Context: an optimization exercise on an open-source flow, tuned for small area, a short achievable clock period and few clock cycles. The choices shown serve that exercise and are no tape-out recipe.
RTL that was checked went through simulation tests only; none was proved equivalent to the original.
Some runs may be left out. An edit can pass the tests and still lose a function that they never use.
No functional check of the RTL was part of runs 3 and 7.
Power is estimated from default activity; no workload was simulated.

## flow/config.mk

```make
export PLATFORM = sky130hd
export DESIGN_NAME = Pipeline_CPU
export DESIGN_NICKNAME = Pipeline_CPU
export VERILOG_FILES = /design/flow/design.v
export SDC_FILE = /design/flow/constraint.sdc
export NUM_CORES = 4
export LEC_CHECK = 0
export CAP_MARGIN = 20
export CORE_MARGIN = 2
export CORE_UTILIZATION = 30
export PLACE_DENSITY = 0.55
export SLEW_MARGIN = 20
```

## flow/constraint.sdc

```tcl
create_clock -name core_clock -period 22.0 [get_ports {aclk}]
set_input_delay 4.4000 -clock core_clock [delete_from_list [all_inputs] [get_ports {aclk}]]
set_output_delay 4.4000 -clock core_clock [all_outputs]
set_load 0.01 [all_outputs]
```

## flow/design.v

```verilog
`timescale 1ns / 1ps
module Pipeline_CPU(
    input aclk,
    input reset,
    output [3 :0] if_ben,
    output [31:0] if_wdata,
    output [31:0] if_addr,
    input         if_addr_ok,
    input         if_data_ok,
    input  [31:0] if_rdata,
    output [3 :0] mem_ben,
    output [31:0] mem_wdata,
    output        mem_wr,
    output [31:0] mem_addr,
    input         mem_addr_ok,
    input         mem_data_ok,
    input  [31:0] mem_rdata
    );
    parameter KM = 4;    
    reg rst;
    always @(posedge aclk) rst <= reset;
    reg  [29:0] pc_f;             
    reg  [29:0] pc_f2;            
    reg         v_f2;             
    reg  [31:0] ir;               
    reg  [29:0] pc_d;
    reg         v_d;
    reg  [31:0] sb;               
    reg  [29:0] pc_sb;
    reg         v_sb;
    reg         v_e;              
    reg  [4 :0] e_dst;
    reg  [31:0] e_a, e_b, e_imm;
    reg         e_fa_em, e_fa_w2, e_fb_em, e_fb_w2;
    reg         e_useimm, e_sub;
    reg         e_sel_add, e_sel_slt, e_sel_sltu, e_sel_and, e_sel_or,
                e_sel_xor, e_sel_nor, e_sel_sh, e_sel_link, e_sel_hi, e_sel_lo;
    reg         e_shl, e_sha, e_shimm, e_shbig;
    reg         e_load, e_store, e_lsign;
    reg  [1 :0] e_size;
    reg         e_mthi, e_mtlo, e_md, e_mddiv, e_mdu;
    reg  [29:0] e_pc8;
    reg  [4 :0] m_dst;            
    reg  [31:0] m_res;
    reg         m_load, m_lsign, m_pend, m_wr;
    reg  [1 :0] m_size;
    reg  [3 :0] m_ben;
    reg  [31:0] m_wdata;
    reg  [4 :0] w_dst;            
    reg  [31:0] w_res;
    reg         w_load, w_lsign;
    reg  [1 :0] w_size, w_a;
    reg  [4 :0] w2_dst;           
    reg  [31:0] w2_val;
    reg         w2_load, w2_lsign;
    reg  [1 :0] w2_size, w2_a;
    reg  [31:0] rf [1:31];
    reg  [31:0] hi, lo;
    assign if_ben    = 4'b1111;
    assign if_wdata  = 32'b0;
    assign if_addr   = {3'b000, pc_f[26:0], 2'b00};
    assign mem_ben   = m_ben;
    assign mem_wr    = m_wr;
    assign mem_wdata = m_wdata;
    assign mem_addr  = {3'b000, m_res[28:0]};
    wire hold = m_pend & ~mem_addr_ok;       
    wire [7 :0] l_byte = (w2_a == 2'd0) ? w2_val[7:0]   :
                         (w2_a == 2'd1) ? w2_val[15:8]  :
                         (w2_a == 2'd2) ? w2_val[23:16] : w2_val[31:24];
    wire [15:0] l_half = w2_a[1] ? w2_val[31:16] : w2_val[15:0];
    wire [31:0] w2_wb  = (!w2_load || w2_size == 2'd2) ? w2_val :
                         (w2_size == 2'd1) ? {{16{w2_lsign & l_half[15]}}, l_half} :
                                             {{24{w2_lsign & l_byte[7]}},  l_byte};
    always @(posedge aclk)
        if (w2_dst != 5'd0)
            rf[w2_dst] <= w2_wb;
    wire [5:0] op = ir[31:26];
    wire [4:0] rs = ir[25:21];
    wire [4:0] rt = ir[20:16];
    wire [4:0] rd = ir[15:11];
    wire [5:0] fn = ir[5:0];
    wire op_r    = (op == 6'h00);
    wire op_ri   = (op == 6'h01);
    wire i_j     = (op == 6'h02);
    wire i_jal   = (op == 6'h03);
    wire i_beq   = (op == 6'h04);
    wire i_bne   = (op == 6'h05);
    wire i_blez  = (op == 6'h06);
    wire i_bgtz  = (op == 6'h07);
    wire i_alui  = (op[5:3] == 3'b001);
    wire i_load  = (op[5:3] == 3'b100);
    wire i_store = (op[5:3] == 3'b101);
    wire i_lui   = (op == 6'h0F);
    wire i_logi  = i_alui & op[2] & ~(op[1] & op[0]);    
    wire i_jr    = op_r & (fn == 6'h08);
    wire i_jalr  = op_r & (fn == 6'h09);
    wire i_mfhi  = op_r & (fn == 6'h10);
    wire i_mthi  = op_r & (fn == 6'h11);
    wire i_mflo  = op_r & (fn == 6'h12);
    wire i_mtlo  = op_r & (fn == 6'h13);
    wire i_md    = op_r & (fn[5:2] == 4'b0110);
    wire i_shift = op_r & (fn[5:3] == 3'b000);
    wire i_arith = op_r & (fn[5:2] == 4'b1000);          
    wire i_logr  = op_r & (fn[5:2] == 4'b1001);          
    wire i_sltr  = op_r & (fn[5:1] == 5'b10101);
    wire is_br   = i_beq | i_bne | i_blez | i_bgtz | op_ri;
    wire is_jmp  = i_j | i_jal | i_jr | i_jalr;
    wire is_cti  = is_br | is_jmp;
    wire i_link  = i_jal | i_jalr | (op_ri & rt[4]);
    wire [4:0] d_dst = op_r ? rd :
                       (i_alui | i_load) ? rt :
                       (i_jal | (op_ri & rt[4])) ? 5'd31 : 5'd0;
    wire use_rs  = ~(i_j | i_jal);
    wire use_rt  = op_r | i_beq | i_bne | i_store;
    wire d_rs    = is_br | i_jr | i_jalr;                
    wire d_rt    = i_beq | i_bne;                        
    wire [31:0] d_imm = i_lui  ? {ir[15:0], 16'b0} :
                        i_logi ? {16'b0, ir[15:0]} :
                                 {{16{ir[15]}}, ir[15:0]};
    wire rs_nz = (rs != 5'd0);
    wire rt_nz = (rt != 5'd0);
    wire hE_s  = rs_nz & (e_dst  == rs);
    wire hM_s  = rs_nz & (m_dst  == rs);
    wire hW_s  = rs_nz & (w_dst  == rs);
    wire hW2_s = rs_nz & (w2_dst == rs);
    wire hE_t  = rt_nz & (e_dst  == rt);
    wire hM_t  = rt_nz & (m_dst  == rt);
    wire hW_t  = rt_nz & (w_dst  == rt);
    wire hW2_t = rt_nz & (w2_dst == rt);
    wire [31:0] rf_s = rs_nz ? rf[rs] : 32'd0;
    wire [31:0] rf_t = rt_nz ? rf[rt] : 32'd0;
    wire [31:0] d_a = hM_s ? m_res : hW_s ? w_res : hW2_s ? w2_wb : rf_s;
    wire [31:0] d_b = hM_t ? m_res : hW_t ? w_res : hW2_t ? w2_wb : rf_t;
    wire sE_s = (hE_s & e_load) | (~hE_s & hM_s & m_load);
    wire sE_t = (hE_t & e_load) | (~hE_t & hM_t & m_load);
    wire sD_s = hE_s | (hM_s & m_load) | (~hM_s & hW_s & w_load);
    wire sD_t = hE_t | (hM_t & m_load) | (~hM_t & hW_t & w_load);
    wire md_wait;
    wire hilo_use = i_mfhi | i_mflo | i_mthi | i_mtlo | i_md;
    wire haz = (use_rs & (d_rs ? sD_s : sE_s)) |
               (use_rt & (d_rt ? sD_t : sE_t)) |
               (hilo_use & (md_wait | (v_e & e_md))) |
               (is_cti & ~v_sb & ~v_f2);
    wire d_adv  = v_d & ~haz & ~hold;
    wire d_free = ~v_d | d_adv;
    wire        a_eq  = (d_a == d_b);
    wire        a_z   = (d_a == 32'd0);
    wire        a_n   = d_a[31];
    wire        taken = is_jmp |
                        (i_beq  &  a_eq) |
                        (i_bne  & ~a_eq) |
                        (i_blez & (a_n | a_z)) |
                        (i_bgtz & ~a_n & ~a_z) |
                        (op_ri  & (rt[0] ^ a_n));
    wire [29:0] pc_d1   = pc_d + 30'd1;
    wire [29:0] br_tgt  = pc_d1 + {{14{ir[15]}}, ir[15:0]};
    wire [29:0] target  = (i_jr | i_jalr) ? d_a[31:2] :
                          (i_j  | i_jal)  ? {pc_d1[29:26], ir[25:0]} : br_tgt;
    wire redirect = d_adv & is_cti & taken;
    wire drop     = v_d & ~d_adv & v_sb & v_f2;      
    always @(posedge aclk)
    begin
        if (rst)
            pc_f <= 30'h2FF00000;                
        else if (redirect)
            pc_f <= target;
        else if (drop)
            pc_f <= pc_f2;
        else
            pc_f <= pc_f + 30'd1;
        pc_f2 <= pc_f;
        v_f2  <= ~rst & ~redirect & ~drop;
        if (d_free)
        begin
            if (v_sb)
            begin
                ir    <= sb;
                pc_d  <= pc_sb;
                sb    <= if_rdata;
                pc_sb <= pc_f2;
            end
            else
            begin
                ir    <= if_rdata;
                pc_d  <= pc_f2;
            end
        end
        else if (~v_sb)
        begin
            sb    <= if_rdata;
            pc_sb <= pc_f2;
        end
        if (rst)
        begin
            v_d  <= 1'b0;
            v_sb <= 1'b0;
        end
        else if (d_free)
        begin
            v_d  <= v_sb | v_f2;
            v_sb <= v_sb & v_f2 & ~redirect;
        end
        else if (~v_sb)
            v_sb <= v_f2;
    end
    wire [31:0] fa, fb;       
    always @(posedge aclk)
    begin
        if (hold)
        begin
            e_a     <= fa;
            e_b     <= fb;
            e_fa_em <= 1'b0;
            e_fa_w2 <= 1'b0;
            e_fb_em <= 1'b0;
            e_fb_w2 <= 1'b0;
        end
        else
        begin
            e_a     <= d_a;
            e_b     <= d_b;
            e_fa_em <= hE_s;
            e_fa_w2 <= ~hE_s & ~hM_s & hW_s & w_load;
            e_fb_em <= hE_t;
            e_fb_w2 <= ~hE_t & ~hM_t & hW_t & w_load;
            e_imm      <= d_imm;
            e_useimm   <= i_alui | i_load | i_store;
            e_sub      <= i_sltr | (op == 6'h0A) | (op == 6'h0B) | (i_arith & fn[1]);
            e_sel_add  <= i_arith | (op == 6'h08) | (op == 6'h09);
            e_sel_slt  <= (i_sltr & ~fn[0]) | (op == 6'h0A);
            e_sel_sltu <= (i_sltr &  fn[0]) | (op == 6'h0B);
            e_sel_and  <= (i_logr & fn[1:0] == 2'd0) | (op == 6'h0C);
            e_sel_or   <= (i_logr & fn[1:0] == 2'd1) | (op == 6'h0D) | i_lui;
            e_sel_xor  <= (i_logr & fn[1:0] == 2'd2) | (op == 6'h0E);
            e_sel_nor  <= (i_logr & fn[1:0] == 2'd3);
            e_sel_sh   <= i_shift;
            e_shl      <= ~fn[1];
            e_sha      <= fn[0];
            e_shimm    <= ~fn[2];
            e_shbig    <= fn[2] & ~fn[0];
            e_sel_link <= i_link;
            e_sel_hi   <= i_mfhi;
            e_sel_lo   <= i_mflo;
            e_size     <= (op[1:0] == 2'b11) ? 2'd2 : {1'b0, op[0]};
            e_lsign    <= ~op[2];
            e_mddiv    <= fn[1];
            e_mdu      <= fn[0];
            e_pc8      <= pc_d + 30'd2;
        end
        if (rst)
        begin
            v_e     <= 1'b0;
            e_dst   <= 5'd0;
            e_load  <= 1'b0;
            e_store <= 1'b0;
            e_mthi  <= 1'b0;
            e_mtlo  <= 1'b0;
            e_md    <= 1'b0;
        end
        else if (~hold)
        begin
            v_e     <= d_adv;
            e_dst   <= d_adv ? d_dst : 5'd0;
            e_load  <= d_adv & i_load;
            e_store <= d_adv & i_store;
            e_mthi  <= d_adv & i_mthi;
            e_mtlo  <= d_adv & i_mtlo;
            e_md    <= d_adv & i_md;
        end
    end
    assign fa = e_fa_em ? m_res : e_fa_w2 ? w2_wb : e_a;
    assign fb = e_fb_em ? m_res : e_fb_w2 ? w2_wb : e_b;
    wire [31:0] alu_b = e_useimm ? e_imm : fb;
    wire [32:0] sum   = {1'b0, fa} + {1'b0, alu_b ^ {32{e_sub}}} + {32'd0, e_sub};
    wire        slt   = (fa[31] ^ alu_b[31]) ? fa[31] : sum[31];
    wire        sltu  = ~sum[32];
    wire [4 :0] sh_amt = e_shimm ? e_imm[10:6] : fa[4:0];
    wire        sh_zero = e_shbig & (fa[31:5] != 27'd0);
    wire [31:0] sh_in;
    wire [31:0] sh_rev;
    genvar gi;
    generate for (gi = 0; gi < 32; gi = gi + 1) begin : rev
        assign sh_in[gi]  = e_shl ? fb[31-gi] : fb[gi];
    end endgenerate
    wire [32:0] sh_x   = {e_sha & fb[31], sh_in};
    wire [32:0] sh_r   = $signed(sh_x) >>> sh_amt;
    generate for (gi = 0; gi < 32; gi = gi + 1) begin : rev2
        assign sh_rev[gi] = e_shl ? sh_r[31-gi] : sh_r[gi];
    end endgenerate
    wire [31:0] e_res = ({32{e_sel_add}}  & sum[31:0]) |
                        ({32{e_sel_slt}}  & {31'd0, slt}) |
                        ({32{e_sel_sltu}} & {31'd0, sltu}) |
                        ({32{e_sel_and}}  & (fa & alu_b)) |
                        ({32{e_sel_or}}   & (fa | alu_b)) |
                        ({32{e_sel_xor}}  & (fa ^ alu_b)) |
                        ({32{e_sel_nor}}  & ~(fa | alu_b)) |
                        ({32{e_sel_sh & ~sh_zero}} & sh_rev) |
                        ({32{e_sel_link}} & {e_pc8, 2'b00}) |
                        ({32{e_sel_hi}}   & hi) |
                        ({32{e_sel_lo}}   & lo);
    wire        e_mem   = e_load | e_store;
    wire [3 :0] e_ben   = ~e_store ? 4'b1111 :
                          (e_size == 2'd2) ? 4'b1111 :
                          (e_size == 2'd1) ? (sum[1] ? 4'b1100 : 4'b0011) :
                          (4'b0001 << sum[1:0]);
    wire [31:0] e_wdata = (e_size == 2'd0) ? {4{fb[7:0]}} :
                          (e_size == 2'd1) ? {2{fb[15:0]}} : fb;
    always @(posedge aclk)
    begin
        if (rst)
        begin
            m_dst  <= 5'd0;
            m_load <= 1'b0;
            m_pend <= 1'b0;
            m_ben  <= 4'b0000;
        end
        else if (~hold)
        begin
            m_dst   <= e_dst;
            m_res   <= e_mem ? sum[31:0] : e_res;
            m_load  <= e_load;
            m_pend  <= e_mem;
            m_ben   <= e_mem ? e_ben : 4'b0000;
            m_wr    <= e_store;
            m_wdata <= e_wdata;
            m_size  <= e_size;
            m_lsign <= e_lsign;
        end
        if (rst | hold)
        begin
            w_dst  <= 5'd0;
            w_load <= 1'b0;
        end
        else
        begin
            w_dst  <= m_dst;
            w_load <= m_load;
        end
        w_res   <= m_res;
        w_size  <= m_size;
        w_lsign <= m_lsign;
        w_a     <= m_res[1:0];
        if (rst)
        begin
            w2_dst  <= 5'd0;
            w2_load <= 1'b0;
        end
        else
        begin
            w2_dst  <= w_dst;
            w2_load <= w_load;
        end
        w2_val   <= w_load ? mem_rdata : w_res;
        w2_size  <= w_size;
        w2_lsign <= w_lsign;
        w2_a     <= w_a;
    end
    wire e_fire = v_e & ~hold;
    localparam NM = 32 / KM;
    localparam W  = 32 + KM;
    reg         md_mi, md_mf, md_dp, md_di, md_df;    
    reg  [4 :0] md_cnt;
    reg  [31:0] md_m;             
    reg  [31:0] md_c;             
    reg         md_cy;            
    reg         md_n1;            
    reg         md_n2;            
    wire md_busy = md_mi | md_mf | md_dp | md_di | md_df;
    reg  [W-1:0] cs_s, cs_c, cs_p, cs_t;
    reg  [KM :0] cs_low;
    integer k;
    always @*
    begin
        cs_s = {{KM{1'b0}}, hi};
        cs_c = {{KM{1'b0}}, md_c};
        for (k = 0; k < KM; k = k + 1)
        begin
            cs_p = lo[k] ? ({{KM{1'b0}}, md_m} << k) : {W{1'b0}};
            cs_t = cs_s ^ cs_c ^ cs_p;
            cs_c = ((cs_s & cs_c) | (cs_s & cs_p) | (cs_c & cs_p)) << 1;
            cs_s = cs_t;
        end
        cs_low = {1'b0, cs_s[KM-1:0]} + {1'b0, cs_c[KM-1:0]} + {{KM{1'b0}}, md_cy};
    end
    wire        lo_z   = (lo == 32'd0);
    wire        ad_xi  = (md_mf & md_n1) | (md_df & md_n1);
    wire [31:0] ad_x   = hi ^ {32{ad_xi}};
    wire [31:0] ad_y   = md_mf ? (md_c ^ {32{md_n1}}) :
                         md_di ? ~md_m : 32'd0;
    wire [1 :0] ad_ci  = md_mf ? (md_n1 ? ({1'b0, ~md_cy} + {1'b0, lo_z}) : {1'b0, md_cy}) :
                         md_di ? 2'd1 : {1'b0, md_n1};
    wire [32:0] ad_sum = {1'b0, ad_x} + {1'b0, ad_y} + {31'd0, ad_ci};
    wire [31:0] lo_neg = ~lo + 32'd1;
    function [5:0] clz32(input [31:0] x);
        integer j;
        begin
            clz32 = 6'd32;
            for (j = 0; j < 32; j = j + 1)
                if (x[j]) clz32 = 6'd31 - j;
        end
    endfunction
    wire [5 :0] za    = clz32(hi);
    wire [5 :0] zb    = clz32(md_m);
    wire        dv_z  = (md_m == 32'd0);
    wire        dv_lt = (zb < za);
    wire [4 :0] dv_d  = zb[4:0] - za[4:0];
    wire        dp_end = dv_z | dv_lt;
    wire        md_neg = md_n1 | md_n2;
    wire        md_last = md_mf | md_df |
                          (md_dp & dp_end & ~md_neg) |
                          (md_di & (md_cnt == 5'd0) & ~md_neg);
    assign md_wait = md_busy & ~md_last;
    wire        st_an = ~e_mdu & fa[31];
    wire        st_bn = ~e_mdu & fb[31];
    wire [31:0] abs_a = st_an ? (~fa + 32'd1) : fa;
    wire [31:0] abs_b = st_bn ? (~fb + 32'd1) : fb;
    wire        st_z  = (fa == 32'd0) | (fb == 32'd0);
    always @(posedge aclk)
    begin
        if (rst)
        begin
            md_mi <= 1'b0;
            md_mf <= 1'b0;
            md_dp <= 1'b0;
            md_di <= 1'b0;
            md_df <= 1'b0;
        end
        else if (e_fire & e_md)
        begin
            md_cnt <= 5'd0;
            md_c   <= 32'd0;
            md_cy  <= 1'b0;
            if (e_mddiv)
            begin
                md_dp <= 1'b1;
                hi    <= abs_a;
                lo    <= 32'd0;
                md_m  <= abs_b;
                md_n1 <= st_an;
                md_n2 <= st_an ^ st_bn;
            end
            else if (st_z)
            begin
                hi    <= 32'd0;
                lo    <= 32'd0;
            end
            else
            begin
                md_mi <= 1'b1;
                hi    <= 32'd0;
                lo    <= abs_b;
                md_m  <= abs_a;
                md_n1 <= st_an ^ st_bn;
                md_n2 <= 1'b0;
            end
        end
        else if (md_mi)
        begin
            hi     <= cs_s[W-1:KM];
            md_c   <= cs_c[W-1:KM];
            md_cy  <= cs_low[KM];
            lo     <= {cs_low[KM-1:0], lo[31:KM]};
            md_cnt <= md_cnt + 5'd1;
            if (md_cnt == NM - 1)
            begin
                md_mi <= 1'b0;
                md_mf <= 1'b1;
            end
        end
        else if (md_mf)
        begin
            hi    <= ad_sum[31:0];
            if (md_n1) lo <= lo_neg;
            md_mf <= 1'b0;
        end
        else if (md_dp)
        begin
            md_dp <= 1'b0;
            if (dp_end)
            begin
                if (dv_z) lo <= 32'hFFFFFFFF;
                md_df <= md_neg;
            end
            else
            begin
                md_m   <= md_m << dv_d;
                md_cnt <= dv_d;
                md_di  <= 1'b1;
            end
        end
        else if (md_di)
        begin
            if (ad_sum[32]) hi <= ad_sum[31:0];
            lo     <= {lo[30:0], ad_sum[32]};
            md_m   <= md_m >> 1;
            md_cnt <= md_cnt - 5'd1;
            if (md_cnt == 5'd0)
            begin
                md_di <= 1'b0;
                md_df <= md_neg;
            end
        end
        else if (md_df)
        begin
            hi    <= ad_sum[31:0];
            if (md_n2) lo <= lo_neg;
            md_df <= 1'b0;
        end
        else if (e_fire)
        begin
            if (e_mthi) hi <= fa;
            if (e_mtlo) lo <= fa;
        end
    end
endmodule
```

## flow/run.sh

```bash
#!/bin/bash
# synth_recipe.tcl (not shown) runs the flow's synth.tcl, then flattens the netlist and writes it again
# the make line also repeats each setting of config.mk as NAME=value (left out here)
make -C /OpenROAD-flow-scripts/flow DESIGN_CONFIG=/design/flow/config.mk WORK_HOME=/design/flow/orfs CLKGATE_MAP_FILE= SYNTH_SCRIPT=/design/flow/synth_recipe.tcl finish
```

### Signal wires on met4, run 1

Scale: 1 px per µm. Supply wires on this layer in grey.
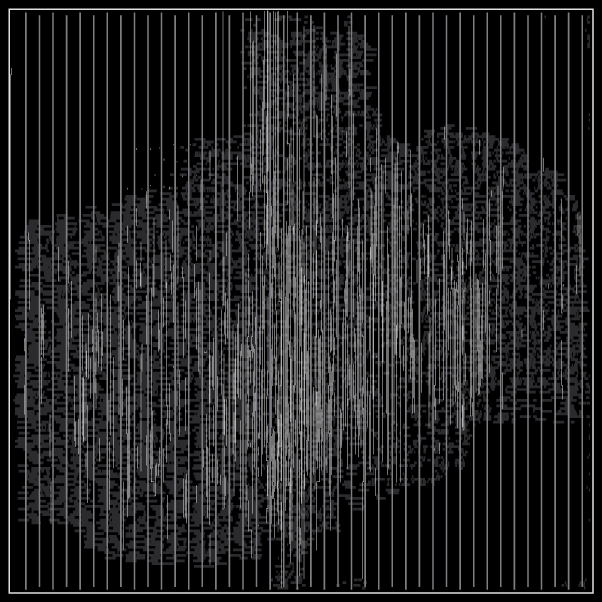
main direction	vertical
wire length on this layer	34.5 mm
nets with wire on the layer	333
share of all routed wire	7.9%
longest straight run	294 µm

### Placement view, run 1

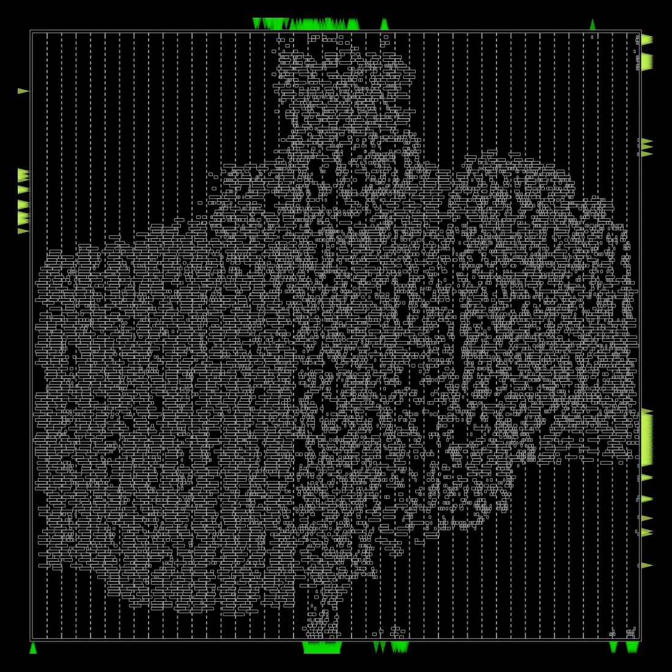
fillers: 32990
Seq cells: 1656

### The metal 3 layer, run 1

Scale: 1 px per µm.
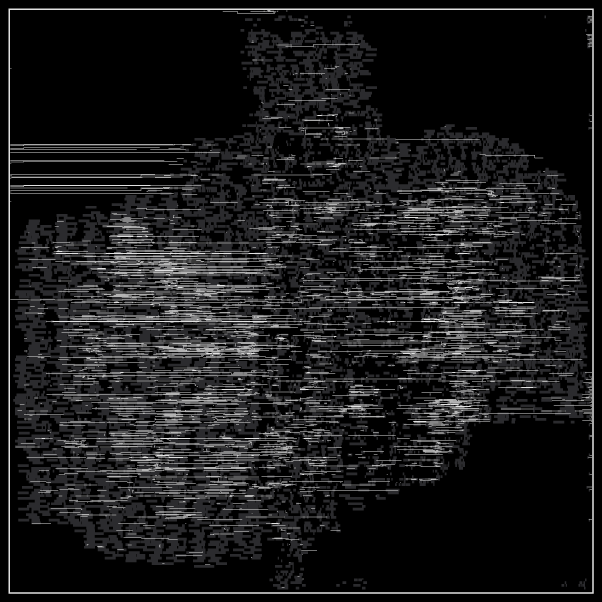
nets with wire on the layer	1246
longest straight run	210 µm

### M2 wires, run 1

Scale: 1 px per µm.
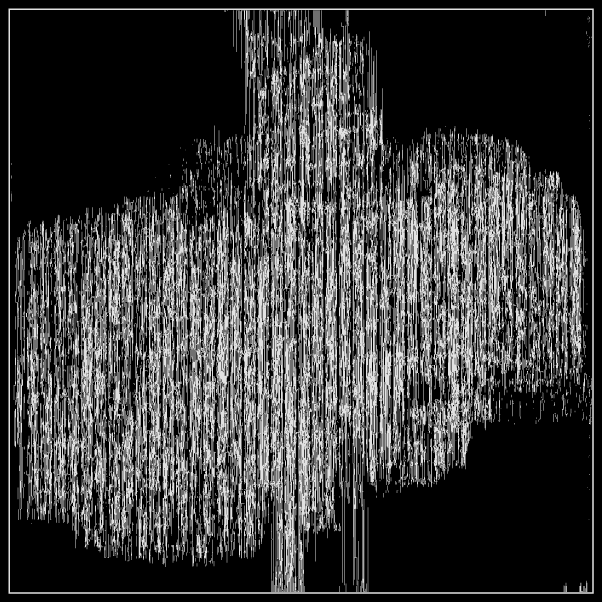
share of all routed wire	44%
main direction	vertical

==> impl_metrics.yaml, run 1 <==
floorplanning:
  io_pins: 207
  die_height_um: 582.1
  placementRows: 212
  die_area_um2: 338900
  die_w_um: 582.1
yosys:
  synth-xor-area-share_pct: 3.625
  synth_top_family_by_area: "multiplexers"
  yosys.cell_types.count: 110
  synth.avg_cell_area_um2: 11.58
  yosysSeqAreaShare_pct: 47.07
  ys_seq_elements: 1656
  yosysWarnings: 1
  synth-edff-count: 1403
  netlist_area_um2: 100300
  synthArstFlopShare_pct: 0
  synthSimpleGateAreaFrac_pct: 10.39
hold_path:
  hold-path-endpoint: "w2_size[0]$_DFF_P_"
  holdPathStages: 0
  hold_path_class: "reg -> reg"
  worst_hold_startpoint: "w_size[0]$_DFF_P_"
place:
  placed_area_um2: 106900
  dp_hpwl_mm: 305.5
  placed_cells: 12820
  place_ws_ns: 12.04
  port_buffers: 159
cells_and_area:
  fin_area_um2: 113300
  final_cell_mix: "edfxtp_1, nand2_1, nor2_1"
  largest_reg_flops: 992
  regMostFlops: "rf"
  area_growth_pct: 13.03
  fin_util_pct: 34.02
  layout_commonest_cell: "edfxtp_1"
  drive_gt1_share_pct: 15.71
critical_path:
  r2r.worst_path.cells: 28
  arrival_ns: 9.99
  crit_buf_inv: 3
  critPathMaxFanout: 32
  start_kind: "register"
  critPathTopFamily: "compound AO/OA/AOI/OAI gates"
  crit_path_end_kind: "register"
  worstSetupPathType: "reg -> reg"
  crit_path_end: "hi[6]$_DFFE_PP_"
  required_ns: 22.49
  r2r_start: "lo[0]$_DFFE_PP_"
  cp.depth: 28
pwr:
  p_clk_share_pct: 29.9
  sequentialPowerShare_pct: 35.7
  power.total_mw: 10.90
  peakVddDrop_v: 0.00007527
  comb_power_share_pct: 34.4
  p_per_area_nw_per_um2: 96.13
  switching_share_pct: 37.61
  p_int_mw: 6.798
  p_leak_nw: 39.69
routing:
  routedWlPerCell_um: 33.10
  dr.pass1.iters: 8
  antenna_left: 0
  via_per_inst: 5.996
  routed.top_layer: "met5"
  vias: 79080
  route.met3.wl_mm: 43.34
  drc_errors: 0
  drt-total-wl_mm: 436.6
cts:
  htreeDepth: 4
  cts.clk_slew.worst_paths_ns: 0.06
  clock_latency_ns: 0.94
  cts_tree: "done"
  ctsHoldBuffers: 0
  clock-sinks: 1656
  cts_made_buffers: 190
  post_cts_buffers: 0
timing:
  slew_viol_final: 0
  finClkSkew_ns: 0.1197
  worst_slack_ns: 12.49
  fin_crit_sh_pct: 43.21
  setup-tns-final_ns: 0
  post-route-min-period_ns: 9.507
  setup_violations: 0
  fmax_mhz: 105.2
  max_slew_margin_pct: 6.744
job:
  max_cap_viol_count: 0
global_route:
  use_met2_pct: 38.44
  overflow: 0
  grt_max_degree: 92
  grt_pass1_wl_mm: 603.4
  grt_busiest_layer: "met2"
  grt_usage_pct: 24.91
run_status:
  outcome: "timing/DRC/antenna clean"
Testbench counts for the RTL of run 1, summed over its fixed seeds: cycles 46,752.
-- run 1: layout make-up --
type,instances,area [µm²],area share (%)
antenna,18,45.04,0.03974
clock buffer,231,5074,4.476
inverter,328,1239,1.093
sequential,1656,47240,41.68
timing repair buffer,477,4111,3.628
multi-input combinational,5977,49000,43.23
tap,4387,5489,4.843
clock inverter,115,1149,1.013
-- run 1: Yosys cell counts, types with 21 or more instances --
cell | instances | area [µm²]
nor4_1 | 64 | 400.4
a221oi_1 | 60 | 525.5
a222oi_1 | 32 | 320.3
a22o_1 | 27 | 236.5
o2111ai_1 | 24 | 210.2
buf_1 | 47 | 176.4
nor3_1 | 128 | 640.6
o22ai_1 | 165 | 1032
a21o_1 | 74 | 555.5
nor2b_1 | 77 | 481.7
ha_1 | 205 | 2565
nand3_1 | 152 | 760.7
mux2_2 | 91 | 1025
buf_2 | 111 | 555.5
a221o_1 | 27 | 270.3
buf_4 | 149 | 1119
or3_1 | 29 | 181.4
a211oi_1 | 167 | 1254
dfxtp_1 | 253 | 5065
and2_1 | 169 | 1057
fa_1 | 131 | 2623
nand2_1 | 792 | 2973
xor2_1 | 129 | 1130
o21ai_1 | 22 | 110.1
and3_1 | 65 | 406.6
o21a_1 | 35 | 262.8
o21ai_0 | 367 | 1837
o31ai_1 | 51 | 382.9
clkbuf_1 | 421 | 1580
nand4_1 | 38 | 237.7
a21oi_1 | 423 | 2117
inv_1 | 317 | 1190
o32ai_1 | 28 | 245.2
xnor2_1 | 286 | 2505
a22oi_1 | 103 | 773.2
mux4_2 | 485 | 10920
mux2i_1 | 304 | 3043
o31a_1 | 22 | 192.7
a211o_1 | 24 | 210.2
edfxtp_1 | 1403 | 42130
o211ai_1 | 79 | 593.1
a31oi_1 | 84 | 525.5
a2111oi_0 | 21 | 183.9
nor2_1 | 568 | 2132
nand2b_1 | 54 | 337.8
-- run 1: power by group through the flow --
stage | clock network (mW) | registers [mW] | logic [mW]
finish | 3.25 | 3.89 | 3.75
detailed placement | 0 | 3.96 | 3.59
global placement | 0 | 3.95 | 3.57
global route | 3.40 | 3.90 | 3.88
floorplan | 0 | 3.82 | 2.15
CTS | 3.29 | 3.89 | 3.61
==> run 2, diff against run 1 <==
==> flow/flow/run.sh (new file) <==
#!/bin/bash
set -euo pipefail
MARGIN=$(cat flow/margin.txt)
bash standard.sh SETUP_SLACK_MARGIN=$MARGIN finish > flow_make.log 2>&1
==> flow/flow/margin.txt (new file) <==
15
==> flow/standard.sh (new file) <==
#!/bin/bash
# synth_recipe.tcl (not shown) runs the flow's synth.tcl, then flattens the netlist and writes it again
# the make line also repeats each setting of config.mk as NAME=value (left out here)
make -C /OpenROAD-flow-scripts/flow DESIGN_CONFIG=/design/flow/config.mk WORK_HOME=/design/flow/orfs CLKGATE_MAP_FILE= SYNTH_SCRIPT=/design/flow/synth_recipe.tcl "${@:-finish}"
removed: flow/run.sh
==> run 2 against run 1 <==
Core utilization rose by 0.33 points; combinational power barely moved; final cell count rose by 0.45%; final area rose by 0.96%; setup slack improved by 2.5 ns; die area did not move; sequential power barely moved; sequential cell count did not move; count of clock-buffer cells in the layout rose by 25; still clean; critical path type is now reg -> out.
==> impl_metrics.yaml, run 2 <==
run_status:
  outcome: "timing/DRC/antenna clean"
yosys:
  yosys-top-cells-count: "edfxtp_1, nand2_1, nor2_1, mux4_2, a21oi_1"
  yosysWarnings: 1
  synth_area_leader_cell: "edfxtp_1"
  yosys-top-cells-area: "edfxtp_1, mux4_2, dfxtp_1, mux2i_1, nand2_1"
  yosysSeqAreaShare_pct: 47.07
  synthArstFlopShare_pct: 0
  netlist_area_um2: 100300
  netlist_instances: 8659
  synth.avg_cell_area_um2: 11.58
  synth.top_cell.area_share_pct: 42.01
  synth_most_common_cell: "edfxtp_1"
  ys_seq_elements: 1656
  yosys.cell_types.count: 110
  synth-edff-count: 1403
place:
  placed_cells: 12830
  port_buffers: 159
  placed_area_um2: 107000
  dp_hpwl_mm: 309.4
  place_ws_ns: 12.94
  gp_congestion: 0.9983
global_route:
  grt_pass1_vias: 75580
  grt_pass1_wl_mm: 606.0
  grt_max_degree: 97
  overflow: 0
  antenna_found_initial: 40
  grt_usage_pct: 25.13
critical_path:
  required_ns: 17.60
  worstSetupPathType: "reg -> out"
  crit_buf_inv: 1
  start_kind: "register"
  critPathTopFamily: "buffers and inverters"
  arrival_ns: 2.56
  critPathMaxFanout: 7
  crit_path_end_kind: "output port"
  max_stage_delay_ns: 0.96
  path_cells: "clkdlybuf4s50_1"
  crit_slowest_cell: "clkdlybuf4s50_1"
timing:
  fin_crit_sh_pct: 31.63
  post-route-min-period_ns: 6.960
  max_slew_margin_pct: 7.043
  worst_slack_ns: 15.04
  setup-tns-final_ns: 0
  slew_viol_final: 0
  finClkSkew_ns: 0.1150
  setup_violations: 0
  timing.final.hold_violations: 0
  worst_slew_pin_slew_ns: 1.394
  fmax_mhz: 143.7
floorplanning:
  core_um2: 333200
  placementRows: 212
  die_height_um: 582.1
  io_pins: 207
  die_w_um: 582.1
  start_util_pct: 30.10
  die_area_um2: 338900
cells_and_area:
  n_fill_cell: 32840
  regMostFlops: "rf"
  largest_reg_flops: 992
  fin_nets: 9096
  fin_util_pct: 34.35
  drive_gt1_share_pct: 16.74
  final_cell_mix: "edfxtp_1, nand2_1, nor2_1"
  final_cells: 13250
  fin_area_um2: 114400
  layout_commonest_cell: "edfxtp_1"
  area_growth_pct: 14.12
cts:
  cts.clk_slew.worst_paths_ns: 0.06
  cts_tree: "done"
  htreeDepth: 4
  cts_buffer_depth: 4
  clock_latency_ns: 0.94
  cts_made_buffers: 194
  ctsHoldBuffers: 0
  clock-sinks: 1656
pwr:
  power_leader: "registers"
  sequentialPowerShare_pct: 35.6
  p_leak_nw: 40.13
  p_switching_mw: 4.110
  peakVddDrop_v: 0.00006495
  pg_seq_mw: 3.90
  comb_power_share_pct: 34.4
  power.total_mw: 10.95
  switching_share_pct: 37.55
  powerClk_mw: 3.28
  p_clk_share_pct: 30.0
  p_per_area_nw_per_um2: 95.65
  p_int_mw: 6.835
  pg_comb_mw: 3.77
routing:
  drc_errors: 0
  vias: 79100
  antenna_left: 0
  via_per_inst: 5.971
  routedWlPerCell_um: 33.26
  drt-total-wl_mm: 440.7
  drt-initial-drc-count: 10520
  dr.pass1.iters: 7
hold_path:
  hold_path_class: "reg -> reg"
job:
  max_cap_viol_count: 0
[run 2: changes by cell type in the layout (fill, tap and decap cells not counted), moves of 5 or more]
cell,change
a21oi_2,+6
clkbuf_16,+10
o21ai_0,-9
a21oi_1,-6
clkbuf_8,+5
clkinv_2,-6
buf_12,+8
nor4_1,-5
buf_6,+9
clkbuf_1,+11
bufinv_16,-5
buf_4,+31
o21ai_1,+7
[run 2: worst reg2reg max path: stages (launching register included)]
cell and delay [ns]:
dfxtp_1 0.35, buf_12 0.20, mux4_2 0.56, mux2_4 0.42, a22oi_2 0.75, inv_2 0.52, o41a_1 0.67, nor4_2 0.31
or4b_1 0.55, nor2_4 0.30, a41oi_4 0.36, nor2_4 0.51, o21ai_0 0.17, a21oi_1 0.73, a221o_1 0.28
[run 2: per-layer routing]
metal	vias up	wire length (µm)	track usage (%)
met5	-	138	0
met4	20	33680	16.29
met3	1058	43120	5.502
met2	4748	198500	39.20
met1	40230	165200	31.44
li1	33040	-	-
[run 2: repair_timing]
action / CTS / global route
buffers inserted: 23 / 23
setup endpoints to repair: 408 / 216
endpoints found under the hold margin: 0 / 0
pin swaps: 17 / 24
gates resized for setup: 79 / 44
cloned: 7 / 1
[run 2: final timing paths]
check	from	end	slack (ns)	depth (start not counted)
max	m_res[18]$_DFFE_PP_	mem_addr[18]	15.04	1
min	w_size[0]$_DFF_P_	w2_size[0]$_DFF_P_	0.33	0
max reg2reg	w2_a[1]$_DFF_P_	m_res[25]$_DFFE_PP_	15.09	14
min reg2reg	w_size[0]$_DFF_P_	w2_size[0]$_DFF_P_	0.33	0
[run 2: area by class of cell]
type | count | area [µm²] | area share (%)
diodes | 18 | 45.04 | 0.03936
clock buffers | 256 | 5409 | 4.727
clock inverters | 93 | 893.4 | 0.7807
inverters | 328 | 1247 | 1.090
multi-input cells | 5980 | 49370 | 43.14
flip-flops and latches | 1656 | 47240 | 41.28
well taps | 4387 | 5489 | 4.797
repair buffers | 530 | 4745 | 4.146
[run 2: cell families (layout without fill, tap and decap cells)]
kind of cell | after synthesis | count (layout) | synth area share [%]
muxes | 882 | 882 | 14.98
AOI/OAI and AO/OA | 2063 | 2064 | 13.98
other | 2 | 62 | 0.007489
buffers and inverters | 1068 | 1207 | 4.784
and+or+nand+nor | 2237 | 2239 | 10.39
xor gates and xnor gates | 415 | 415 | 3.625
adders and majority gates | 336 | 336 | 5.173
DFF | 1656 | 1656 | 47.07
### The metal 3 layer, run 2

Scale: 1 px per µm.
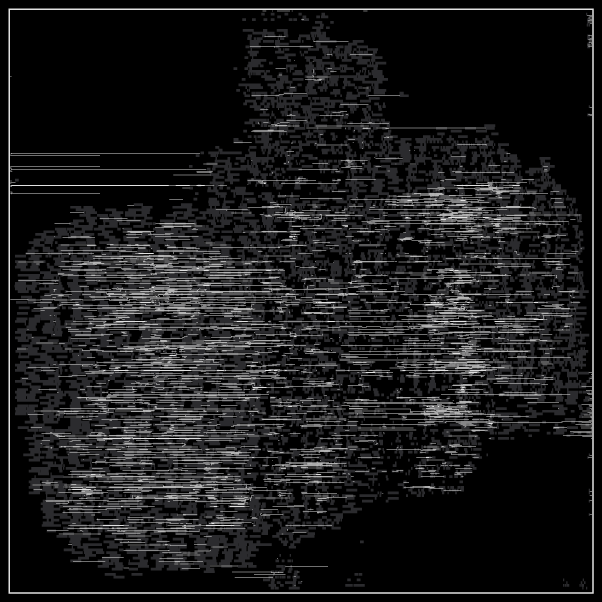
share of all routed wire	9.8%
main direction	horizontal

### Metal 1, run 2

Scale: 1 px per µm. Supply wires on this layer in grey.
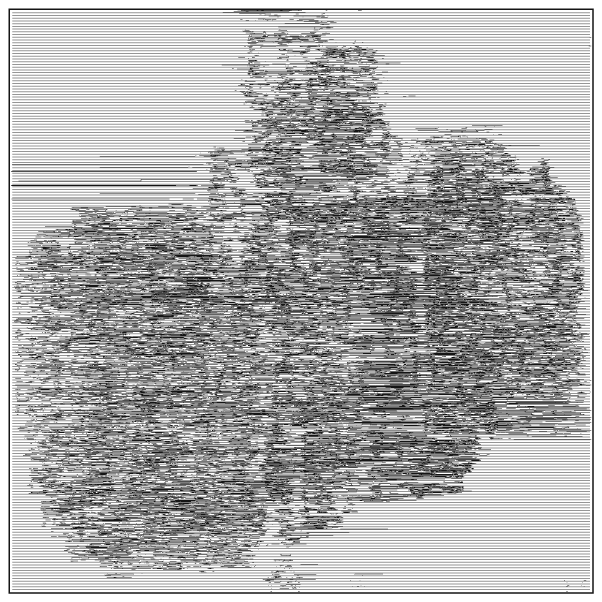
main direction	horizontal
longest straight run	191 µm
share of all routed wire	37%

==> run 3, diff against run 2 <==
--- a/flow/design.v
+++ b/flow/design.v
@@ -46,6 +46,13 @@
     reg  [1 :0] m_size;
     reg  [3 :0] m_ben;
     reg  [31:0] m_wdata;
+    reg         v_m1;             
+    reg  [4 :0] m1_dst;
+    reg  [31:0] m1_res;
+    reg         m1_load, m1_lsign, m1_pend, m1_wr;
+    reg  [1 :0] m1_size;
+    reg  [3 :0] m1_ben;
+    reg  [31:0] m1_wdata;
     reg  [4 :0] w_dst;            
     reg  [31:0] w_res;
     reg         w_load, w_lsign;
@@ -63,7 +70,7 @@
     assign mem_wr    = m_wr;
     assign mem_wdata = m_wdata;
     assign mem_addr  = {3'b000, m_res[28:0]};
-    wire hold = m_pend & ~mem_addr_ok;       
+    wire hold = m_pend & ~mem_addr_ok;
     wire [7 :0] l_byte = (w2_a == 2'd0) ? w2_val[7:0]   :
                          (w2_a == 2'd1) ? w2_val[15:8]  :
                          (w2_a == 2'd2) ? w2_val[23:16] : w2_val[31:24];
@@ -141,7 +148,7 @@
                (use_rt & (d_rt ? sD_t : sE_t)) |
                (hilo_use & (md_wait | (v_e & e_md))) |
                (is_cti & ~v_sb & ~v_f2);
-    wire d_adv  = v_d & ~haz & ~hold;
+    wire d_adv  = v_d & ~haz & ~v_m1;
     wire d_free = ~v_d | d_adv;
     wire        a_eq  = (d_a == d_b);
     wire        a_z   = (d_a == 32'd0);
@@ -206,7 +213,7 @@
     wire [31:0] fa, fb;       
     always @(posedge aclk)
     begin
-        if (hold)
+        if (v_m1)
         begin
             e_a     <= fa;
             e_b     <= fb;
@@ -257,7 +264,7 @@
             e_mtlo  <= 1'b0;
             e_md    <= 1'b0;
         end
-        else if (~hold)
+        else if (~v_m1)
         begin
             v_e     <= d_adv;
             e_dst   <= d_adv ? d_dst : 5'd0;
@@ -268,8 +275,9 @@
             e_md    <= d_adv & i_md;
         end
     end
-    assign fa = e_fa_em ? m_res : e_fa_w2 ? w2_wb : e_a;
-    assign fb = e_fb_em ? m_res : e_fb_w2 ? w2_wb : e_b;
+    wire [31:0] m_fwd = v_m1 ? m1_res : m_res;    
+    assign fa = e_fa_em ? m_fwd : e_fa_w2 ? w2_wb : e_a;
+    assign fb = e_fb_em ? m_fwd : e_fb_w2 ? w2_wb : e_b;
     wire [31:0] alu_b = e_useimm ? e_imm : fb;
     wire [32:0] sum   = {1'b0, fa} + {1'b0, alu_b ^ {32{e_sub}}} + {32'd0, e_sub};
     wire        slt   = (fa[31] ^ alu_b[31]) ? fa[31] : sum[31];
@@ -305,8 +313,26 @@
                           (4'b0001 << sum[1:0]);
     wire [31:0] e_wdata = (e_size == 2'd0) ? {4{fb[7:0]}} :
                           (e_size == 2'd1) ? {2{fb[15:0]}} : fb;
+    wire [31:0] e_mres = e_mem ? sum[31:0] : e_res;
+    wire [3 :0] e_mben = e_mem ? e_ben : 4'b0000;
     always @(posedge aclk)
     begin
+        if (~v_m1)
+        begin
+            m1_dst   <= e_dst;
+            m1_res   <= e_mres;
+            m1_load  <= e_load;
+            m1_pend  <= e_mem;
+            m1_ben   <= e_mben;
+            m1_wr    <= e_store;
+            m1_wdata <= e_wdata;
+            m1_size  <= e_size;
+            m1_lsign <= e_lsign;
+        end
+        if (rst)
+            v_m1 <= 1'b0;
+        else
+            v_m1 <= hold & (v_m1 | v_e);
         if (rst)
         begin
             m_dst  <= 5'd0;
@@ -316,15 +342,30 @@
         end
         else if (~hold)
         begin
-            m_dst   <= e_dst;
-            m_res   <= e_mem ? sum[31:0] : e_res;
-            m_load  <= e_load;
-            m_pend  <= e_mem;
-            m_ben   <= e_mem ? e_ben : 4'b0000;
-            m_wr    <= e_store;
-            m_wdata <= e_wdata;
-            m_size  <= e_size;
-            m_lsign <= e_lsign;
+            if (v_m1)
+            begin
+                m_dst   <= m1_dst;
+                m_res   <= m1_res;
+                m_load  <= m1_load;
+                m_pend  <= m1_pend;
+                m_ben   <= m1_ben;
+                m_wr    <= m1_wr;
+                m_wdata <= m1_wdata;
+                m_size  <= m1_size;
+                m_lsign <= m1_lsign;
+            end
+            else
+            begin
+                m_dst   <= e_dst;
+                m_res   <= e_mres;
+                m_load  <= e_load;
+                m_pend  <= e_mem;
+                m_ben   <= e_mben;
+                m_wr    <= e_store;
+                m_wdata <= e_wdata;
+                m_size  <= e_size;
+                m_lsign <= e_lsign;
+            end
         end
         if (rst | hold)
         begin
@@ -355,7 +396,7 @@
         w2_lsign <= w_lsign;
         w2_a     <= w_a;
     end
-    wire e_fire = v_e & ~hold;
+    wire e_fire = v_e & ~v_m1;
     localparam NM = 32 / KM;
     localparam W  = 32 + KM;
     reg         md_mi, md_mf, md_dp, md_di, md_df;    
@@ -382,15 +423,15 @@
         end
         cs_low = {1'b0, cs_s[KM-1:0]} + {1'b0, cs_c[KM-1:0]} + {{KM{1'b0}}, md_cy};
     end
-    wire        lo_z   = (lo == 32'd0);
+    reg         md_lz;            
     wire        ad_xi  = (md_mf & md_n1) | (md_df & md_n1);
     wire [31:0] ad_x   = hi ^ {32{ad_xi}};
-    wire [31:0] ad_y   = md_mf ? (md_c ^ {32{md_n1}}) :
-                         md_di ? ~md_m : 32'd0;
-    wire [1 :0] ad_ci  = md_mf ? (md_n1 ? ({1'b0, ~md_cy} + {1'b0, lo_z}) : {1'b0, md_cy}) :
-                         md_di ? 2'd1 : {1'b0, md_n1};
+    wire [31:0] ad_y   = md_mf ? (md_c ^ {32{md_n1}}) : 32'd0;
+    wire [1 :0] ad_ci  = md_mf ? (md_n1 ? ({1'b0, ~md_cy} + {1'b0, md_lz}) : {1'b0, md_cy}) :
+                                 {1'b0, md_n1};
     wire [32:0] ad_sum = {1'b0, ad_x} + {1'b0, ad_y} + {31'd0, ad_ci};
     wire [31:0] lo_neg = ~lo + 32'd1;
+    wire [32:0] dv_t   = {1'b0, hi} + {1'b0, ~md_m} + 33'd1;     
     function [5:0] clz32(input [31:0] x);
         integer j;
         begin
@@ -430,6 +471,7 @@
             md_cnt <= 5'd0;
             md_c   <= 32'd0;
             md_cy  <= 1'b0;
+            md_lz  <= 1'b1;
             if (e_mddiv)
             begin
                 md_dp <= 1'b1;
@@ -459,6 +501,7 @@
             hi     <= cs_s[W-1:KM];
             md_c   <= cs_c[W-1:KM];
             md_cy  <= cs_low[KM];
+            md_lz  <= md_lz & (cs_low[KM-1:0] == {KM{1'b0}});
             lo     <= {cs_low[KM-1:0], lo[31:KM]};
             md_cnt <= md_cnt + 5'd1;
             if (md_cnt == NM - 1)
@@ -490,8 +533,8 @@
         end
         else if (md_di)
         begin
-            if (ad_sum[32]) hi <= ad_sum[31:0];
-            lo     <= {lo[30:0], ad_sum[32]};
+            if (dv_t[32]) hi <= dv_t[31:0];
+            lo     <= {lo[30:0], dv_t[32]};
             md_m   <= md_m >> 1;
             md_cnt <= md_cnt - 5'd1;
             if (md_cnt == 5'd0)
==> flow/flow/margin.txt (replaced) <==
17
==> run 3 against run 2 <==
First-iteration DRC count grew 10%; critical path type is now reg -> reg; clock power hardly changed; non-clock buffer count increased by 462; final cell count increased by 7.5%; routed wire length rose by 13%; highest routed layer unchanged; sequential power grew 5%.
==> impl_metrics.yaml, run 3 <==
floorplanning:
  placementRows: 216
  die_w_um: 593.0
  start_util_pct: 30.11
  die_area_um2: 351700
  io_pins: 207
  die_height_um: 593.0
timing:
  worst_hold_slack_ns: 0.3287
  worst_slew_pin_slew_ns: 1.319
  slew_viol_final: 0
  fin_crit_sh_pct: 27.87
  timing.final.hold_violations: 0
  fmax_mhz: 163.1
  post-route-min-period_ns: 6.132
  setup_violations: 0
  setup-tns-final_ns: 0
  rsz0062_at_grt: "true"
  max_slew_margin_pct: 11.85
  finClkSkew_ns: 0.1415
global_route:
  antenna_found_initial: 61
  grt_usage_pct: 27.34
  overflow: 0
  grt_pass1_wl_mm: 675.1
  grt_pass1_vias: 82690
  grt_max_degree: 89
yosys:
  synth_most_common_cell: "edfxtp_1"
  yosys.cell_types.count: 122
  ys.flop_type: "edfxtp_1"
  yosys-top-cells-area: "edfxtp_1, mux4_2, dfxtp_1, mux2i_1, ha_1"
  netlist_instances: 8974
  yosys-top-cells-count: "edfxtp_1, nor2_1, nand2_1, a21oi_1, mux4_2"
  synth.avg_cell_area_um2: 11.60
  yosysWarnings: 1
  synth_area_leader_cell: "edfxtp_1"
  yosysSeqAreaShare_pct: 46.91
  netlist_area_um2: 104100
  synthArstFlopShare_pct: 0
  synth.top_cell.area_share_pct: 40.50
  ys_seq_elements: 1737
  synth-edff-count: 1404
critical_path:
  cpMostUsedCell: "buf_4"
  path_cells: "buf_4, buf_6, nand2_2, nor2_2, buf_4, a22oi_1, o21ai_0, o21ai_0, a31oi_1, xor2_1, nand4_1, nor2_1, nand4_1, buf_4, and4_4, or3_4, buf_12, o211ai_1, a21oi_1"
  arrival_ns: 6.80
  crit_slowest_cell: "a31oi_1"
  worstSetupPathType: "reg -> reg"
  start_kind: "register"
  crit_path_end_kind: "register"
  required_ns: 22.67
  critPathMaxFanout: 33
  max_stage_delay_ns: 0.98
job:
  max_cap_viol_count: 0
cts:
  cts_buffer_depth: 4
  clock-sinks: 1737
  cts_made_buffers: 197
  cts.clk_slew.worst_paths_ns: 0.06
  clock_latency_ns: 0.94
  ctsHoldBuffers: 0
  cts_root_buf: "clkbuf_16"
  cts_tree: "done"
  htreeDepth: 4
routing:
  drc_errors: 0
  routedWlPerCell_um: 34.89
  dr.pass1.iters: 9
  via_per_inst: 6.084
  drt-initial-drc-count: 11620
  drt-total-wl_mm: 497.0
  antenna_left: 0
  vias: 86660
cells_and_area:
  largest_reg_flops: 992
  regMostFlops: "rf"
  fin_nets: 9925
  layout_commonest_cell: "edfxtp_1"
  area_growth_pct: 22.79
  final_cells: 14250
  drive_gt1_share_pct: 26.83
  final_cell_mix: "edfxtp_1, nand2_1, nor2_1"
pwr:
  peakVddDrop_v: 0.00007336
  p_per_area_nw_per_um2: 98.02
  p_leak_nw: 46.28
hold_path:
  hold_path_class: "reg -> reg"
place:
  port_buffers: 159
  placed_cells: 13360
  gp_congestion: 0.9897
  dp_hpwl_mm: 327.8
run_status:
  outcome: "timing/DRC/antenna clean"
[run 3: layout make-up]
cell class	count	area (µm²)
well taps	4578	5728
clock buffers	252	5310
diodes	19	47.55
inverters	371	1523
repair inverters	6	63.81
clock inverters	107	975.9
repair buffers	992	10800
multi-input cells	6183	54370
fillers	33260	217800
flip-flops and latches	1737	49000
[run 3: metrics by stage]
stage | power [mW] | cell area (µm²) | setup WS [ns]
after CTS | 12.06 | 124900 | 15.90
final | 12.53 | 127800 | 15.87
after global placement | 8.245 | 111100 | 13.78
after detailed placement | 8.273 | 111100 | 13.77
after floorplan | 6.425 | 104400 | 16.71
after global routing | 12.79 | 127800 | 15.78
[run 3: what timing repair did]
item,4_1_cts,5_1_grt
cloned,60,9
buffers inserted,328,111
pin swaps,191,158
setup endpoints to repair,647,581
gates resized for setup,1317,396
[run 3: cells by family after synthesis]
family / after synthesis / synth area share [%]
adders and majority gates: 367 / 5.363
muxes: 1054 / 15.60
AOI/OAI and AO/OA: 2194 / 14.22
DFF: 1737 / 46.91
buffers and inverters: 1102 / 4.933
and+or+nand+nor: 2068 / 9.185
other: 2 / 0.007215
xor gates and xnor gates: 450 / 3.786
[run 3: path summary, 6_finish.rpt]
kind	startpoint	to	slack [ns]	cells past startpoint
setup / recovery	register	pc_f[3]$_SDFF_PP0_	15.87	19
setup reg to reg	register	pc_f[3]$_SDFF_PP0_	15.87	19
hold reg to reg	w_size[1]$_DFF_P_	w2_size[1]$_DFF_P_	0.33	0
hold / removal	w_size[1]$_DFF_P_	w2_size[1]$_DFF_P_	0.33	0
[run 3: metal layers]
layer | GRT usage [%] | routed length, µm | vias to the layer above
li1 | - | - | 35250
met3 | 7.084 | 54430 | 1623
met1 | 33.56 | 181200 | 43740
met4 | 20.39 | 45800 | 42
met5 | 0.05411 | 315 | -
met2 | 41.38 | 215200 | 6011
[run 3: power breakdown]
group          leakage, nW  switching, mW  internal, mW  total, mW
sequential            15.8          0.229          3.86       4.09
combinational         27.4           3.24          1.89       5.13
clock                 3.05           1.45          1.85       3.31
[run 3: critical path, delay by kind of cell, from the launching register on]
kind            cells  cell delay, ns
compound gates      6            1.75
xor+xnor            1            0.19
simple gates        7            1.72
flops               1            0.67
buf+inv             5            1.52
### Placement view, run 3

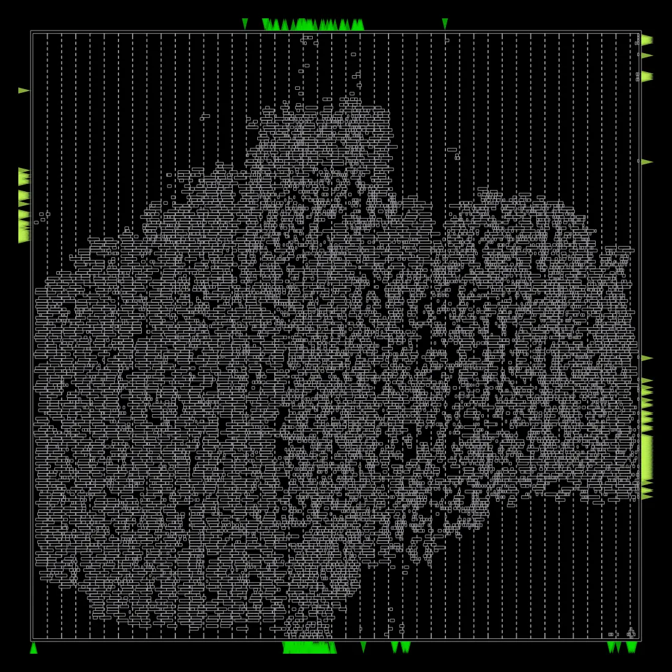
Final Core Density: 36.98%
Core ar.: 345700 µm²

### M2 wires, run 3

Scale: 1 px per µm.
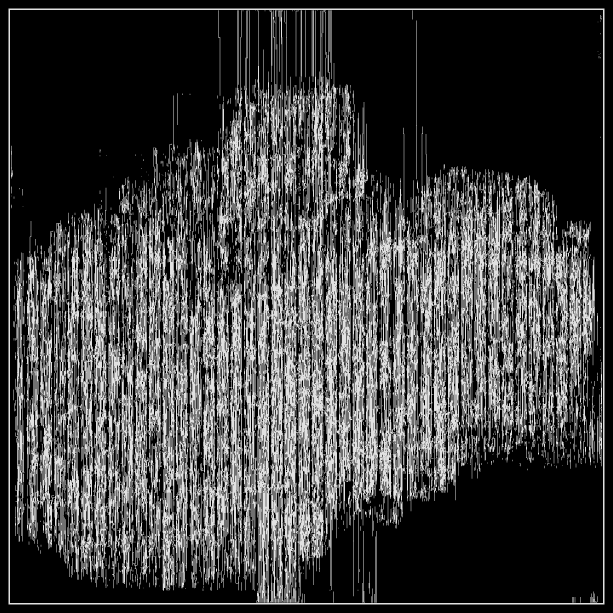
main direction	vertical
nets with wire on the layer	8564
share of all routed wire	43%
longest straight run	137 µm
wire length on this layer	215 mm

==> run 4, diff against run 3 <==
--- a/flow/design.v
+++ b/flow/design.v
@@ -39,7 +39,6 @@
     reg         e_load, e_store, e_lsign;
     reg  [1 :0] e_size;
     reg         e_mthi, e_mtlo, e_md, e_mddiv, e_mdu;
-    reg  [29:0] e_pc8;
     reg  [4 :0] m_dst;            
     reg  [31:0] m_res;
     reg         m_load, m_lsign, m_pend, m_wr;
@@ -224,10 +223,10 @@
         end
         else
         begin
-            e_a     <= d_a;
+            e_a     <= i_link ? {pc_d + 30'd2, 2'b00} : d_a;    
             e_b     <= d_b;
-            e_fa_em <= hE_s;
-            e_fa_w2 <= ~hE_s & ~hM_s & hW_s & w_load;
+            e_fa_em <= hE_s & ~i_link;
+            e_fa_w2 <= ~hE_s & ~hM_s & hW_s & w_load & ~i_link;
             e_fb_em <= hE_t;
             e_fb_w2 <= ~hE_t & ~hM_t & hW_t & w_load;
             e_imm      <= d_imm;
@@ -252,7 +251,6 @@
             e_lsign    <= ~op[2];
             e_mddiv    <= fn[1];
             e_mdu      <= fn[0];
-            e_pc8      <= pc_d + 30'd2;
         end
         if (rst)
         begin
@@ -303,7 +301,7 @@
                         ({32{e_sel_xor}}  & (fa ^ alu_b)) |
                         ({32{e_sel_nor}}  & ~(fa | alu_b)) |
                         ({32{e_sel_sh & ~sh_zero}} & sh_rev) |
-                        ({32{e_sel_link}} & {e_pc8, 2'b00}) |
+                        ({32{e_sel_link}} & fa) |
                         ({32{e_sel_hi}}   & hi) |
                         ({32{e_sel_lo}}   & lo);
     wire        e_mem   = e_load | e_store;
@@ -455,7 +453,8 @@
     wire        st_bn = ~e_mdu & fb[31];
     wire [31:0] abs_a = st_an ? (~fa + 32'd1) : fa;
     wire [31:0] abs_b = st_bn ? (~fb + 32'd1) : fb;
-    wire        st_z  = (fa == 32'd0) | (fb == 32'd0);
+    wire        fa_z  = (fa == 32'd0);
+    wire        fb_z  = (fb == 32'd0);
     always @(posedge aclk)
     begin
         if (rst)
@@ -472,7 +471,17 @@
             md_c   <= 32'd0;
             md_cy  <= 1'b0;
             md_lz  <= 1'b1;
-            if (e_mddiv)
+            if (e_mddiv & fb_z)
+            begin
+                hi    <= fa;                 
+                lo    <= (~e_mdu & fa[31]) ? 32'd1 : 32'hFFFFFFFF;
+            end
+            else if (e_mddiv & fa_z)
+            begin
+                hi    <= 32'd0;
+                lo    <= 32'd0;
+            end
+            else if (e_mddiv)
             begin
                 md_dp <= 1'b1;
                 hi    <= abs_a;
@@ -481,7 +490,7 @@
                 md_n1 <= st_an;
                 md_n2 <= st_an ^ st_bn;
             end
-            else if (st_z)
+            else if (fa_z | fb_z)
             begin
                 hi    <= 32'd0;
                 lo    <= 32'd0;
==> flow/flow/margin.txt (replaced) <==
16
==> run 4 against run 3 <==
Highest routed layer unchanged; hold slack improved by 0.00058 ns; register-to-register slack got worse by 0.17 ns; still clean on timing, DRC and antenna; sequential power fell by 3%; sequential share of layout area is 1.1 points higher; largest cell class unchanged.
==> impl_metrics.yaml, run 4 <==
yosys:
  yosysSeqAreaShare_pct: 45.40
  yosysWarnings: 1
  synth_most_common_cell: "edfxtp_1"
  ys.flop_type: "edfxtp_1"
  synthArstFlopShare_pct: 0
  netlist_area_um2: 105600
  yosys-top-cells-count: "edfxtp_1, nor2_1, nand2_1, a21oi_1, clkbuf_1"
  yosys.cell_types.count: 112
  synth.top_cell.area_share_pct: 39.09
  yosys-top-cells-area: "edfxtp_1, mux4_2, dfxtp_1, mux2i_1, ha_1"
  ys_seq_elements: 1707
  netlist_instances: 9272
  synth_area_leader_cell: "edfxtp_1"
  synth.avg_cell_area_um2: 11.38
  synth-edff-count: 1374
timing:
  worst_slew_pin_slew_ns: 1.210
  max_slew_margin_pct: 18.64
  post-route-min-period_ns: 6.300
  fin_crit_sh_pct: 28.64
  setup-tns-final_ns: 0
  slew_viol_final: 0
  fmax_mhz: 158.7
  timing.final.hold_violations: 0
  setup_violations: 0
  rsz0062_at_grt: "true"
  finClkSkew_ns: 0.1050
cts:
  htreeDepth: 4
  cts_tree: "done"
  clock-sinks: 1707
  clock_latency_ns: 0.96
  cts_made_buffers: 199
  cts.clk_slew.worst_paths_ns: 0.06
  cts_root_buf: "clkbuf_16"
  cts_buffer_depth: 4
routing:
  routedWlPerCell_um: 34.74
  dr.pass1.iters: 6
  antenna_left: 0
  drt-total-wl_mm: 492.3
  drc_errors: 0
  vias: 86810
  via_per_inst: 6.126
  drt-initial-drc-count: 11800
cells_and_area:
  fin_nets: 9826
  multiInputGateArea_um2: 54070
  final_cells: 14170
  drive_gt1_share_pct: 19.98
  layout_commonest_cell: "edfxtp_1"
  regArea_um2: 48040
  area_growth_pct: 15.48
  regMostFlops: "rf"
  final_cell_mix: "edfxtp_1, nor2_1, nand2_1"
  n_fill_cell: 34490
  largest_reg_flops: 992
place:
  dp_hpwl_mm: 333.5
  port_buffers: 159
  placed_cells: 13630
  gp_congestion: 1.005
critical_path:
  r2r.worst_path.cells: 13
  max_stage_delay_ns: 1.08
  crit_buf_inv: 2
  path_cells: "buf_12, mux4_2, and3_4, a2111oi_1, o31a_1, buf_4, nand4_1, and4bb_2, a31o_2, nand2_1, o21ai_0, a32oi_1, a41oi_1"
  start_kind: "register"
  arrival_ns: 6.98
  r2r_start: "w2_a[1]$_DFF_P_"
  r2r_slack_ns: 15.70
  worstSetupPathType: "reg -> reg"
  worstSetupStartpoint: "w2_a[1]$_DFF_P_"
  crit_path_end_kind: "register"
  critPathTopFamily: "compound AO/OA/AOI/OAI gates"
  crit_path_end: "m_res[23]$_DFFE_PP_"
  cp.depth: 13
  required_ns: 22.68
  critPathMaxFanout: 17
  crit_slowest_cell: "a2111oi_1"
  r2r-end: "m_res[23]$_DFFE_PP_"
global_route:
  grt_max_degree: 108
  grt_pass1_vias: 83690
  overflow: 0
  grt_usage_pct: 26.58
  antenna_found_initial: 39
  grt_pass1_wl_mm: 671.9
hold_path:
  hold_path_class: "reg -> reg"
job:
  max_cap_viol_count: 0
floorplanning:
  die_w_um: 597.2
  placementRows: 217
  core_um2: 349700
  die_area_um2: 356600
  start_util_pct: 30.18
  io_pins: 207
  die_height_um: 597.2
run_status:
  outcome: "timing/DRC/antenna clean"
pwr:
  p_leak_nw: 43.18
  p_per_area_nw_per_um2: 98.12
  power.total_mw: 11.96
  peakVddDrop_v: 0.00007466
Testbench counts for the RTL of run 4, summed over its fixed seeds: cycles 46,742.
## run 4: kinds of logic after synthesis
logic type / synth area share [%]
AO/OA/AOI/OAI: 14.95
multiplexers: 15.87
adder cells (fa/ha/maj): 5.289
buffers and inverters: 4.790
other: 0.007115
AND/OR/NAND/NOR: 10.07
XOR/XNOR: 3.618
flip-flops: 45.40
## run 4: how the worst min path moves through the flow
stage | endpoint | startpoint | cells after the start
floorplan | w2_lsign$_DFF_P_ | w_lsign$_DFF_P_ | 0
global placement | w2_lsign$_DFF_P_ | w_lsign$_DFF_P_ | 0
detailed placement | w2_size[1]$_DFF_P_ | w_size[1]$_DFF_P_ | 0
CTS | w2_size[0]$_DFF_P_ | w_size[0]$_DFF_P_ | 0
global route | w2_size[1]$_DFF_P_ | w_size[1]$_DFF_P_ | 0
finish | w2_size[1]$_DFF_P_ | w_size[1]$_DFF_P_ | 0
## run 4: routing by layer
layer | track usage, % | share of wire, % | up-vias
li1 | - | - | 35670
met1 | 32.13 | 36 | 44040
met2 | 41.82 | 45 | 5715
met3 | 5.731 | 9.9 | 1362
met4 | 19.44 | 8.7 | 26
met5 | 0 | 0.036 | -
## run 4: repair_timing
item,4_1_cts,5_1_grt
gates resized for setup,578,78
pin swaps,11,19
hold buffers,0,0
setup buffers,92,44
setup endpoints to repair,590,305
gates cloned,16,8
## run 4: final cells by class
class | count | area share (%)
Multi-Input combinational cell | 6469 | 44.35
Sequential cell | 1707 | 39.41
Timing Repair Buffer | 647 | 4.971
Tap cell | 4599 | 4.721
Clock buffer | 245 | 4.355
Inverter | 360 | 1.137
Clock inverter | 121 | 0.9957
Antenna cell | 18 | 0.03695
Timing Repair inverter | 5 | 0.02053
## run 4: through the flow
step / instance area, µm² / setup slack (ns) / hold slack [ns] / utilization (%)
after floorplan: 105700 / 16.08 / 0.3096 / -
after global placement: 112600 / 13.29 / 0.3234 / 32.19
after detailed placement: 112600 / 13.26 / 0.3183 / 32.19
after CTS: 121000 / 15.86 / 0.3340 / 34.59
after global routing: 121900 / 15.88 / 0.3407 / 34.85
final: 121900 / 15.70 / 0.3293 / 34.86
## run 4: power by group
part | switching [mW] | internal (mW)
Combinational | 3.05 | 1.50
Clock | 1.50 | 1.94
Sequential | 0.194 | 3.78
Total | 4.74 | 7.22
### The metal 3 layer, run 4

Scale: 1 px per µm.
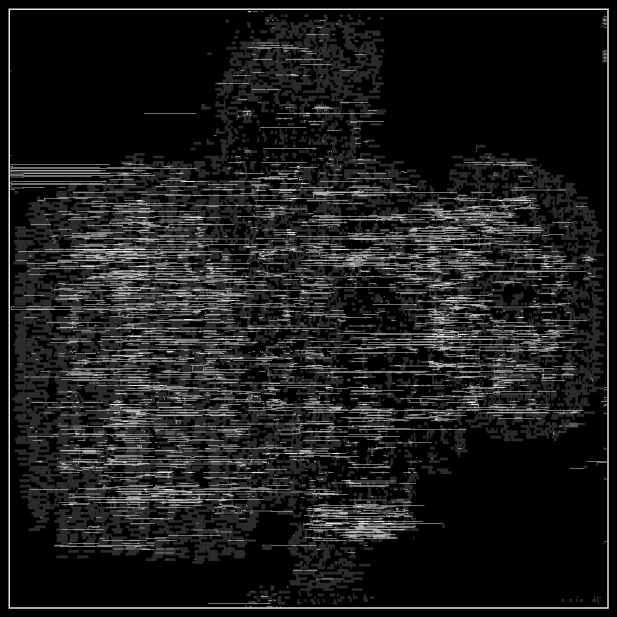
wire length on this layer	48.5 mm
nets with wire on the layer	1455
share of all routed wire	9.9%
main direction	horizontal
longest straight run	186 µm

### Metal 1, run 4

Scale: 1 px per µm. Supply wires on this layer in grey.
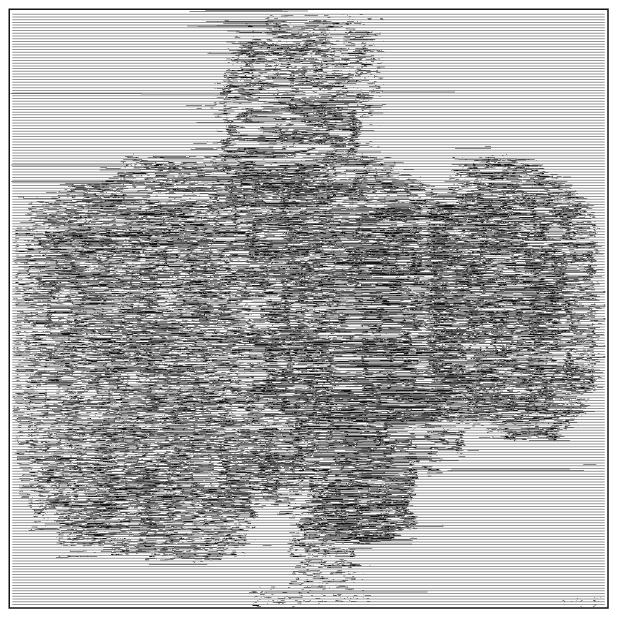
wire length on this layer	178 mm
nets with wire on the layer	9310
longest straight run	163 µm

==> run 5, diff against run 4 <==
--- a/flow/design.v
+++ b/flow/design.v
@@ -23,9 +23,11 @@
     reg  [29:0] pc_f2;            
     reg         v_f2;             
     reg  [31:0] ir;               
+    reg         ir_p;             
     reg  [29:0] pc_d;
     reg         v_d;
     reg  [31:0] sb;               
+    reg         sb_p;
     reg  [29:0] pc_sb;
     reg         v_sb;
     reg         v_e;              
@@ -58,8 +60,6 @@
     reg  [1 :0] w_size, w_a;
     reg  [4 :0] w2_dst;           
     reg  [31:0] w2_val;
-    reg         w2_load, w2_lsign;
-    reg  [1 :0] w2_size, w2_a;
     reg  [31:0] rf [1:31];
     reg  [31:0] hi, lo;
     assign if_ben    = 4'b1111;
@@ -70,13 +70,14 @@
     assign mem_wdata = m_wdata;
     assign mem_addr  = {3'b000, m_res[28:0]};
     wire hold = m_pend & ~mem_addr_ok;
-    wire [7 :0] l_byte = (w2_a == 2'd0) ? w2_val[7:0]   :
-                         (w2_a == 2'd1) ? w2_val[15:8]  :
-                         (w2_a == 2'd2) ? w2_val[23:16] : w2_val[31:24];
-    wire [15:0] l_half = w2_a[1] ? w2_val[31:16] : w2_val[15:0];
-    wire [31:0] w2_wb  = (!w2_load || w2_size == 2'd2) ? w2_val :
-                         (w2_size == 2'd1) ? {{16{w2_lsign & l_half[15]}}, l_half} :
-                                             {{24{w2_lsign & l_byte[7]}},  l_byte};
+    wire [7 :0] l_byte = (w_a == 2'd0) ? mem_rdata[7:0]   :
+                         (w_a == 2'd1) ? mem_rdata[15:8]  :
+                         (w_a == 2'd2) ? mem_rdata[23:16] : mem_rdata[31:24];
+    wire [15:0] l_half = w_a[1] ? mem_rdata[31:16] : mem_rdata[15:0];
+    wire [31:0] l_data = (w_size == 2'd2) ? mem_rdata :
+                         (w_size == 2'd1) ? {{16{w_lsign & l_half[15]}}, l_half} :
+                                            {{24{w_lsign & l_byte[7]}},  l_byte};
+    wire [31:0] w2_wb  = w2_val;
     always @(posedge aclk)
         if (w2_dst != 5'd0)
             rf[w2_dst] <= w2_wb;
@@ -146,7 +147,7 @@
     wire haz = (use_rs & (d_rs ? sD_s : sE_s)) |
                (use_rt & (d_rt ? sD_t : sE_t)) |
                (hilo_use & (md_wait | (v_e & e_md))) |
-               (is_cti & ~v_sb & ~v_f2);
+               (is_cti & ~ir_p & ~v_sb & ~v_f2);
     wire d_adv  = v_d & ~haz & ~v_m1;
     wire d_free = ~v_d | d_adv;
     wire        a_eq  = (d_a == d_b);
@@ -162,8 +163,10 @@
     wire [29:0] br_tgt  = pc_d1 + {{14{ir[15]}}, ir[15:0]};
     wire [29:0] target  = (i_jr | i_jalr) ? d_a[31:2] :
                           (i_j  | i_jal)  ? {pc_d1[29:26], ir[25:0]} : br_tgt;
-    wire redirect = d_adv & is_cti & taken;
+    wire redirect = d_adv & is_cti & taken & ~ir_p;
     wire drop     = v_d & ~d_adv & v_sb & v_f2;      
+    wire        f_j    = v_f2 & (if_rdata[31:27] == 5'b00001);
+    wire        f_pred = f_j & ~redirect & ~drop;
     always @(posedge aclk)
     begin
         if (rst)
@@ -172,6 +175,8 @@
             pc_f <= target;
         else if (drop)
             pc_f <= pc_f2;
+        else if (f_pred)
+            pc_f <= {pc_f[29:26], if_rdata[25:0]};
         else
             pc_f <= pc_f + 30'd1;
         pc_f2 <= pc_f;
@@ -181,21 +186,27 @@
             if (v_sb)
             begin
                 ir    <= sb;
+                ir_p  <= sb_p;
                 pc_d  <= pc_sb;
                 sb    <= if_rdata;
+                sb_p  <= f_pred;
                 pc_sb <= pc_f2;
             end
             else
             begin
                 ir    <= if_rdata;
+                ir_p  <= f_pred;
                 pc_d  <= pc_f2;
             end
         end
         else if (~v_sb)
         begin
             sb    <= if_rdata;
+            sb_p  <= f_pred;
             pc_sb <= pc_f2;
         end
+        else if (drop)
+            sb_p  <= 1'b0;       
         if (rst)
         begin
             v_d  <= 1'b0;
@@ -214,8 +225,8 @@
     begin
         if (v_m1)
         begin
-            e_a     <= fa;
-            e_b     <= fb;
+            e_a     <= e_fa_em ? m1_res : fa;
+            e_b     <= e_fb_em ? m1_res : fb;
             e_fa_em <= 1'b0;
             e_fa_w2 <= 1'b0;
             e_fb_em <= 1'b0;
@@ -232,7 +243,7 @@
             e_imm      <= d_imm;
             e_useimm   <= i_alui | i_load | i_store;
             e_sub      <= i_sltr | (op == 6'h0A) | (op == 6'h0B) | (i_arith & fn[1]);
-            e_sel_add  <= i_arith | (op == 6'h08) | (op == 6'h09);
+            e_sel_add  <= i_arith | (op == 6'h08) | (op == 6'h09) | i_load | i_store;
             e_sel_slt  <= (i_sltr & ~fn[0]) | (op == 6'h0A);
             e_sel_sltu <= (i_sltr &  fn[0]) | (op == 6'h0B);
             e_sel_and  <= (i_logr & fn[1:0] == 2'd0) | (op == 6'h0C);
@@ -273,9 +284,8 @@
             e_md    <= d_adv & i_md;
         end
     end
-    wire [31:0] m_fwd = v_m1 ? m1_res : m_res;    
-    assign fa = e_fa_em ? m_fwd : e_fa_w2 ? w2_wb : e_a;
-    assign fb = e_fb_em ? m_fwd : e_fb_w2 ? w2_wb : e_b;
+    assign fa = e_fa_em ? m_res : e_fa_w2 ? w2_wb : e_a;
+    assign fb = e_fb_em ? m_res : e_fb_w2 ? w2_wb : e_b;
     wire [31:0] alu_b = e_useimm ? e_imm : fb;
     wire [32:0] sum   = {1'b0, fa} + {1'b0, alu_b ^ {32{e_sub}}} + {32'd0, e_sub};
     wire        slt   = (fa[31] ^ alu_b[31]) ? fa[31] : sum[31];
@@ -311,7 +321,7 @@
                           (4'b0001 << sum[1:0]);
     wire [31:0] e_wdata = (e_size == 2'd0) ? {4{fb[7:0]}} :
                           (e_size == 2'd1) ? {2{fb[15:0]}} : fb;
-    wire [31:0] e_mres = e_mem ? sum[31:0] : e_res;
+    wire [31:0] e_mres = e_res;          
     wire [3 :0] e_mben = e_mem ? e_ben : 4'b0000;
     always @(posedge aclk)
     begin
@@ -380,19 +390,10 @@
         w_lsign <= m_lsign;
         w_a     <= m_res[1:0];
         if (rst)
-        begin
-            w2_dst  <= 5'd0;
-            w2_load <= 1'b0;
-        end
+            w2_dst <= 5'd0;
         else
-        begin
-            w2_dst  <= w_dst;
-            w2_load <= w_load;
-        end
-        w2_val   <= w_load ? mem_rdata : w_res;
-        w2_size  <= w_size;
-        w2_lsign <= w_lsign;
-        w2_a     <= w_a;
+            w2_dst <= w_dst;
+        w2_val <= w_load ? l_data : w_res;
     end
     wire e_fire = v_e & ~v_m1;
     localparam NM = 32 / KM;
@@ -446,7 +447,6 @@
     wire        dp_end = dv_z | dv_lt;
     wire        md_neg = md_n1 | md_n2;
     wire        md_last = md_mf | md_df |
-                          (md_dp & dp_end & ~md_neg) |
                           (md_di & (md_cnt == 5'd0) & ~md_neg);
     assign md_wait = md_busy & ~md_last;
     wire        st_an = ~e_mdu & fa[31];
--- a/flow/config.mk
+++ b/flow/config.mk
@@ -7,6 +7,6 @@
 export LEC_CHECK = 0
 export CAP_MARGIN = 20
 export CORE_MARGIN = 2
-export CORE_UTILIZATION = 30
-export PLACE_DENSITY = 0.55
+export CORE_UTILIZATION = 45
+export PLACE_DENSITY = 0.65
 export SLEW_MARGIN = 20
==> run 5 against run 4 <==
Still clean; synthesized cell count down 0.12%; sequential share of layout area up 1.6 points; synthesized area decreased by 1.7%; register-to-register slack improved by 0.21 ns; global-route usage is 11 points higher; clock skew grew 0.013 ns; clock power is 5% lower; count of clock-buffer cells in the layout fell by 13; first-iteration DRC count increased by 15%; critical endpoint is now mem_addr[10]; largest power group is now registers.
==> impl_metrics.yaml, run 5 <==
run_status:
  outcome: "timing/DRC/antenna clean"
critical_path:
  start_kind: "register"
  arrival_ns: 1.70
  worstSetupPathType: "reg -> out"
  r2r_slack_ns: 15.91
  crit_buf_inv: 1
  crit_path_end_kind: "output port"
  critPathMaxFanout: 2
  crit_slowest_cell: "edfxtp_1"
  path_cells: "buf_2"
  required_ns: 17.60
  max_stage_delay_ns: 0.55
yosys:
  synth-xor-area-share_pct: 3.655
  ys.flop_type: "edfxtp_1"
  synth.top_cell.area_share_pct: 39.82
  yosysWarnings: 1
  netlist_area_um2: 103800
  synth_compound_area_share_pct: 14.50
  synthSimpleGateAreaFrac_pct: 10.91
  synthMuxAreaShare_pct: 14.51
  synth_fa_ha_area_share_pct: 5.380
  netlist_instances: 9261
  synth_most_common_cell: "edfxtp_1"
  yosysSeqAreaShare_pct: 46.13
  synth_top_family_by_area: "multiplexers"
  synth_area_leader_cell: "edfxtp_1"
  synthArstFlopShare_pct: 0
  synth.avg_cell_area_um2: 11.20
  yosys-top-cells-count: "edfxtp_1, nand2_1, nor2_1, a21oi_1, mux4_2"
  ys_seq_elements: 1703
place:
  gp_congestion: 1.077
  dp_hpwl_mm: 313.7
  placed_cells: 12070
routing:
  via_per_inst: 6.831
  drt-total-wl_mm: 447.8
  antenna_left: 0
  dr.pass1.iters: 11
  drc_errors: 0
cts:
  cts_tree: "done"
  htreeDepth: 4
  cts_buffer_depth: 3
  clock-sinks: 1703
  cts.clk_slew.worst_paths_ns: 0.06
  cts_made_buffers: 184
  ctsHoldBuffers: 0
timing:
  post-route-min-period_ns: 6.097
  timing.final.hold_violations: 0
  rsz0062_at_grt: "true"
  max_slew_margin_pct: 16.86
  fmax_mhz: 164.0
  worst_slew_pin_slew_ns: 1.212
  fin_crit_sh_pct: 27.72
  setup-tns-final_ns: 0
  setup_violations: 0
  finClkSkew_ns: 0.1179
floorplanning:
  die_w_um: 484.2
  start_util_pct: 45.18
  core_um2: 229700
  io_pins: 207
  die_height_um: 484.2
  die_area_um2: 234500
  placementRows: 176
cells_and_area:
  final_cells: 12520
  fin_nets: 9754
  layout_commonest_cell: "edfxtp_1"
  regMostFlops: "rf"
  final_cell_mix: "edfxtp_1, nand2_1, nor2_1"
  area_growth_pct: 12.60
  drive_gt1_share_pct: 16.83
  largest_reg_flops: 992
  n_fill_cell: 19910
pwr:
  p_leak_nw: 42.20
  peakVddDrop_v: 0.00009466
  p_per_area_nw_per_um2: 97.21
global_route:
  grt_pass1_vias: 80980
  grt_max_degree: 144
  antenna_found_initial: 36
  overflow: 0
  grt_pass1_wl_mm: 622.3
  grt_usage_pct: 37.14
job:
  max_cap_viol_count: 0
Testbench counts for the RTL of run 5, summed over its fixed seeds: cycles 46,265.
## run 5: area by class of cell
type                       instances  area [µm²]  share of cell area [%]
clock inverter                   116        1399                   1.197
inverter                         388        1474                   1.262
multi-input combinational       6455       51980                   44.49
tap                             3026        3786                   3.241
sequential                      1703       47950                   41.04
clock buffer                     232        4885                   4.181
antenna                           14       35.03                 0.02999
timing repair buffer             585        5328                   4.560
## run 5: metrics by stage
stage,total power [mW],area (µm²),setup WS (ns),hold slack [ns],utilization (%)
6_report,11.36,116800,15.90,0.3358,50.87
5_1_grt,11.61,116800,15.88,0.3448,50.85
4_1_cts,11.16,116300,15.89,0.3279,50.62
3_5_place_dp,7.841,108800,13.76,0.3672,47.37
3_3_place_gp,7.797,108800,13.81,0.3697,47.36
2_1_floorplan,6.186,103900,16.10,0.3233,-
## run 5: kinds of logic after synthesis
family | count (synthesis)
compound gates | 2291
xor+xnor | 433
fa+ha+maj | 367
buf+inv | 1146
flops | 1703
mux | 875
other cells | 2
simple gates | 2444
## run 5: final timing paths
kind                                            start                  end  cells after the start
worst min-delay path            pc_f[27]$_SDFFE_PP1P_    pc_f2[27]$_DFF_P_                      0
worst max-delay path              m_res[10]$_DFFE_PP_         mem_addr[10]                      1
worst max register to register               register  pc_f[18]$_SDFF_PP0_                     14
worst min register to register  pc_f[27]$_SDFFE_PP1P_    pc_f2[27]$_DFF_P_                      0
## run 5: power breakdown
group | internal [mW] | switching [mW]
clock network | 1.81 | 1.44
logic | 1.30 | 2.69
registers | 3.88 | 0.236
total | 6.99 | 4.37
## run 5: timing repair
item | 4_1_cts | 5_1_grt
gates resized for setup | 399 | 77
cloned | 5 | 2
endpoints found under the hold margin | 0 | 0
pin swaps | 10 | 11
setup buffers | 52 | 30
setup endpoints to repair | 428 | 268
## run 5: metal layers
layer  track usage, %  share of wire (%)  vias to the layer above  routed length, µm
met4            26.88                8.8                       38              39420
li1                 -                  -                    35120                  -
met2            55.28                 43                     6440             193400
met3            9.858                 12                     1542              54640
met1            46.77                 36                    42380             160100
met5                0              0.054                        -                240
### M2 wires, run 5

Scale: 1.5 px per µm.
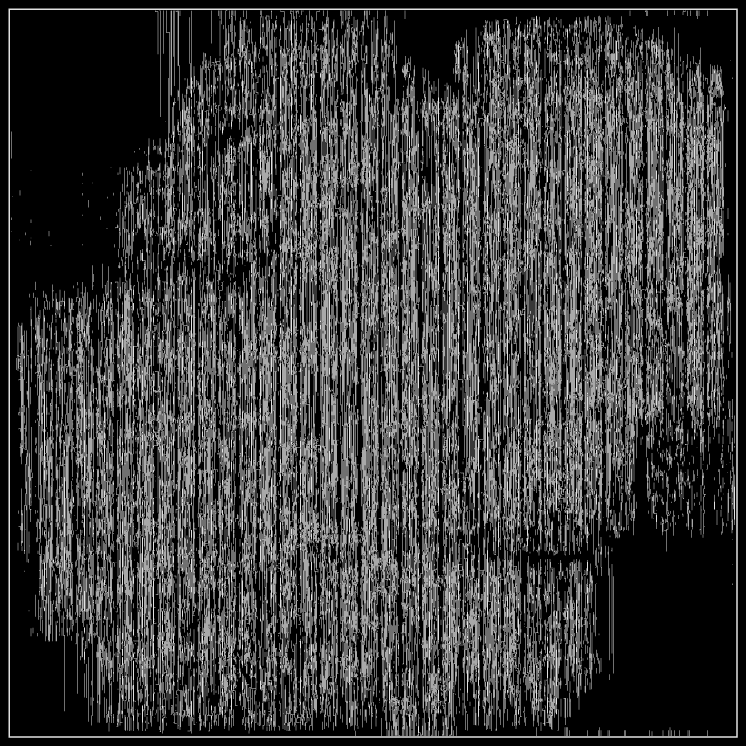
share of all routed wire	43%
main direction	vertical
wire length on this layer	193 mm
longest straight run	151 µm

### Signal wires on met4, run 5

Scale: 1.5 px per µm. Supply wires on this layer in grey.
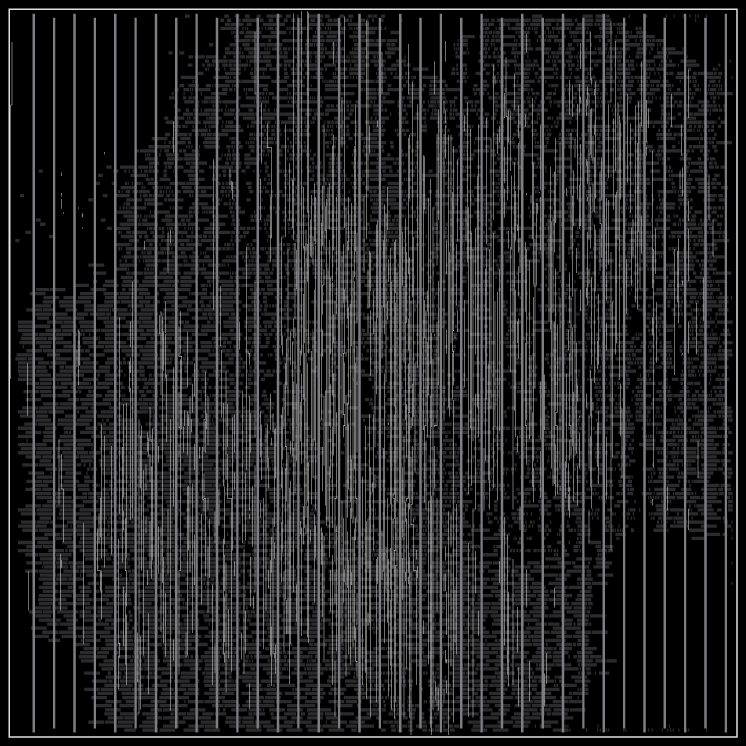
main direction	vertical
longest straight run	285 µm
wire length on this layer	39.4 mm
nets with wire on the layer	481
share of all routed wire	8.8%

==> run 6, diff against run 5 <==
--- a/flow/config.mk
+++ b/flow/config.mk
@@ -7,6 +7,6 @@
 export LEC_CHECK = 0
 export CAP_MARGIN = 20
 export CORE_MARGIN = 2
-export CORE_UTILIZATION = 45
-export PLACE_DENSITY = 0.65
+export CORE_UTILIZATION = 30
+export PLACE_DENSITY = 0.55
 export SLEW_MARGIN = 20
==> run 6 against run 5 <==
Sequential cell count unchanged; via count down 2.4%; total power up 0.59%; combinational power up 2%; synthesized cell count unchanged; first-iteration DRC count down 23%; clock skew down 0.0055 ns; critical endpoint is now mem_addr[26].
==> impl_metrics.yaml, run 6 <==
routing:
  vias: 83500
  routedWlPerCell_um: 32.81
  drt-initial-drc-count: 10420
  dr.pass1.iters: 8
  drt-total-wl_mm: 461.5
hold_path:
  worst_hold_startpoint: "m_lsign$_DFFE_PP_"
  hold-path-endpoint: "w_lsign$_DFF_P_"
  hold_path_class: "reg -> reg"
  holdPathStages: 0
place:
  gp_congestion: 1.001
  port_buffers: 159
  placed_area_um2: 110800
  place_ws_ns: 13.34
critical_path:
  crit_slowest_cell: "edfxtp_1"
  start_kind: "register"
  required_ns: 17.60
  r2r.worst_path.cells: 17
  crit_path_end_kind: "output port"
  worstSetupPathType: "reg -> out"
  r2r-end: "pc_f[18]$_SDFF_PP0_"
  critPathTopFamily: "flip-flops"
  path_cells: "buf_12, buf_6"
  max_stage_delay_ns: 0.43
  arrival_ns: 1.64
timing:
  setup_violations: 0
  setup-tns-final_ns: 0
  rsz0062_at_grt: "true"
  fin_crit_sh_pct: 27.45
  max_slew_margin_pct: 11.68
  fmax_mhz: 165.6
run_status:
  outcome: "timing/DRC/antenna clean"
global_route:
  grt_pass1_wl_mm: 637.1
  antenna_found_initial: 19
  grt_usage_pct: 25.48
  grt_max_degree: 164
cts:
  clock-sinks: 1703
  clock_latency_ns: 0.95
  cts.clk_slew.worst_paths_ns: 0.07
  cts_buffer_depth: 4
cells_and_area:
  regArea_um2: 47960
  fin_nets: 9774
  final_cells: 14060
  final_cell_mix: "edfxtp_1, nand2_1, nor2_1"
  layout_commonest_cell: "edfxtp_1"
  regMostFlops: "rf"
yosys:
  ys_seq_elements: 1703
  netlist_instances: 9261
  yosys.cell_types.count: 101
  synth.top_cell.area_share_pct: 39.82
  yosys-top-cells-area: "edfxtp_1, mux4_2, dfxtp_1, a21oi_1, nand2_1"
  ys.flop_type: "edfxtp_1"
  yosysSeqAreaShare_pct: 46.13
  netlist_area_um2: 103800
  synth.avg_cell_area_um2: 11.20
  yosysWarnings: 1
pwr:
  switching_share_pct: 38.39
  sequentialPowerShare_pct: 35.7
  peakVddDrop_v: 0.00007907
  power.total_mw: 11.42
  comb_power_share_pct: 35.4
  p_int_mw: 7.038
job:
  max_cap_viol_count: 0
floorplanning:
  placementRows: 215
  start_util_pct: 30.21
## run 6: cell counts after synthesis
No cell type changed its count.
## run 6: layer usage
metal | vias up | global-route usage (%) | part of all wire (%)
met5 | - | 0 | 0.011
met4 | 10 | 17.90 | 8.5
met3 | 1230 | 4.894 | 8.7
met2 | 4954 | 41.12 | 46
met1 | 42180 | 30.67 | 37
li1 | 35130 | - | -
## run 6: logic make-up (layout without fill, tap and decap cells)
group	Yosys count	after routing	share of synthesized area [%]
simple gates	2444	2445	10.91
compound gates	2291	2291	14.50
flops	1703	1703	46.13
buf+inv	1146	1338	4.911
mux	875	875	14.51
xor+xnor	433	433	3.655
fa+ha+maj	367	367	5.380
other cells	2	54	0.007237
## run 6: worst max-delay path by stage
stage / end / slack (ns) / from / cells after the start
5_1_grt: mem_addr[6] / 15.95 / m_res[6]$_DFFE_PP_ / 1
6_report: mem_addr[26] / 15.96 / m_res[26]$_DFFE_PP_ / 2
3_3_place_gp: pc_f[18]$_SDFF_PP0_ / 13.43 / register / 17
4_1_cts: mem_addr[6] / 15.90 / m_res[6]$_DFFE_PP_ / 1
3_5_place_dp: pc_f[18]$_SDFF_PP0_ / 13.34 / register / 17
2_1_floorplan: m_lsign$_DFFE_PP_ / 16.10 / mem_addr_ok / 4
## run 6: power by group through the flow
stage	logic, mW	registers (mW)	clock network [mW]
floorplan	2.06	4.13	0
global placement	3.67	4.18	0
detailed placement	3.70	4.19	0
CTS	3.88	4.08	3.33
global route	4.19	4.09	3.45
finish	4.04	4.08	3.30
## run 6: cell type report
class,count,share of cell area (%)
multi-input cells,6455,43.75
flip-flops and latches,1703,40.27
well taps,4557,4.787
repair buffers,593,4.658
clock buffers,252,4.470
inverters,388,1.242
clock inverters,105,0.8078
diodes,10,0.02101
## run 6: timing repair
item,CTS,global route
pin swaps,10,15
gates cloned,5,8
endpoints found under the setup margin,432,227
hold buffers,0,0
endpoints found under the hold margin,0,0
setup buffers,62,26
resized for setup,434,80
## run 6: worst reg2reg max path: stages, from the launching register on
cell and delay, ns:
dfxtp_2 0.31, buf_4 0.37, nor2b_4 0.47, buf_4 0.32
nand2_1 0.47, o22ai_1 0.43, nor3_2 0.20, a221oi_1 0.70
xnor2_1 0.19, o2111ai_1 0.19, or4_1 0.61, nor4_4 0.14
buf_4 0.21, a31oi_1 0.16, a211oi_4 0.30, clkbuf_16 0.27
nor2_4 0.14, a2111oi_1 0.33
### Placement view, run 6

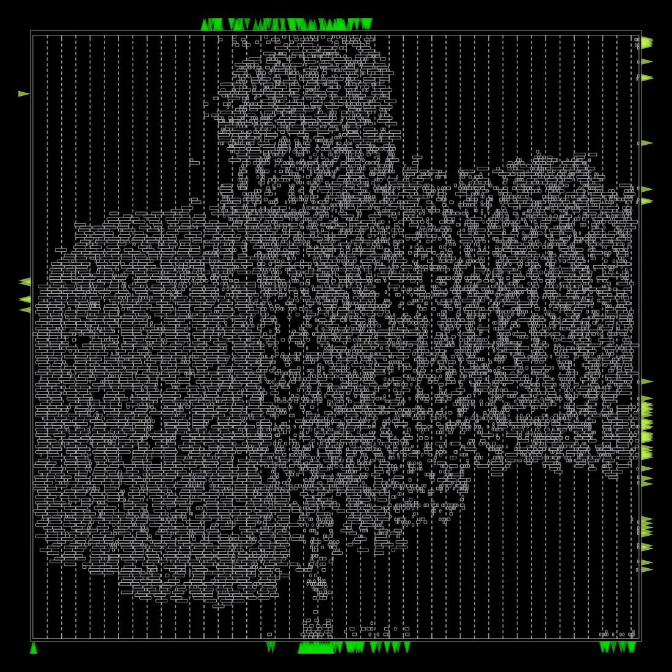
Core ar.: 343500 µm²
Final Core Density: 34.67%
Tapcell Cnt: 4557

### Metal 1, run 6

Scale: 1 px per µm. Supply wires on this layer in grey.
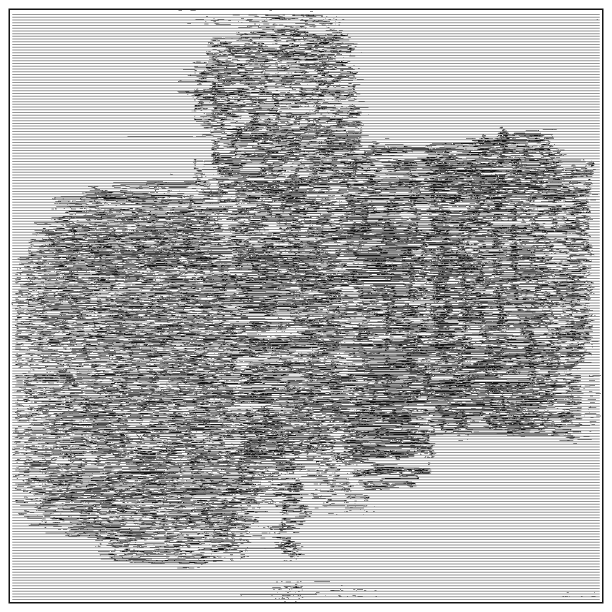
main direction	horizontal
wire length on this layer	169 mm
longest straight run	101 µm

==> run 7: a larger rewrite; changed files in full <==
removed: flow/flow/run.sh
removed: flow/flow/margin.txt
removed: flow/standard.sh
==> flow/design.v <==
`timescale 1ns / 1ps
module Pipeline_CPU(
    input aclk,
    input reset,
    output [3 :0] if_ben,
    output [31:0] if_wdata,
    output [31:0] if_addr,
    input         if_addr_ok,
    input         if_data_ok,
    input  [31:0] if_rdata,
    output [3 :0] mem_ben,
    output [31:0] mem_wdata,
    output        mem_wr,
    output [31:0] mem_addr,
    input         mem_addr_ok,
    input         mem_data_ok,
    input  [31:0] mem_rdata
    );
    parameter KM = 4;    
    parameter KD = 2;    
    reg rst;
    always @(posedge aclk) rst <= reset;
    reg  [29:0] pc_f;             
    reg  [29:0] pc_f2;            
    reg         v_f2;             
    reg  [31:0] ir;               
    reg  [29:0] pc_d;
    reg         v_d;
    reg  [31:0] sb;               
    reg  [29:0] pc_sb;
    reg         v_sb;
    reg         v_e;              
    reg  [4 :0] e_dst;
    reg  [31:0] e_a, e_b, e_imm;
    reg         e_fa_em, e_fa_w2, e_fb_em, e_fb_w2;
    reg         e_useimm, e_sub;
    reg         e_sel_add, e_sel_slt, e_sel_sltu, e_sel_and, e_sel_or,
                e_sel_xor, e_sel_nor, e_sel_sh, e_sel_link, e_sel_hi, e_sel_lo;
    reg         e_shl, e_sha, e_shimm, e_shbig;
    reg         e_load, e_store, e_lsign;
    reg  [1 :0] e_size;
    reg         e_mthi, e_mtlo, e_md, e_mddiv, e_mdu;
    reg  [29:0] e_pc8;
    reg  [4 :0] m_dst;            
    reg  [31:0] m_res;
    reg         m_load, m_lsign, m_pend, m_wr;
    reg  [1 :0] m_size;
    reg  [3 :0] m_ben;
    reg  [31:0] m_wdata;
    reg  [4 :0] w_dst;            
    reg  [31:0] w_res;
    reg         w_load, w_lsign;
    reg  [1 :0] w_size, w_a;
    reg  [4 :0] w2_dst;           
    reg  [31:0] w2_val;
    reg         w2_load, w2_lsign;
    reg  [1 :0] w2_size, w2_a;
    reg  [31:0] rf [1:31];
    reg  [31:0] hi, lo;
    assign if_ben    = 4'b1111;
    assign if_wdata  = 32'b0;
    assign if_addr   = {3'b000, pc_f[26:0], 2'b00};
    assign mem_ben   = m_ben;
    assign mem_wr    = m_wr;
    assign mem_wdata = m_wdata;
    assign mem_addr  = {3'b000, m_res[28:0]};
    wire hold = m_pend & ~mem_addr_ok;       
    wire [7 :0] l_byte = (w2_a == 2'd0) ? w2_val[7:0]   :
                         (w2_a == 2'd1) ? w2_val[15:8]  :
                         (w2_a == 2'd2) ? w2_val[23:16] : w2_val[31:24];
    wire [15:0] l_half = w2_a[1] ? w2_val[31:16] : w2_val[15:0];
    wire [31:0] w2_wb  = (!w2_load || w2_size == 2'd2) ? w2_val :
                         (w2_size == 2'd1) ? {{16{w2_lsign & l_half[15]}}, l_half} :
                                             {{24{w2_lsign & l_byte[7]}},  l_byte};
    always @(posedge aclk)
        if (w2_dst != 5'd0)
            rf[w2_dst] <= w2_wb;
    wire [5:0] op = ir[31:26];
    wire [4:0] rs = ir[25:21];
    wire [4:0] rt = ir[20:16];
    wire [4:0] rd = ir[15:11];
    wire [5:0] fn = ir[5:0];
    wire op_r    = (op == 6'h00);
    wire op_ri   = (op == 6'h01);
    wire i_j     = (op == 6'h02);
    wire i_jal   = (op == 6'h03);
    wire i_beq   = (op == 6'h04);
    wire i_bne   = (op == 6'h05);
    wire i_blez  = (op == 6'h06);
    wire i_bgtz  = (op == 6'h07);
    wire i_alui  = (op[5:3] == 3'b001);
    wire i_load  = (op[5:3] == 3'b100);
    wire i_store = (op[5:3] == 3'b101);
    wire i_lui   = (op == 6'h0F);
    wire i_logi  = i_alui & op[2] & ~(op[1] & op[0]);    
    wire i_jr    = op_r & (fn == 6'h08);
    wire i_jalr  = op_r & (fn == 6'h09);
    wire i_mfhi  = op_r & (fn == 6'h10);
    wire i_mthi  = op_r & (fn == 6'h11);
    wire i_mflo  = op_r & (fn == 6'h12);
    wire i_mtlo  = op_r & (fn == 6'h13);
    wire i_md    = op_r & (fn[5:2] == 4'b0110);
    wire i_shift = op_r & (fn[5:3] == 3'b000);
    wire i_arith = op_r & (fn[5:2] == 4'b1000);          
    wire i_logr  = op_r & (fn[5:2] == 4'b1001);          
    wire i_sltr  = op_r & (fn[5:1] == 5'b10101);
    wire is_br   = i_beq | i_bne | i_blez | i_bgtz | op_ri;
    wire is_jmp  = i_j | i_jal | i_jr | i_jalr;
    wire is_cti  = is_br | is_jmp;
    wire i_link  = i_jal | i_jalr | (op_ri & rt[4]);
    wire [4:0] d_dst = op_r ? rd :
                       (i_alui | i_load) ? rt :
                       (i_jal | (op_ri & rt[4])) ? 5'd31 : 5'd0;
    wire use_rs  = ~(i_j | i_jal);
    wire use_rt  = op_r | i_beq | i_bne | i_store;
    wire d_rs    = is_br | i_jr | i_jalr;                
    wire d_rt    = i_beq | i_bne;                        
    wire [31:0] d_imm = i_lui  ? {ir[15:0], 16'b0} :
                        i_logi ? {16'b0, ir[15:0]} :
                                 {{16{ir[15]}}, ir[15:0]};
    wire rs_nz = (rs != 5'd0);
    wire rt_nz = (rt != 5'd0);
    wire hE_s  = rs_nz & (e_dst  == rs);
    wire hM_s  = rs_nz & (m_dst  == rs);
    wire hW_s  = rs_nz & (w_dst  == rs);
    wire hW2_s = rs_nz & (w2_dst == rs);
    wire hE_t  = rt_nz & (e_dst  == rt);
    wire hM_t  = rt_nz & (m_dst  == rt);
    wire hW_t  = rt_nz & (w_dst  == rt);
    wire hW2_t = rt_nz & (w2_dst == rt);
    wire [31:0] rf_s = rs_nz ? rf[rs] : 32'd0;
    wire [31:0] rf_t = rt_nz ? rf[rt] : 32'd0;
    wire [31:0] d_a = hM_s ? m_res : hW_s ? w_res : hW2_s ? w2_wb : rf_s;
    wire [31:0] d_b = hM_t ? m_res : hW_t ? w_res : hW2_t ? w2_wb : rf_t;
    wire sE_s = (hE_s & e_load) | (~hE_s & hM_s & m_load);
    wire sE_t = (hE_t & e_load) | (~hE_t & hM_t & m_load);
    wire sD_s = hE_s | (hM_s & m_load) | (~hM_s & hW_s & w_load);
    wire sD_t = hE_t | (hM_t & m_load) | (~hM_t & hW_t & w_load);
    wire md_wait;
    wire hilo_use = i_mfhi | i_mflo | i_mthi | i_mtlo | i_md;
    wire haz = (use_rs & (d_rs ? sD_s : sE_s)) |
               (use_rt & (d_rt ? sD_t : sE_t)) |
               (hilo_use & (md_wait | (v_e & e_md))) |
               (is_cti & ~v_sb & ~v_f2);
    wire d_adv  = v_d & ~haz & ~hold;
    wire d_free = ~v_d | d_adv;
    wire        a_eq  = (d_a == d_b);
    wire        a_z   = (d_a == 32'd0);
    wire        a_n   = d_a[31];
    wire        taken = is_jmp |
                        (i_beq  &  a_eq) |
                        (i_bne  & ~a_eq) |
                        (i_blez & (a_n | a_z)) |
                        (i_bgtz & ~a_n & ~a_z) |
                        (op_ri  & (rt[0] ^ a_n));
    wire [29:0] pc_d1   = pc_d + 30'd1;
    wire [29:0] br_tgt  = pc_d1 + {{14{ir[15]}}, ir[15:0]};
    wire [29:0] target  = (i_jr | i_jalr) ? d_a[31:2] :
                          (i_j  | i_jal)  ? {pc_d1[29:26], ir[25:0]} : br_tgt;
    wire redirect = d_adv & is_cti & taken;
    wire drop     = v_d & ~d_adv & v_sb & v_f2;      
    always @(posedge aclk)
    begin
        if (rst)
            pc_f <= 30'h2FF00000;                
        else if (redirect)
            pc_f <= target;
        else if (drop)
            pc_f <= pc_f2;
        else
            pc_f <= pc_f + 30'd1;
        pc_f2 <= pc_f;
        v_f2  <= ~rst & ~redirect & ~drop;
        if (d_free)
        begin
            if (v_sb)
            begin
                ir    <= sb;
                pc_d  <= pc_sb;
                sb    <= if_rdata;
                pc_sb <= pc_f2;
            end
            else
            begin
                ir    <= if_rdata;
                pc_d  <= pc_f2;
            end
        end
        else if (~v_sb)
        begin
            sb    <= if_rdata;
            pc_sb <= pc_f2;
        end
        if (rst)
        begin
            v_d  <= 1'b0;
            v_sb <= 1'b0;
        end
        else if (d_free)
        begin
            v_d  <= v_sb | v_f2;
            v_sb <= v_sb & v_f2 & ~redirect;
        end
        else if (~v_sb)
            v_sb <= v_f2;
    end
    wire [31:0] fa, fb;       
    always @(posedge aclk)
    begin
        if (hold)
        begin
            e_a     <= fa;
            e_b     <= fb;
            e_fa_em <= 1'b0;
            e_fa_w2 <= 1'b0;
            e_fb_em <= 1'b0;
            e_fb_w2 <= 1'b0;
        end
        else
        begin
            e_a     <= d_a;
            e_b     <= d_b;
            e_fa_em <= hE_s;
            e_fa_w2 <= ~hE_s & ~hM_s & hW_s & w_load;
            e_fb_em <= hE_t;
            e_fb_w2 <= ~hE_t & ~hM_t & hW_t & w_load;
            e_imm      <= d_imm;
            e_useimm   <= i_alui | i_load | i_store;
            e_sub      <= i_sltr | (op == 6'h0A) | (op == 6'h0B) | (i_arith & fn[1]);
            e_sel_add  <= i_arith | (op == 6'h08) | (op == 6'h09);
            e_sel_slt  <= (i_sltr & ~fn[0]) | (op == 6'h0A);
            e_sel_sltu <= (i_sltr &  fn[0]) | (op == 6'h0B);
            e_sel_and  <= (i_logr & fn[1:0] == 2'd0) | (op == 6'h0C);
            e_sel_or   <= (i_logr & fn[1:0] == 2'd1) | (op == 6'h0D) | i_lui;
            e_sel_xor  <= (i_logr & fn[1:0] == 2'd2) | (op == 6'h0E);
            e_sel_nor  <= (i_logr & fn[1:0] == 2'd3);
            e_sel_sh   <= i_shift;
            e_shl      <= ~fn[1];
            e_sha      <= fn[0];
            e_shimm    <= ~fn[2];
            e_shbig    <= fn[2] & ~fn[0];
            e_sel_link <= i_link;
            e_sel_hi   <= i_mfhi;
            e_sel_lo   <= i_mflo;
            e_size     <= (op[1:0] == 2'b11) ? 2'd2 : {1'b0, op[0]};
            e_lsign    <= ~op[2];
            e_mddiv    <= fn[1];
            e_mdu      <= fn[0];
            e_pc8      <= pc_d + 30'd2;
        end
        if (rst)
        begin
            v_e     <= 1'b0;
            e_dst   <= 5'd0;
            e_load  <= 1'b0;
            e_store <= 1'b0;
            e_mthi  <= 1'b0;
            e_mtlo  <= 1'b0;
            e_md    <= 1'b0;
        end
        else if (~hold)
        begin
            v_e     <= d_adv;
            e_dst   <= d_adv ? d_dst : 5'd0;
            e_load  <= d_adv & i_load;
            e_store <= d_adv & i_store;
            e_mthi  <= d_adv & i_mthi;
            e_mtlo  <= d_adv & i_mtlo;
            e_md    <= d_adv & i_md;
        end
    end
    assign fa = e_fa_em ? m_res : e_fa_w2 ? w2_wb : e_a;
    assign fb = e_fb_em ? m_res : e_fb_w2 ? w2_wb : e_b;
    wire [31:0] alu_b = e_useimm ? e_imm : fb;
    wire [32:0] sum   = {1'b0, fa} + {1'b0, alu_b ^ {32{e_sub}}} + {32'd0, e_sub};
    wire        slt   = (fa[31] ^ alu_b[31]) ? fa[31] : sum[31];
    wire        sltu  = ~sum[32];
    wire [4 :0] sh_amt = e_shimm ? e_imm[10:6] : fa[4:0];
    wire        sh_zero = e_shbig & (fa[31:5] != 27'd0);
    wire [31:0] sh_in;
    wire [31:0] sh_rev;
    genvar gi;
    generate for (gi = 0; gi < 32; gi = gi + 1) begin : rev
        assign sh_in[gi]  = e_shl ? fb[31-gi] : fb[gi];
    end endgenerate
    wire [32:0] sh_x   = {e_sha & fb[31], sh_in};
    wire [32:0] sh_r   = $signed(sh_x) >>> sh_amt;
    generate for (gi = 0; gi < 32; gi = gi + 1) begin : rev2
        assign sh_rev[gi] = e_shl ? sh_r[31-gi] : sh_r[gi];
    end endgenerate
    wire [31:0] e_res = ({32{e_sel_add}}  & sum[31:0]) |
                        ({32{e_sel_slt}}  & {31'd0, slt}) |
                        ({32{e_sel_sltu}} & {31'd0, sltu}) |
                        ({32{e_sel_and}}  & (fa & alu_b)) |
                        ({32{e_sel_or}}   & (fa | alu_b)) |
                        ({32{e_sel_xor}}  & (fa ^ alu_b)) |
                        ({32{e_sel_nor}}  & ~(fa | alu_b)) |
                        ({32{e_sel_sh & ~sh_zero}} & sh_rev) |
                        ({32{e_sel_link}} & {e_pc8, 2'b00}) |
                        ({32{e_sel_hi}}   & hi) |
                        ({32{e_sel_lo}}   & lo);
    wire        e_mem   = e_load | e_store;
    wire [3 :0] e_ben   = ~e_store ? 4'b1111 :
                          (e_size == 2'd2) ? 4'b1111 :
                          (e_size == 2'd1) ? (sum[1] ? 4'b1100 : 4'b0011) :
                          (4'b0001 << sum[1:0]);
    wire [31:0] e_wdata = (e_size == 2'd0) ? {4{fb[7:0]}} :
                          (e_size == 2'd1) ? {2{fb[15:0]}} : fb;
    always @(posedge aclk)
    begin
        if (rst)
        begin
            m_dst  <= 5'd0;
            m_load <= 1'b0;
            m_pend <= 1'b0;
            m_ben  <= 4'b0000;
        end
        else if (~hold)
        begin
            m_dst   <= e_dst;
            m_res   <= e_mem ? sum[31:0] : e_res;
            m_load  <= e_load;
            m_pend  <= e_mem;
            m_ben   <= e_mem ? e_ben : 4'b0000;
            m_wr    <= e_store;
            m_wdata <= e_wdata;
            m_size  <= e_size;
            m_lsign <= e_lsign;
        end
        if (rst | hold)
        begin
            w_dst  <= 5'd0;
            w_load <= 1'b0;
        end
        else
        begin
            w_dst  <= m_dst;
            w_load <= m_load;
        end
        w_res   <= m_res;
        w_size  <= m_size;
        w_lsign <= m_lsign;
        w_a     <= m_res[1:0];
        if (rst)
        begin
            w2_dst  <= 5'd0;
            w2_load <= 1'b0;
        end
        else
        begin
            w2_dst  <= w_dst;
            w2_load <= w_load;
        end
        w2_val   <= w_load ? mem_rdata : w_res;
        w2_size  <= w_size;
        w2_lsign <= w_lsign;
        w2_a     <= w_a;
    end
    wire e_fire = v_e & ~hold;
    reg         md_busy, md_fix, md_div, md_sgn, md_negq, md_negr;
    reg  [4 :0] md_cnt;
    reg  [31:0] md_m;
    localparam NM = 32 / KM;
    localparam ND = 32 / KD;
    wire md_fixnext = md_div & (md_negq | md_negr);
    wire md_endit   = md_div ? (md_cnt == ND - 1) : (md_cnt == NM - 1);
    wire md_last    = md_busy & (md_fix | (md_endit & ~md_fixnext));
    assign md_wait  = md_busy & ~md_last;
    reg  [31:0] it_h, it_l;
    reg  [32:0] it_t, it_add, it_s;
    integer k;
    always @*
    begin
        it_h = hi;
        it_l = lo;
        if (md_div)
        begin
            for (k = 0; k < KD; k = k + 1)
            begin
                it_t = {it_h, it_l[31]} - {1'b0, md_m};
                if (!it_t[32])
                    it_h = it_t[31:0];
                else
                    it_h = {it_h[30:0], it_l[31]};
                it_l = {it_l[30:0], ~it_t[32]};
            end
        end
        else
        begin
            for (k = 0; k < KM; k = k + 1)
            begin
                it_add = it_l[0] ? {md_sgn & md_m[31], md_m} : 33'd0;
                if (md_sgn && (md_cnt * KM + k == 31))
                    it_s = {md_sgn & it_h[31], it_h} - it_add;
                else
                    it_s = {md_sgn & it_h[31], it_h} + it_add;
                it_h = it_s[32:1];
                it_l = {it_s[0], it_l[31:1]};
            end
        end
    end
    wire        st_an = ~e_mdu & fa[31];
    wire        st_bn = ~e_mdu & fb[31];
    wire [31:0] neg_a = st_an ? -fa : fa;
    wire [31:0] neg_b = st_bn ? -fb : fb;
    always @(posedge aclk)
    begin
        if (rst)
        begin
            md_busy <= 1'b0;
            md_fix  <= 1'b0;
        end
        else if (e_fire & e_md)
        begin
            md_busy <= 1'b1;
            md_fix  <= 1'b0;
            md_cnt  <= 5'd0;
            md_div  <= e_mddiv;
            md_sgn  <= ~e_mdu;
            md_negq <= st_an ^ st_bn;
            md_negr <= st_an;
            md_m    <= e_mddiv ? neg_b : fa;
            hi      <= 32'd0;
            lo      <= e_mddiv ? neg_a : fb;
        end
        else if (md_busy)
        begin
            if (md_fix)
            begin
                hi      <= md_negr ? -hi : hi;
                lo      <= md_negq ? -lo : lo;
                md_busy <= 1'b0;
            end
            else
            begin
                hi     <= it_h;
                lo     <= it_l;
                md_cnt <= md_cnt + 5'd1;
                if (md_endit)
                begin
                    if (md_fixnext)
                        md_fix  <= 1'b1;
                    else
                        md_busy <= 1'b0;
                end
            end
        end
        else if (e_fire)
        begin
            if (e_mthi) hi <= fa;
            if (e_mtlo) lo <= fa;
        end
    end
endmodule
==> flow/run.sh <==
#!/bin/bash
# synth_recipe.tcl (not shown) runs the flow's synth.tcl, then flattens the netlist and writes it again
# the make line also repeats each setting of config.mk as NAME=value (left out here)
make -C /OpenROAD-flow-scripts/flow DESIGN_CONFIG=/design/flow/config.mk WORK_HOME=/design/flow/orfs CLKGATE_MAP_FILE= SYNTH_SCRIPT=/design/flow/synth_recipe.tcl finish
==> run 7 against run 6 <==
Register-to-register slack worse by 4.5 ns; sequential cell count is 81 lower; routed wire length is 1.4% lower; total power is 1.3% higher; hold slack worse by 0.016 ns; sequential power is 3% lower; setup slack worse by 4.4 ns; fmax is 42% lower; clock power is 6.7% lower; final cell count is 1.3% lower; count of clock-buffer cells in the layout is 8 lower; combinational power is 12% higher; critical path type is now reg -> reg; largest power group is now combinational cells; highest routed layer unchanged.
==> impl_metrics.yaml, run 7 <==
run_status:
  outcome: "timing/DRC/antenna clean"
critical_path:
  r2r_slack_ns: 11.56
  start_kind: "register"
  cpMostUsedCell: "nor2_1"
  required_ns: 22.59
  r2r-end: "hi[31]$_SDFFCE_PP0P_"
  r2r.worst_path.cells: 39
  r2r_start: "lo[0]$_DFFE_PP_"
  worstSetupStartpoint: "lo[0]$_DFFE_PP_"
  arrival_ns: 11.03
  crit_slowest_cell: "o31ai_1"
  max_stage_delay_ns: 0.75
  worstSetupPathType: "reg -> reg"
  critPathMaxFanout: 31
  crit_path_end_kind: "register"
place:
  gp_congestion: 0.9730
  place_ws_ns: 11.57
  port_buffers: 159
  dp_hpwl_mm: 324.6
  placed_area_um2: 109100
cells_and_area:
  fin_area_um2: 115100
  multiInputGateArea_um2: 52240
  layout_commonest_cell: "edfxtp_1"
  drive_gt1_share_pct: 14.57
  area_growth_pct: 12.35
  final_cell_mix: "edfxtp_1, nor2_1, a21oi_1"
  regMostFlops: "rf"
  fin_nets: 9582
  largest_reg_flops: 992
  regArea_um2: 46240
global_route:
  overflow: 0
  use_met1_pct: 32.79
  grt_pass1_vias: 79420
  grt_max_degree: 132
  grt_pass1_wl_mm: 627.4
  use_met2_pct: 39.30
  antenna_found_initial: 49
  grt_usage_pct: 25.28
  use_met3_pct: 5.409
  grt_busiest_layer: "met2"
routing:
  routedWlPerCell_um: 32.77
  antenna_left: 0
  drt-initial-drc-count: 10930
  drc_errors: 0
  dr.pass1.iters: 7
  via_per_inst: 6.004
  vias: 83350
  drt-total-wl_mm: 454.9
floorplanning:
  die_area_um2: 346000
  core_um2: 339800
  die_height_um: 588.3
  io_pins: 207
  start_util_pct: 30.14
  placementRows: 214
  die_w_um: 588.3
yosys:
  synth_most_common_cell: "edfxtp_1"
  synth.top_cell.area_share_pct: 40.23
  netlist_area_um2: 102400
  synthMuxAreaShare_pct: 14.83
  synth-xor-area-share_pct: 4.563
  synth_top_family_by_area: "compound AO/OA/AOI/OAI gates"
  synthSimpleGateAreaFrac_pct: 10.29
  netlist_instances: 9178
  yosys-top-cells-count: "edfxtp_1, nor2_1, a21oi_1, nand2_1, o21ai_0"
  synth-edff-count: 1372
  synth.avg_cell_area_um2: 11.16
  yosys-top-cells-area: "edfxtp_1, mux4_2, dfxtp_1, mux2i_1, ha_1"
  synthArstFlopShare_pct: 0
  yosysWarnings: 1
  ys.flop_type: "edfxtp_1"
  ys_seq_elements: 1622
  synth_compound_area_share_pct: 16.55
  synth_area_leader_cell: "edfxtp_1"
  yosysSeqAreaShare_pct: 45.12
  synth_fa_ha_area_share_pct: 4.127
  yosys.cell_types.count: 133
timing:
  timing.final.hold_violations: 0
  slew_viol_final: 0
  rsz0062_at_grt: "false"
  worst_slew_pin_slew_ns: 1.211
  fin_crit_sh_pct: 47.46
  finClkSkew_ns: 0.1338
  setup-tns-final_ns: 0
  setup_violations: 0
  fmax_mhz: 95.77
  post-route-min-period_ns: 10.44
  worst_slack_ns: 11.56
  max_slew_margin_pct: 17.19
cts:
  cts_tree: "done"
  cts_root_buf: "clkbuf_16"
  cts_made_buffers: 184
  cts_buffer_depth: 4
  cts-resized-gates: 0
  post_cts_buffers: 0
  clock-sinks: 1622
  ctsHoldBuffers: 0
  cts.clk_slew.worst_paths_ns: 0.07
  clock_latency_ns: 0.94
  htreeDepth: 4
pwr:
  power.total_mw: 11.57
  peakVddDrop_v: 0.00007355
  p_per_area_nw_per_um2: 100.5
  p_leak_nw: 40.53
hold_path:
  holdPathStages: 0
  worst_hold_startpoint: "w_size[1]$_DFF_P_"
  hold-path-endpoint: "w2_size[1]$_DFF_P_"
  hold_path_class: "reg -> reg"
job:
  max_cap_viol_count: 0
==> run 7: worst max-delay path, delay by kind of cell, from the launching register on <==
kind	cells	cell delay, ns
AO/OA/AOI/OAI	17	4.80
XOR/XNOR	3	0.46
adder cells (fa/ha/maj)	4	1.31
buffers and inverters	2	0.46
flip-flops	1	0.49
AND/OR/NAND/NOR	13	2.66
==> run 7: how the worst max path moves through the flow <==
stage,endpoint,depth (start not counted)
floorplan,md_div$_DFFE_PP_,5
global placement,hi[31]$_SDFFCE_PP0P_,39
detailed placement,hi[31]$_SDFFCE_PP0P_,39
CTS,hi[31]$_SDFFCE_PP0P_,39
global route,hi[31]$_SDFFCE_PP0P_,39
finish,hi[31]$_SDFFCE_PP0P_,39
==> run 7: logic make-up after synthesis <==
group | Yosys count
xor gates and xnor gates | 532
adders and majority gates | 333
other | 2
DFF | 1622
and+or+nand+nor | 2204
AOI/OAI and AO/OA | 2514
buffers and inverters | 966
muxes | 1005
==> run 7: layer usage <==
metal	part of all wire (%)	vias to the layer above	routed length, µm
met1	40	42220	180700
met3	9.4	998	42900
met2	45	4664	202800
li1	-	35430	-
met5	0.054	-	247
met4	6.2	38	28170
==> run 7: through the flow <==
step / std cells / hold slack [ns] / util, %
4_1_cts: 13860 / 0.3273 / 33.84
5_1_grt: 13860 / 0.3287 / 33.85
3_5_place_dp: 13530 / 0.3193 / 32.12
6_report: 13880 / 0.3260 / 33.86
2_1_floorplan: 9220 / 0.3096 / -
3_3_place_gp: 13530 / 0.3151 / 32.12
==> run 7: final cells by class <==
type	instances	share of cell area [%]
sequential	1622	40.19
inverter	266	0.8722
tap	4536	4.933
timing repair buffer	473	3.465
clock inverter	86	0.6514
multi-input combinational	6632	45.41
antenna	22	0.04785
clock buffer	244	4.429
==> run 7: power by group <==
group          switching, mW  internal, mW  leakage, nW
Clock                   1.33          1.75         2.87
Sequential             0.269          3.68         14.8
Combinational           3.08          1.46         22.9
Total                   4.68          6.89         40.5
### Placement view, run 7

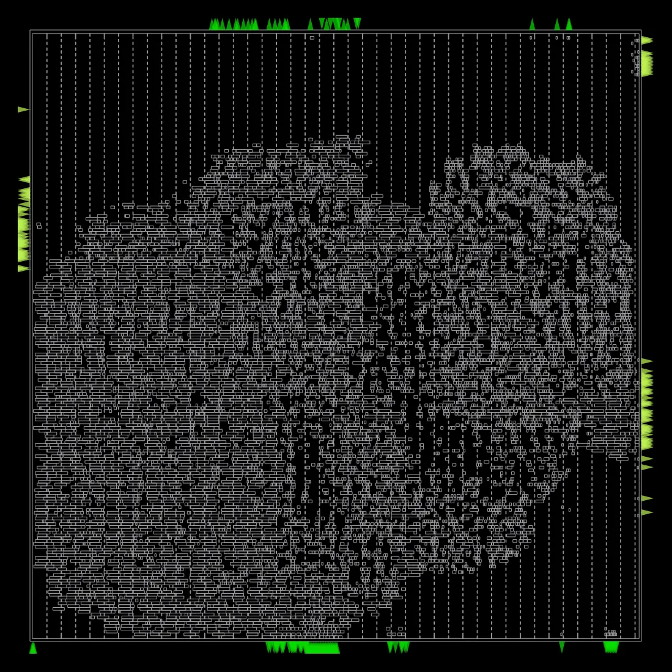
fillers: 33810
Seq area share: 40.19%
Tapcell Cnt: 4536
Seq cells: 1622

### Signal wires on met4, run 7

Scale: 1 px per µm. Supply wires on this layer in grey.
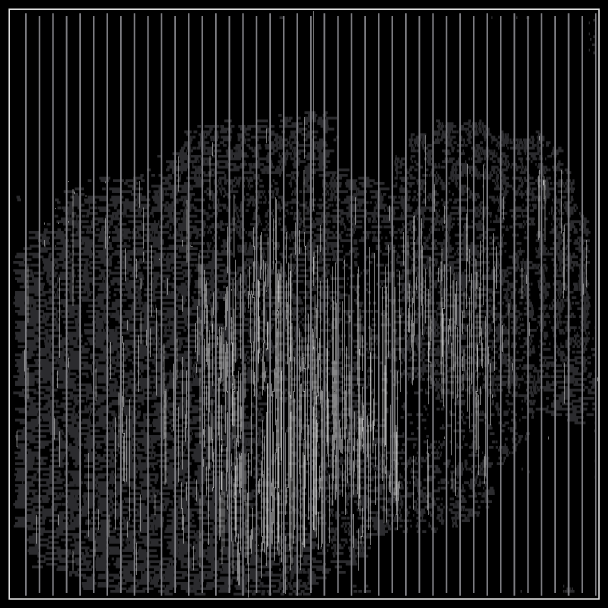
main direction	vertical
wire length on this layer	28.2 mm
longest straight run	242 µm
share of all routed wire	6.2%
nets with wire on the layer	322

## port drivers added, routing unchanged
In the flow no input, the clock included, has a driving cell. The finished layouts below were timed again as built, in two steps. Step 1: set_driving_cell puts a clkbuf_16 on aclk and a buf_2 on each other input, an assumption about the parent block. Step 2, shift: input delay + t, output delay - t, t = (earliest + latest rising clock arrival at the registers) / 2. This alone moves slack from input paths to output paths. Three values: ideal, step 1, step 2; two values: the first two.
| run | t, ns | setup WS [ns] | hold WS [ns] | worst slew at a driven data input, ns |
|---|---|---|---|---|
| run 1 | 0.974 | 12.493 / 12.493 / 12.003 | 0.331 / 0.331 / 0.331 | 0.21 |
| run 2 | 0.978 | 15.040 / 14.940 / 14.310 | 0.332 / 0.332 / 0.332 | 0.22 |
| run 3 | 0.975 | 15.868 / 15.823 / 15.868 | 0.329 / 0.329 / 0.329 | 0.21 |
| run 4 | 1.016 | 15.700 / 15.700 / 15.063 | 0.329 / 0.329 / 0.329 | 0.20 |
| run 5 | 0.963 | 15.903 / 15.812 / 15.098 | 0.336 / 0.336 / 0.336 | 0.11 |
| run 6 | 0.994 | 15.960 / 15.859 / 15.102 | 0.342 / 0.342 / 0.342 | 0.09 |
| run 7 | 0.963 | 11.558 / 11.558 / 11.558 | 0.326 / 0.326 / 0.326 | 0.18 |
After both steps every run listed still meets setup and hold. For run 6, which loses most, drivers alone change the setup slack by -0.101 ns; drivers and shift together by -0.858 ns.
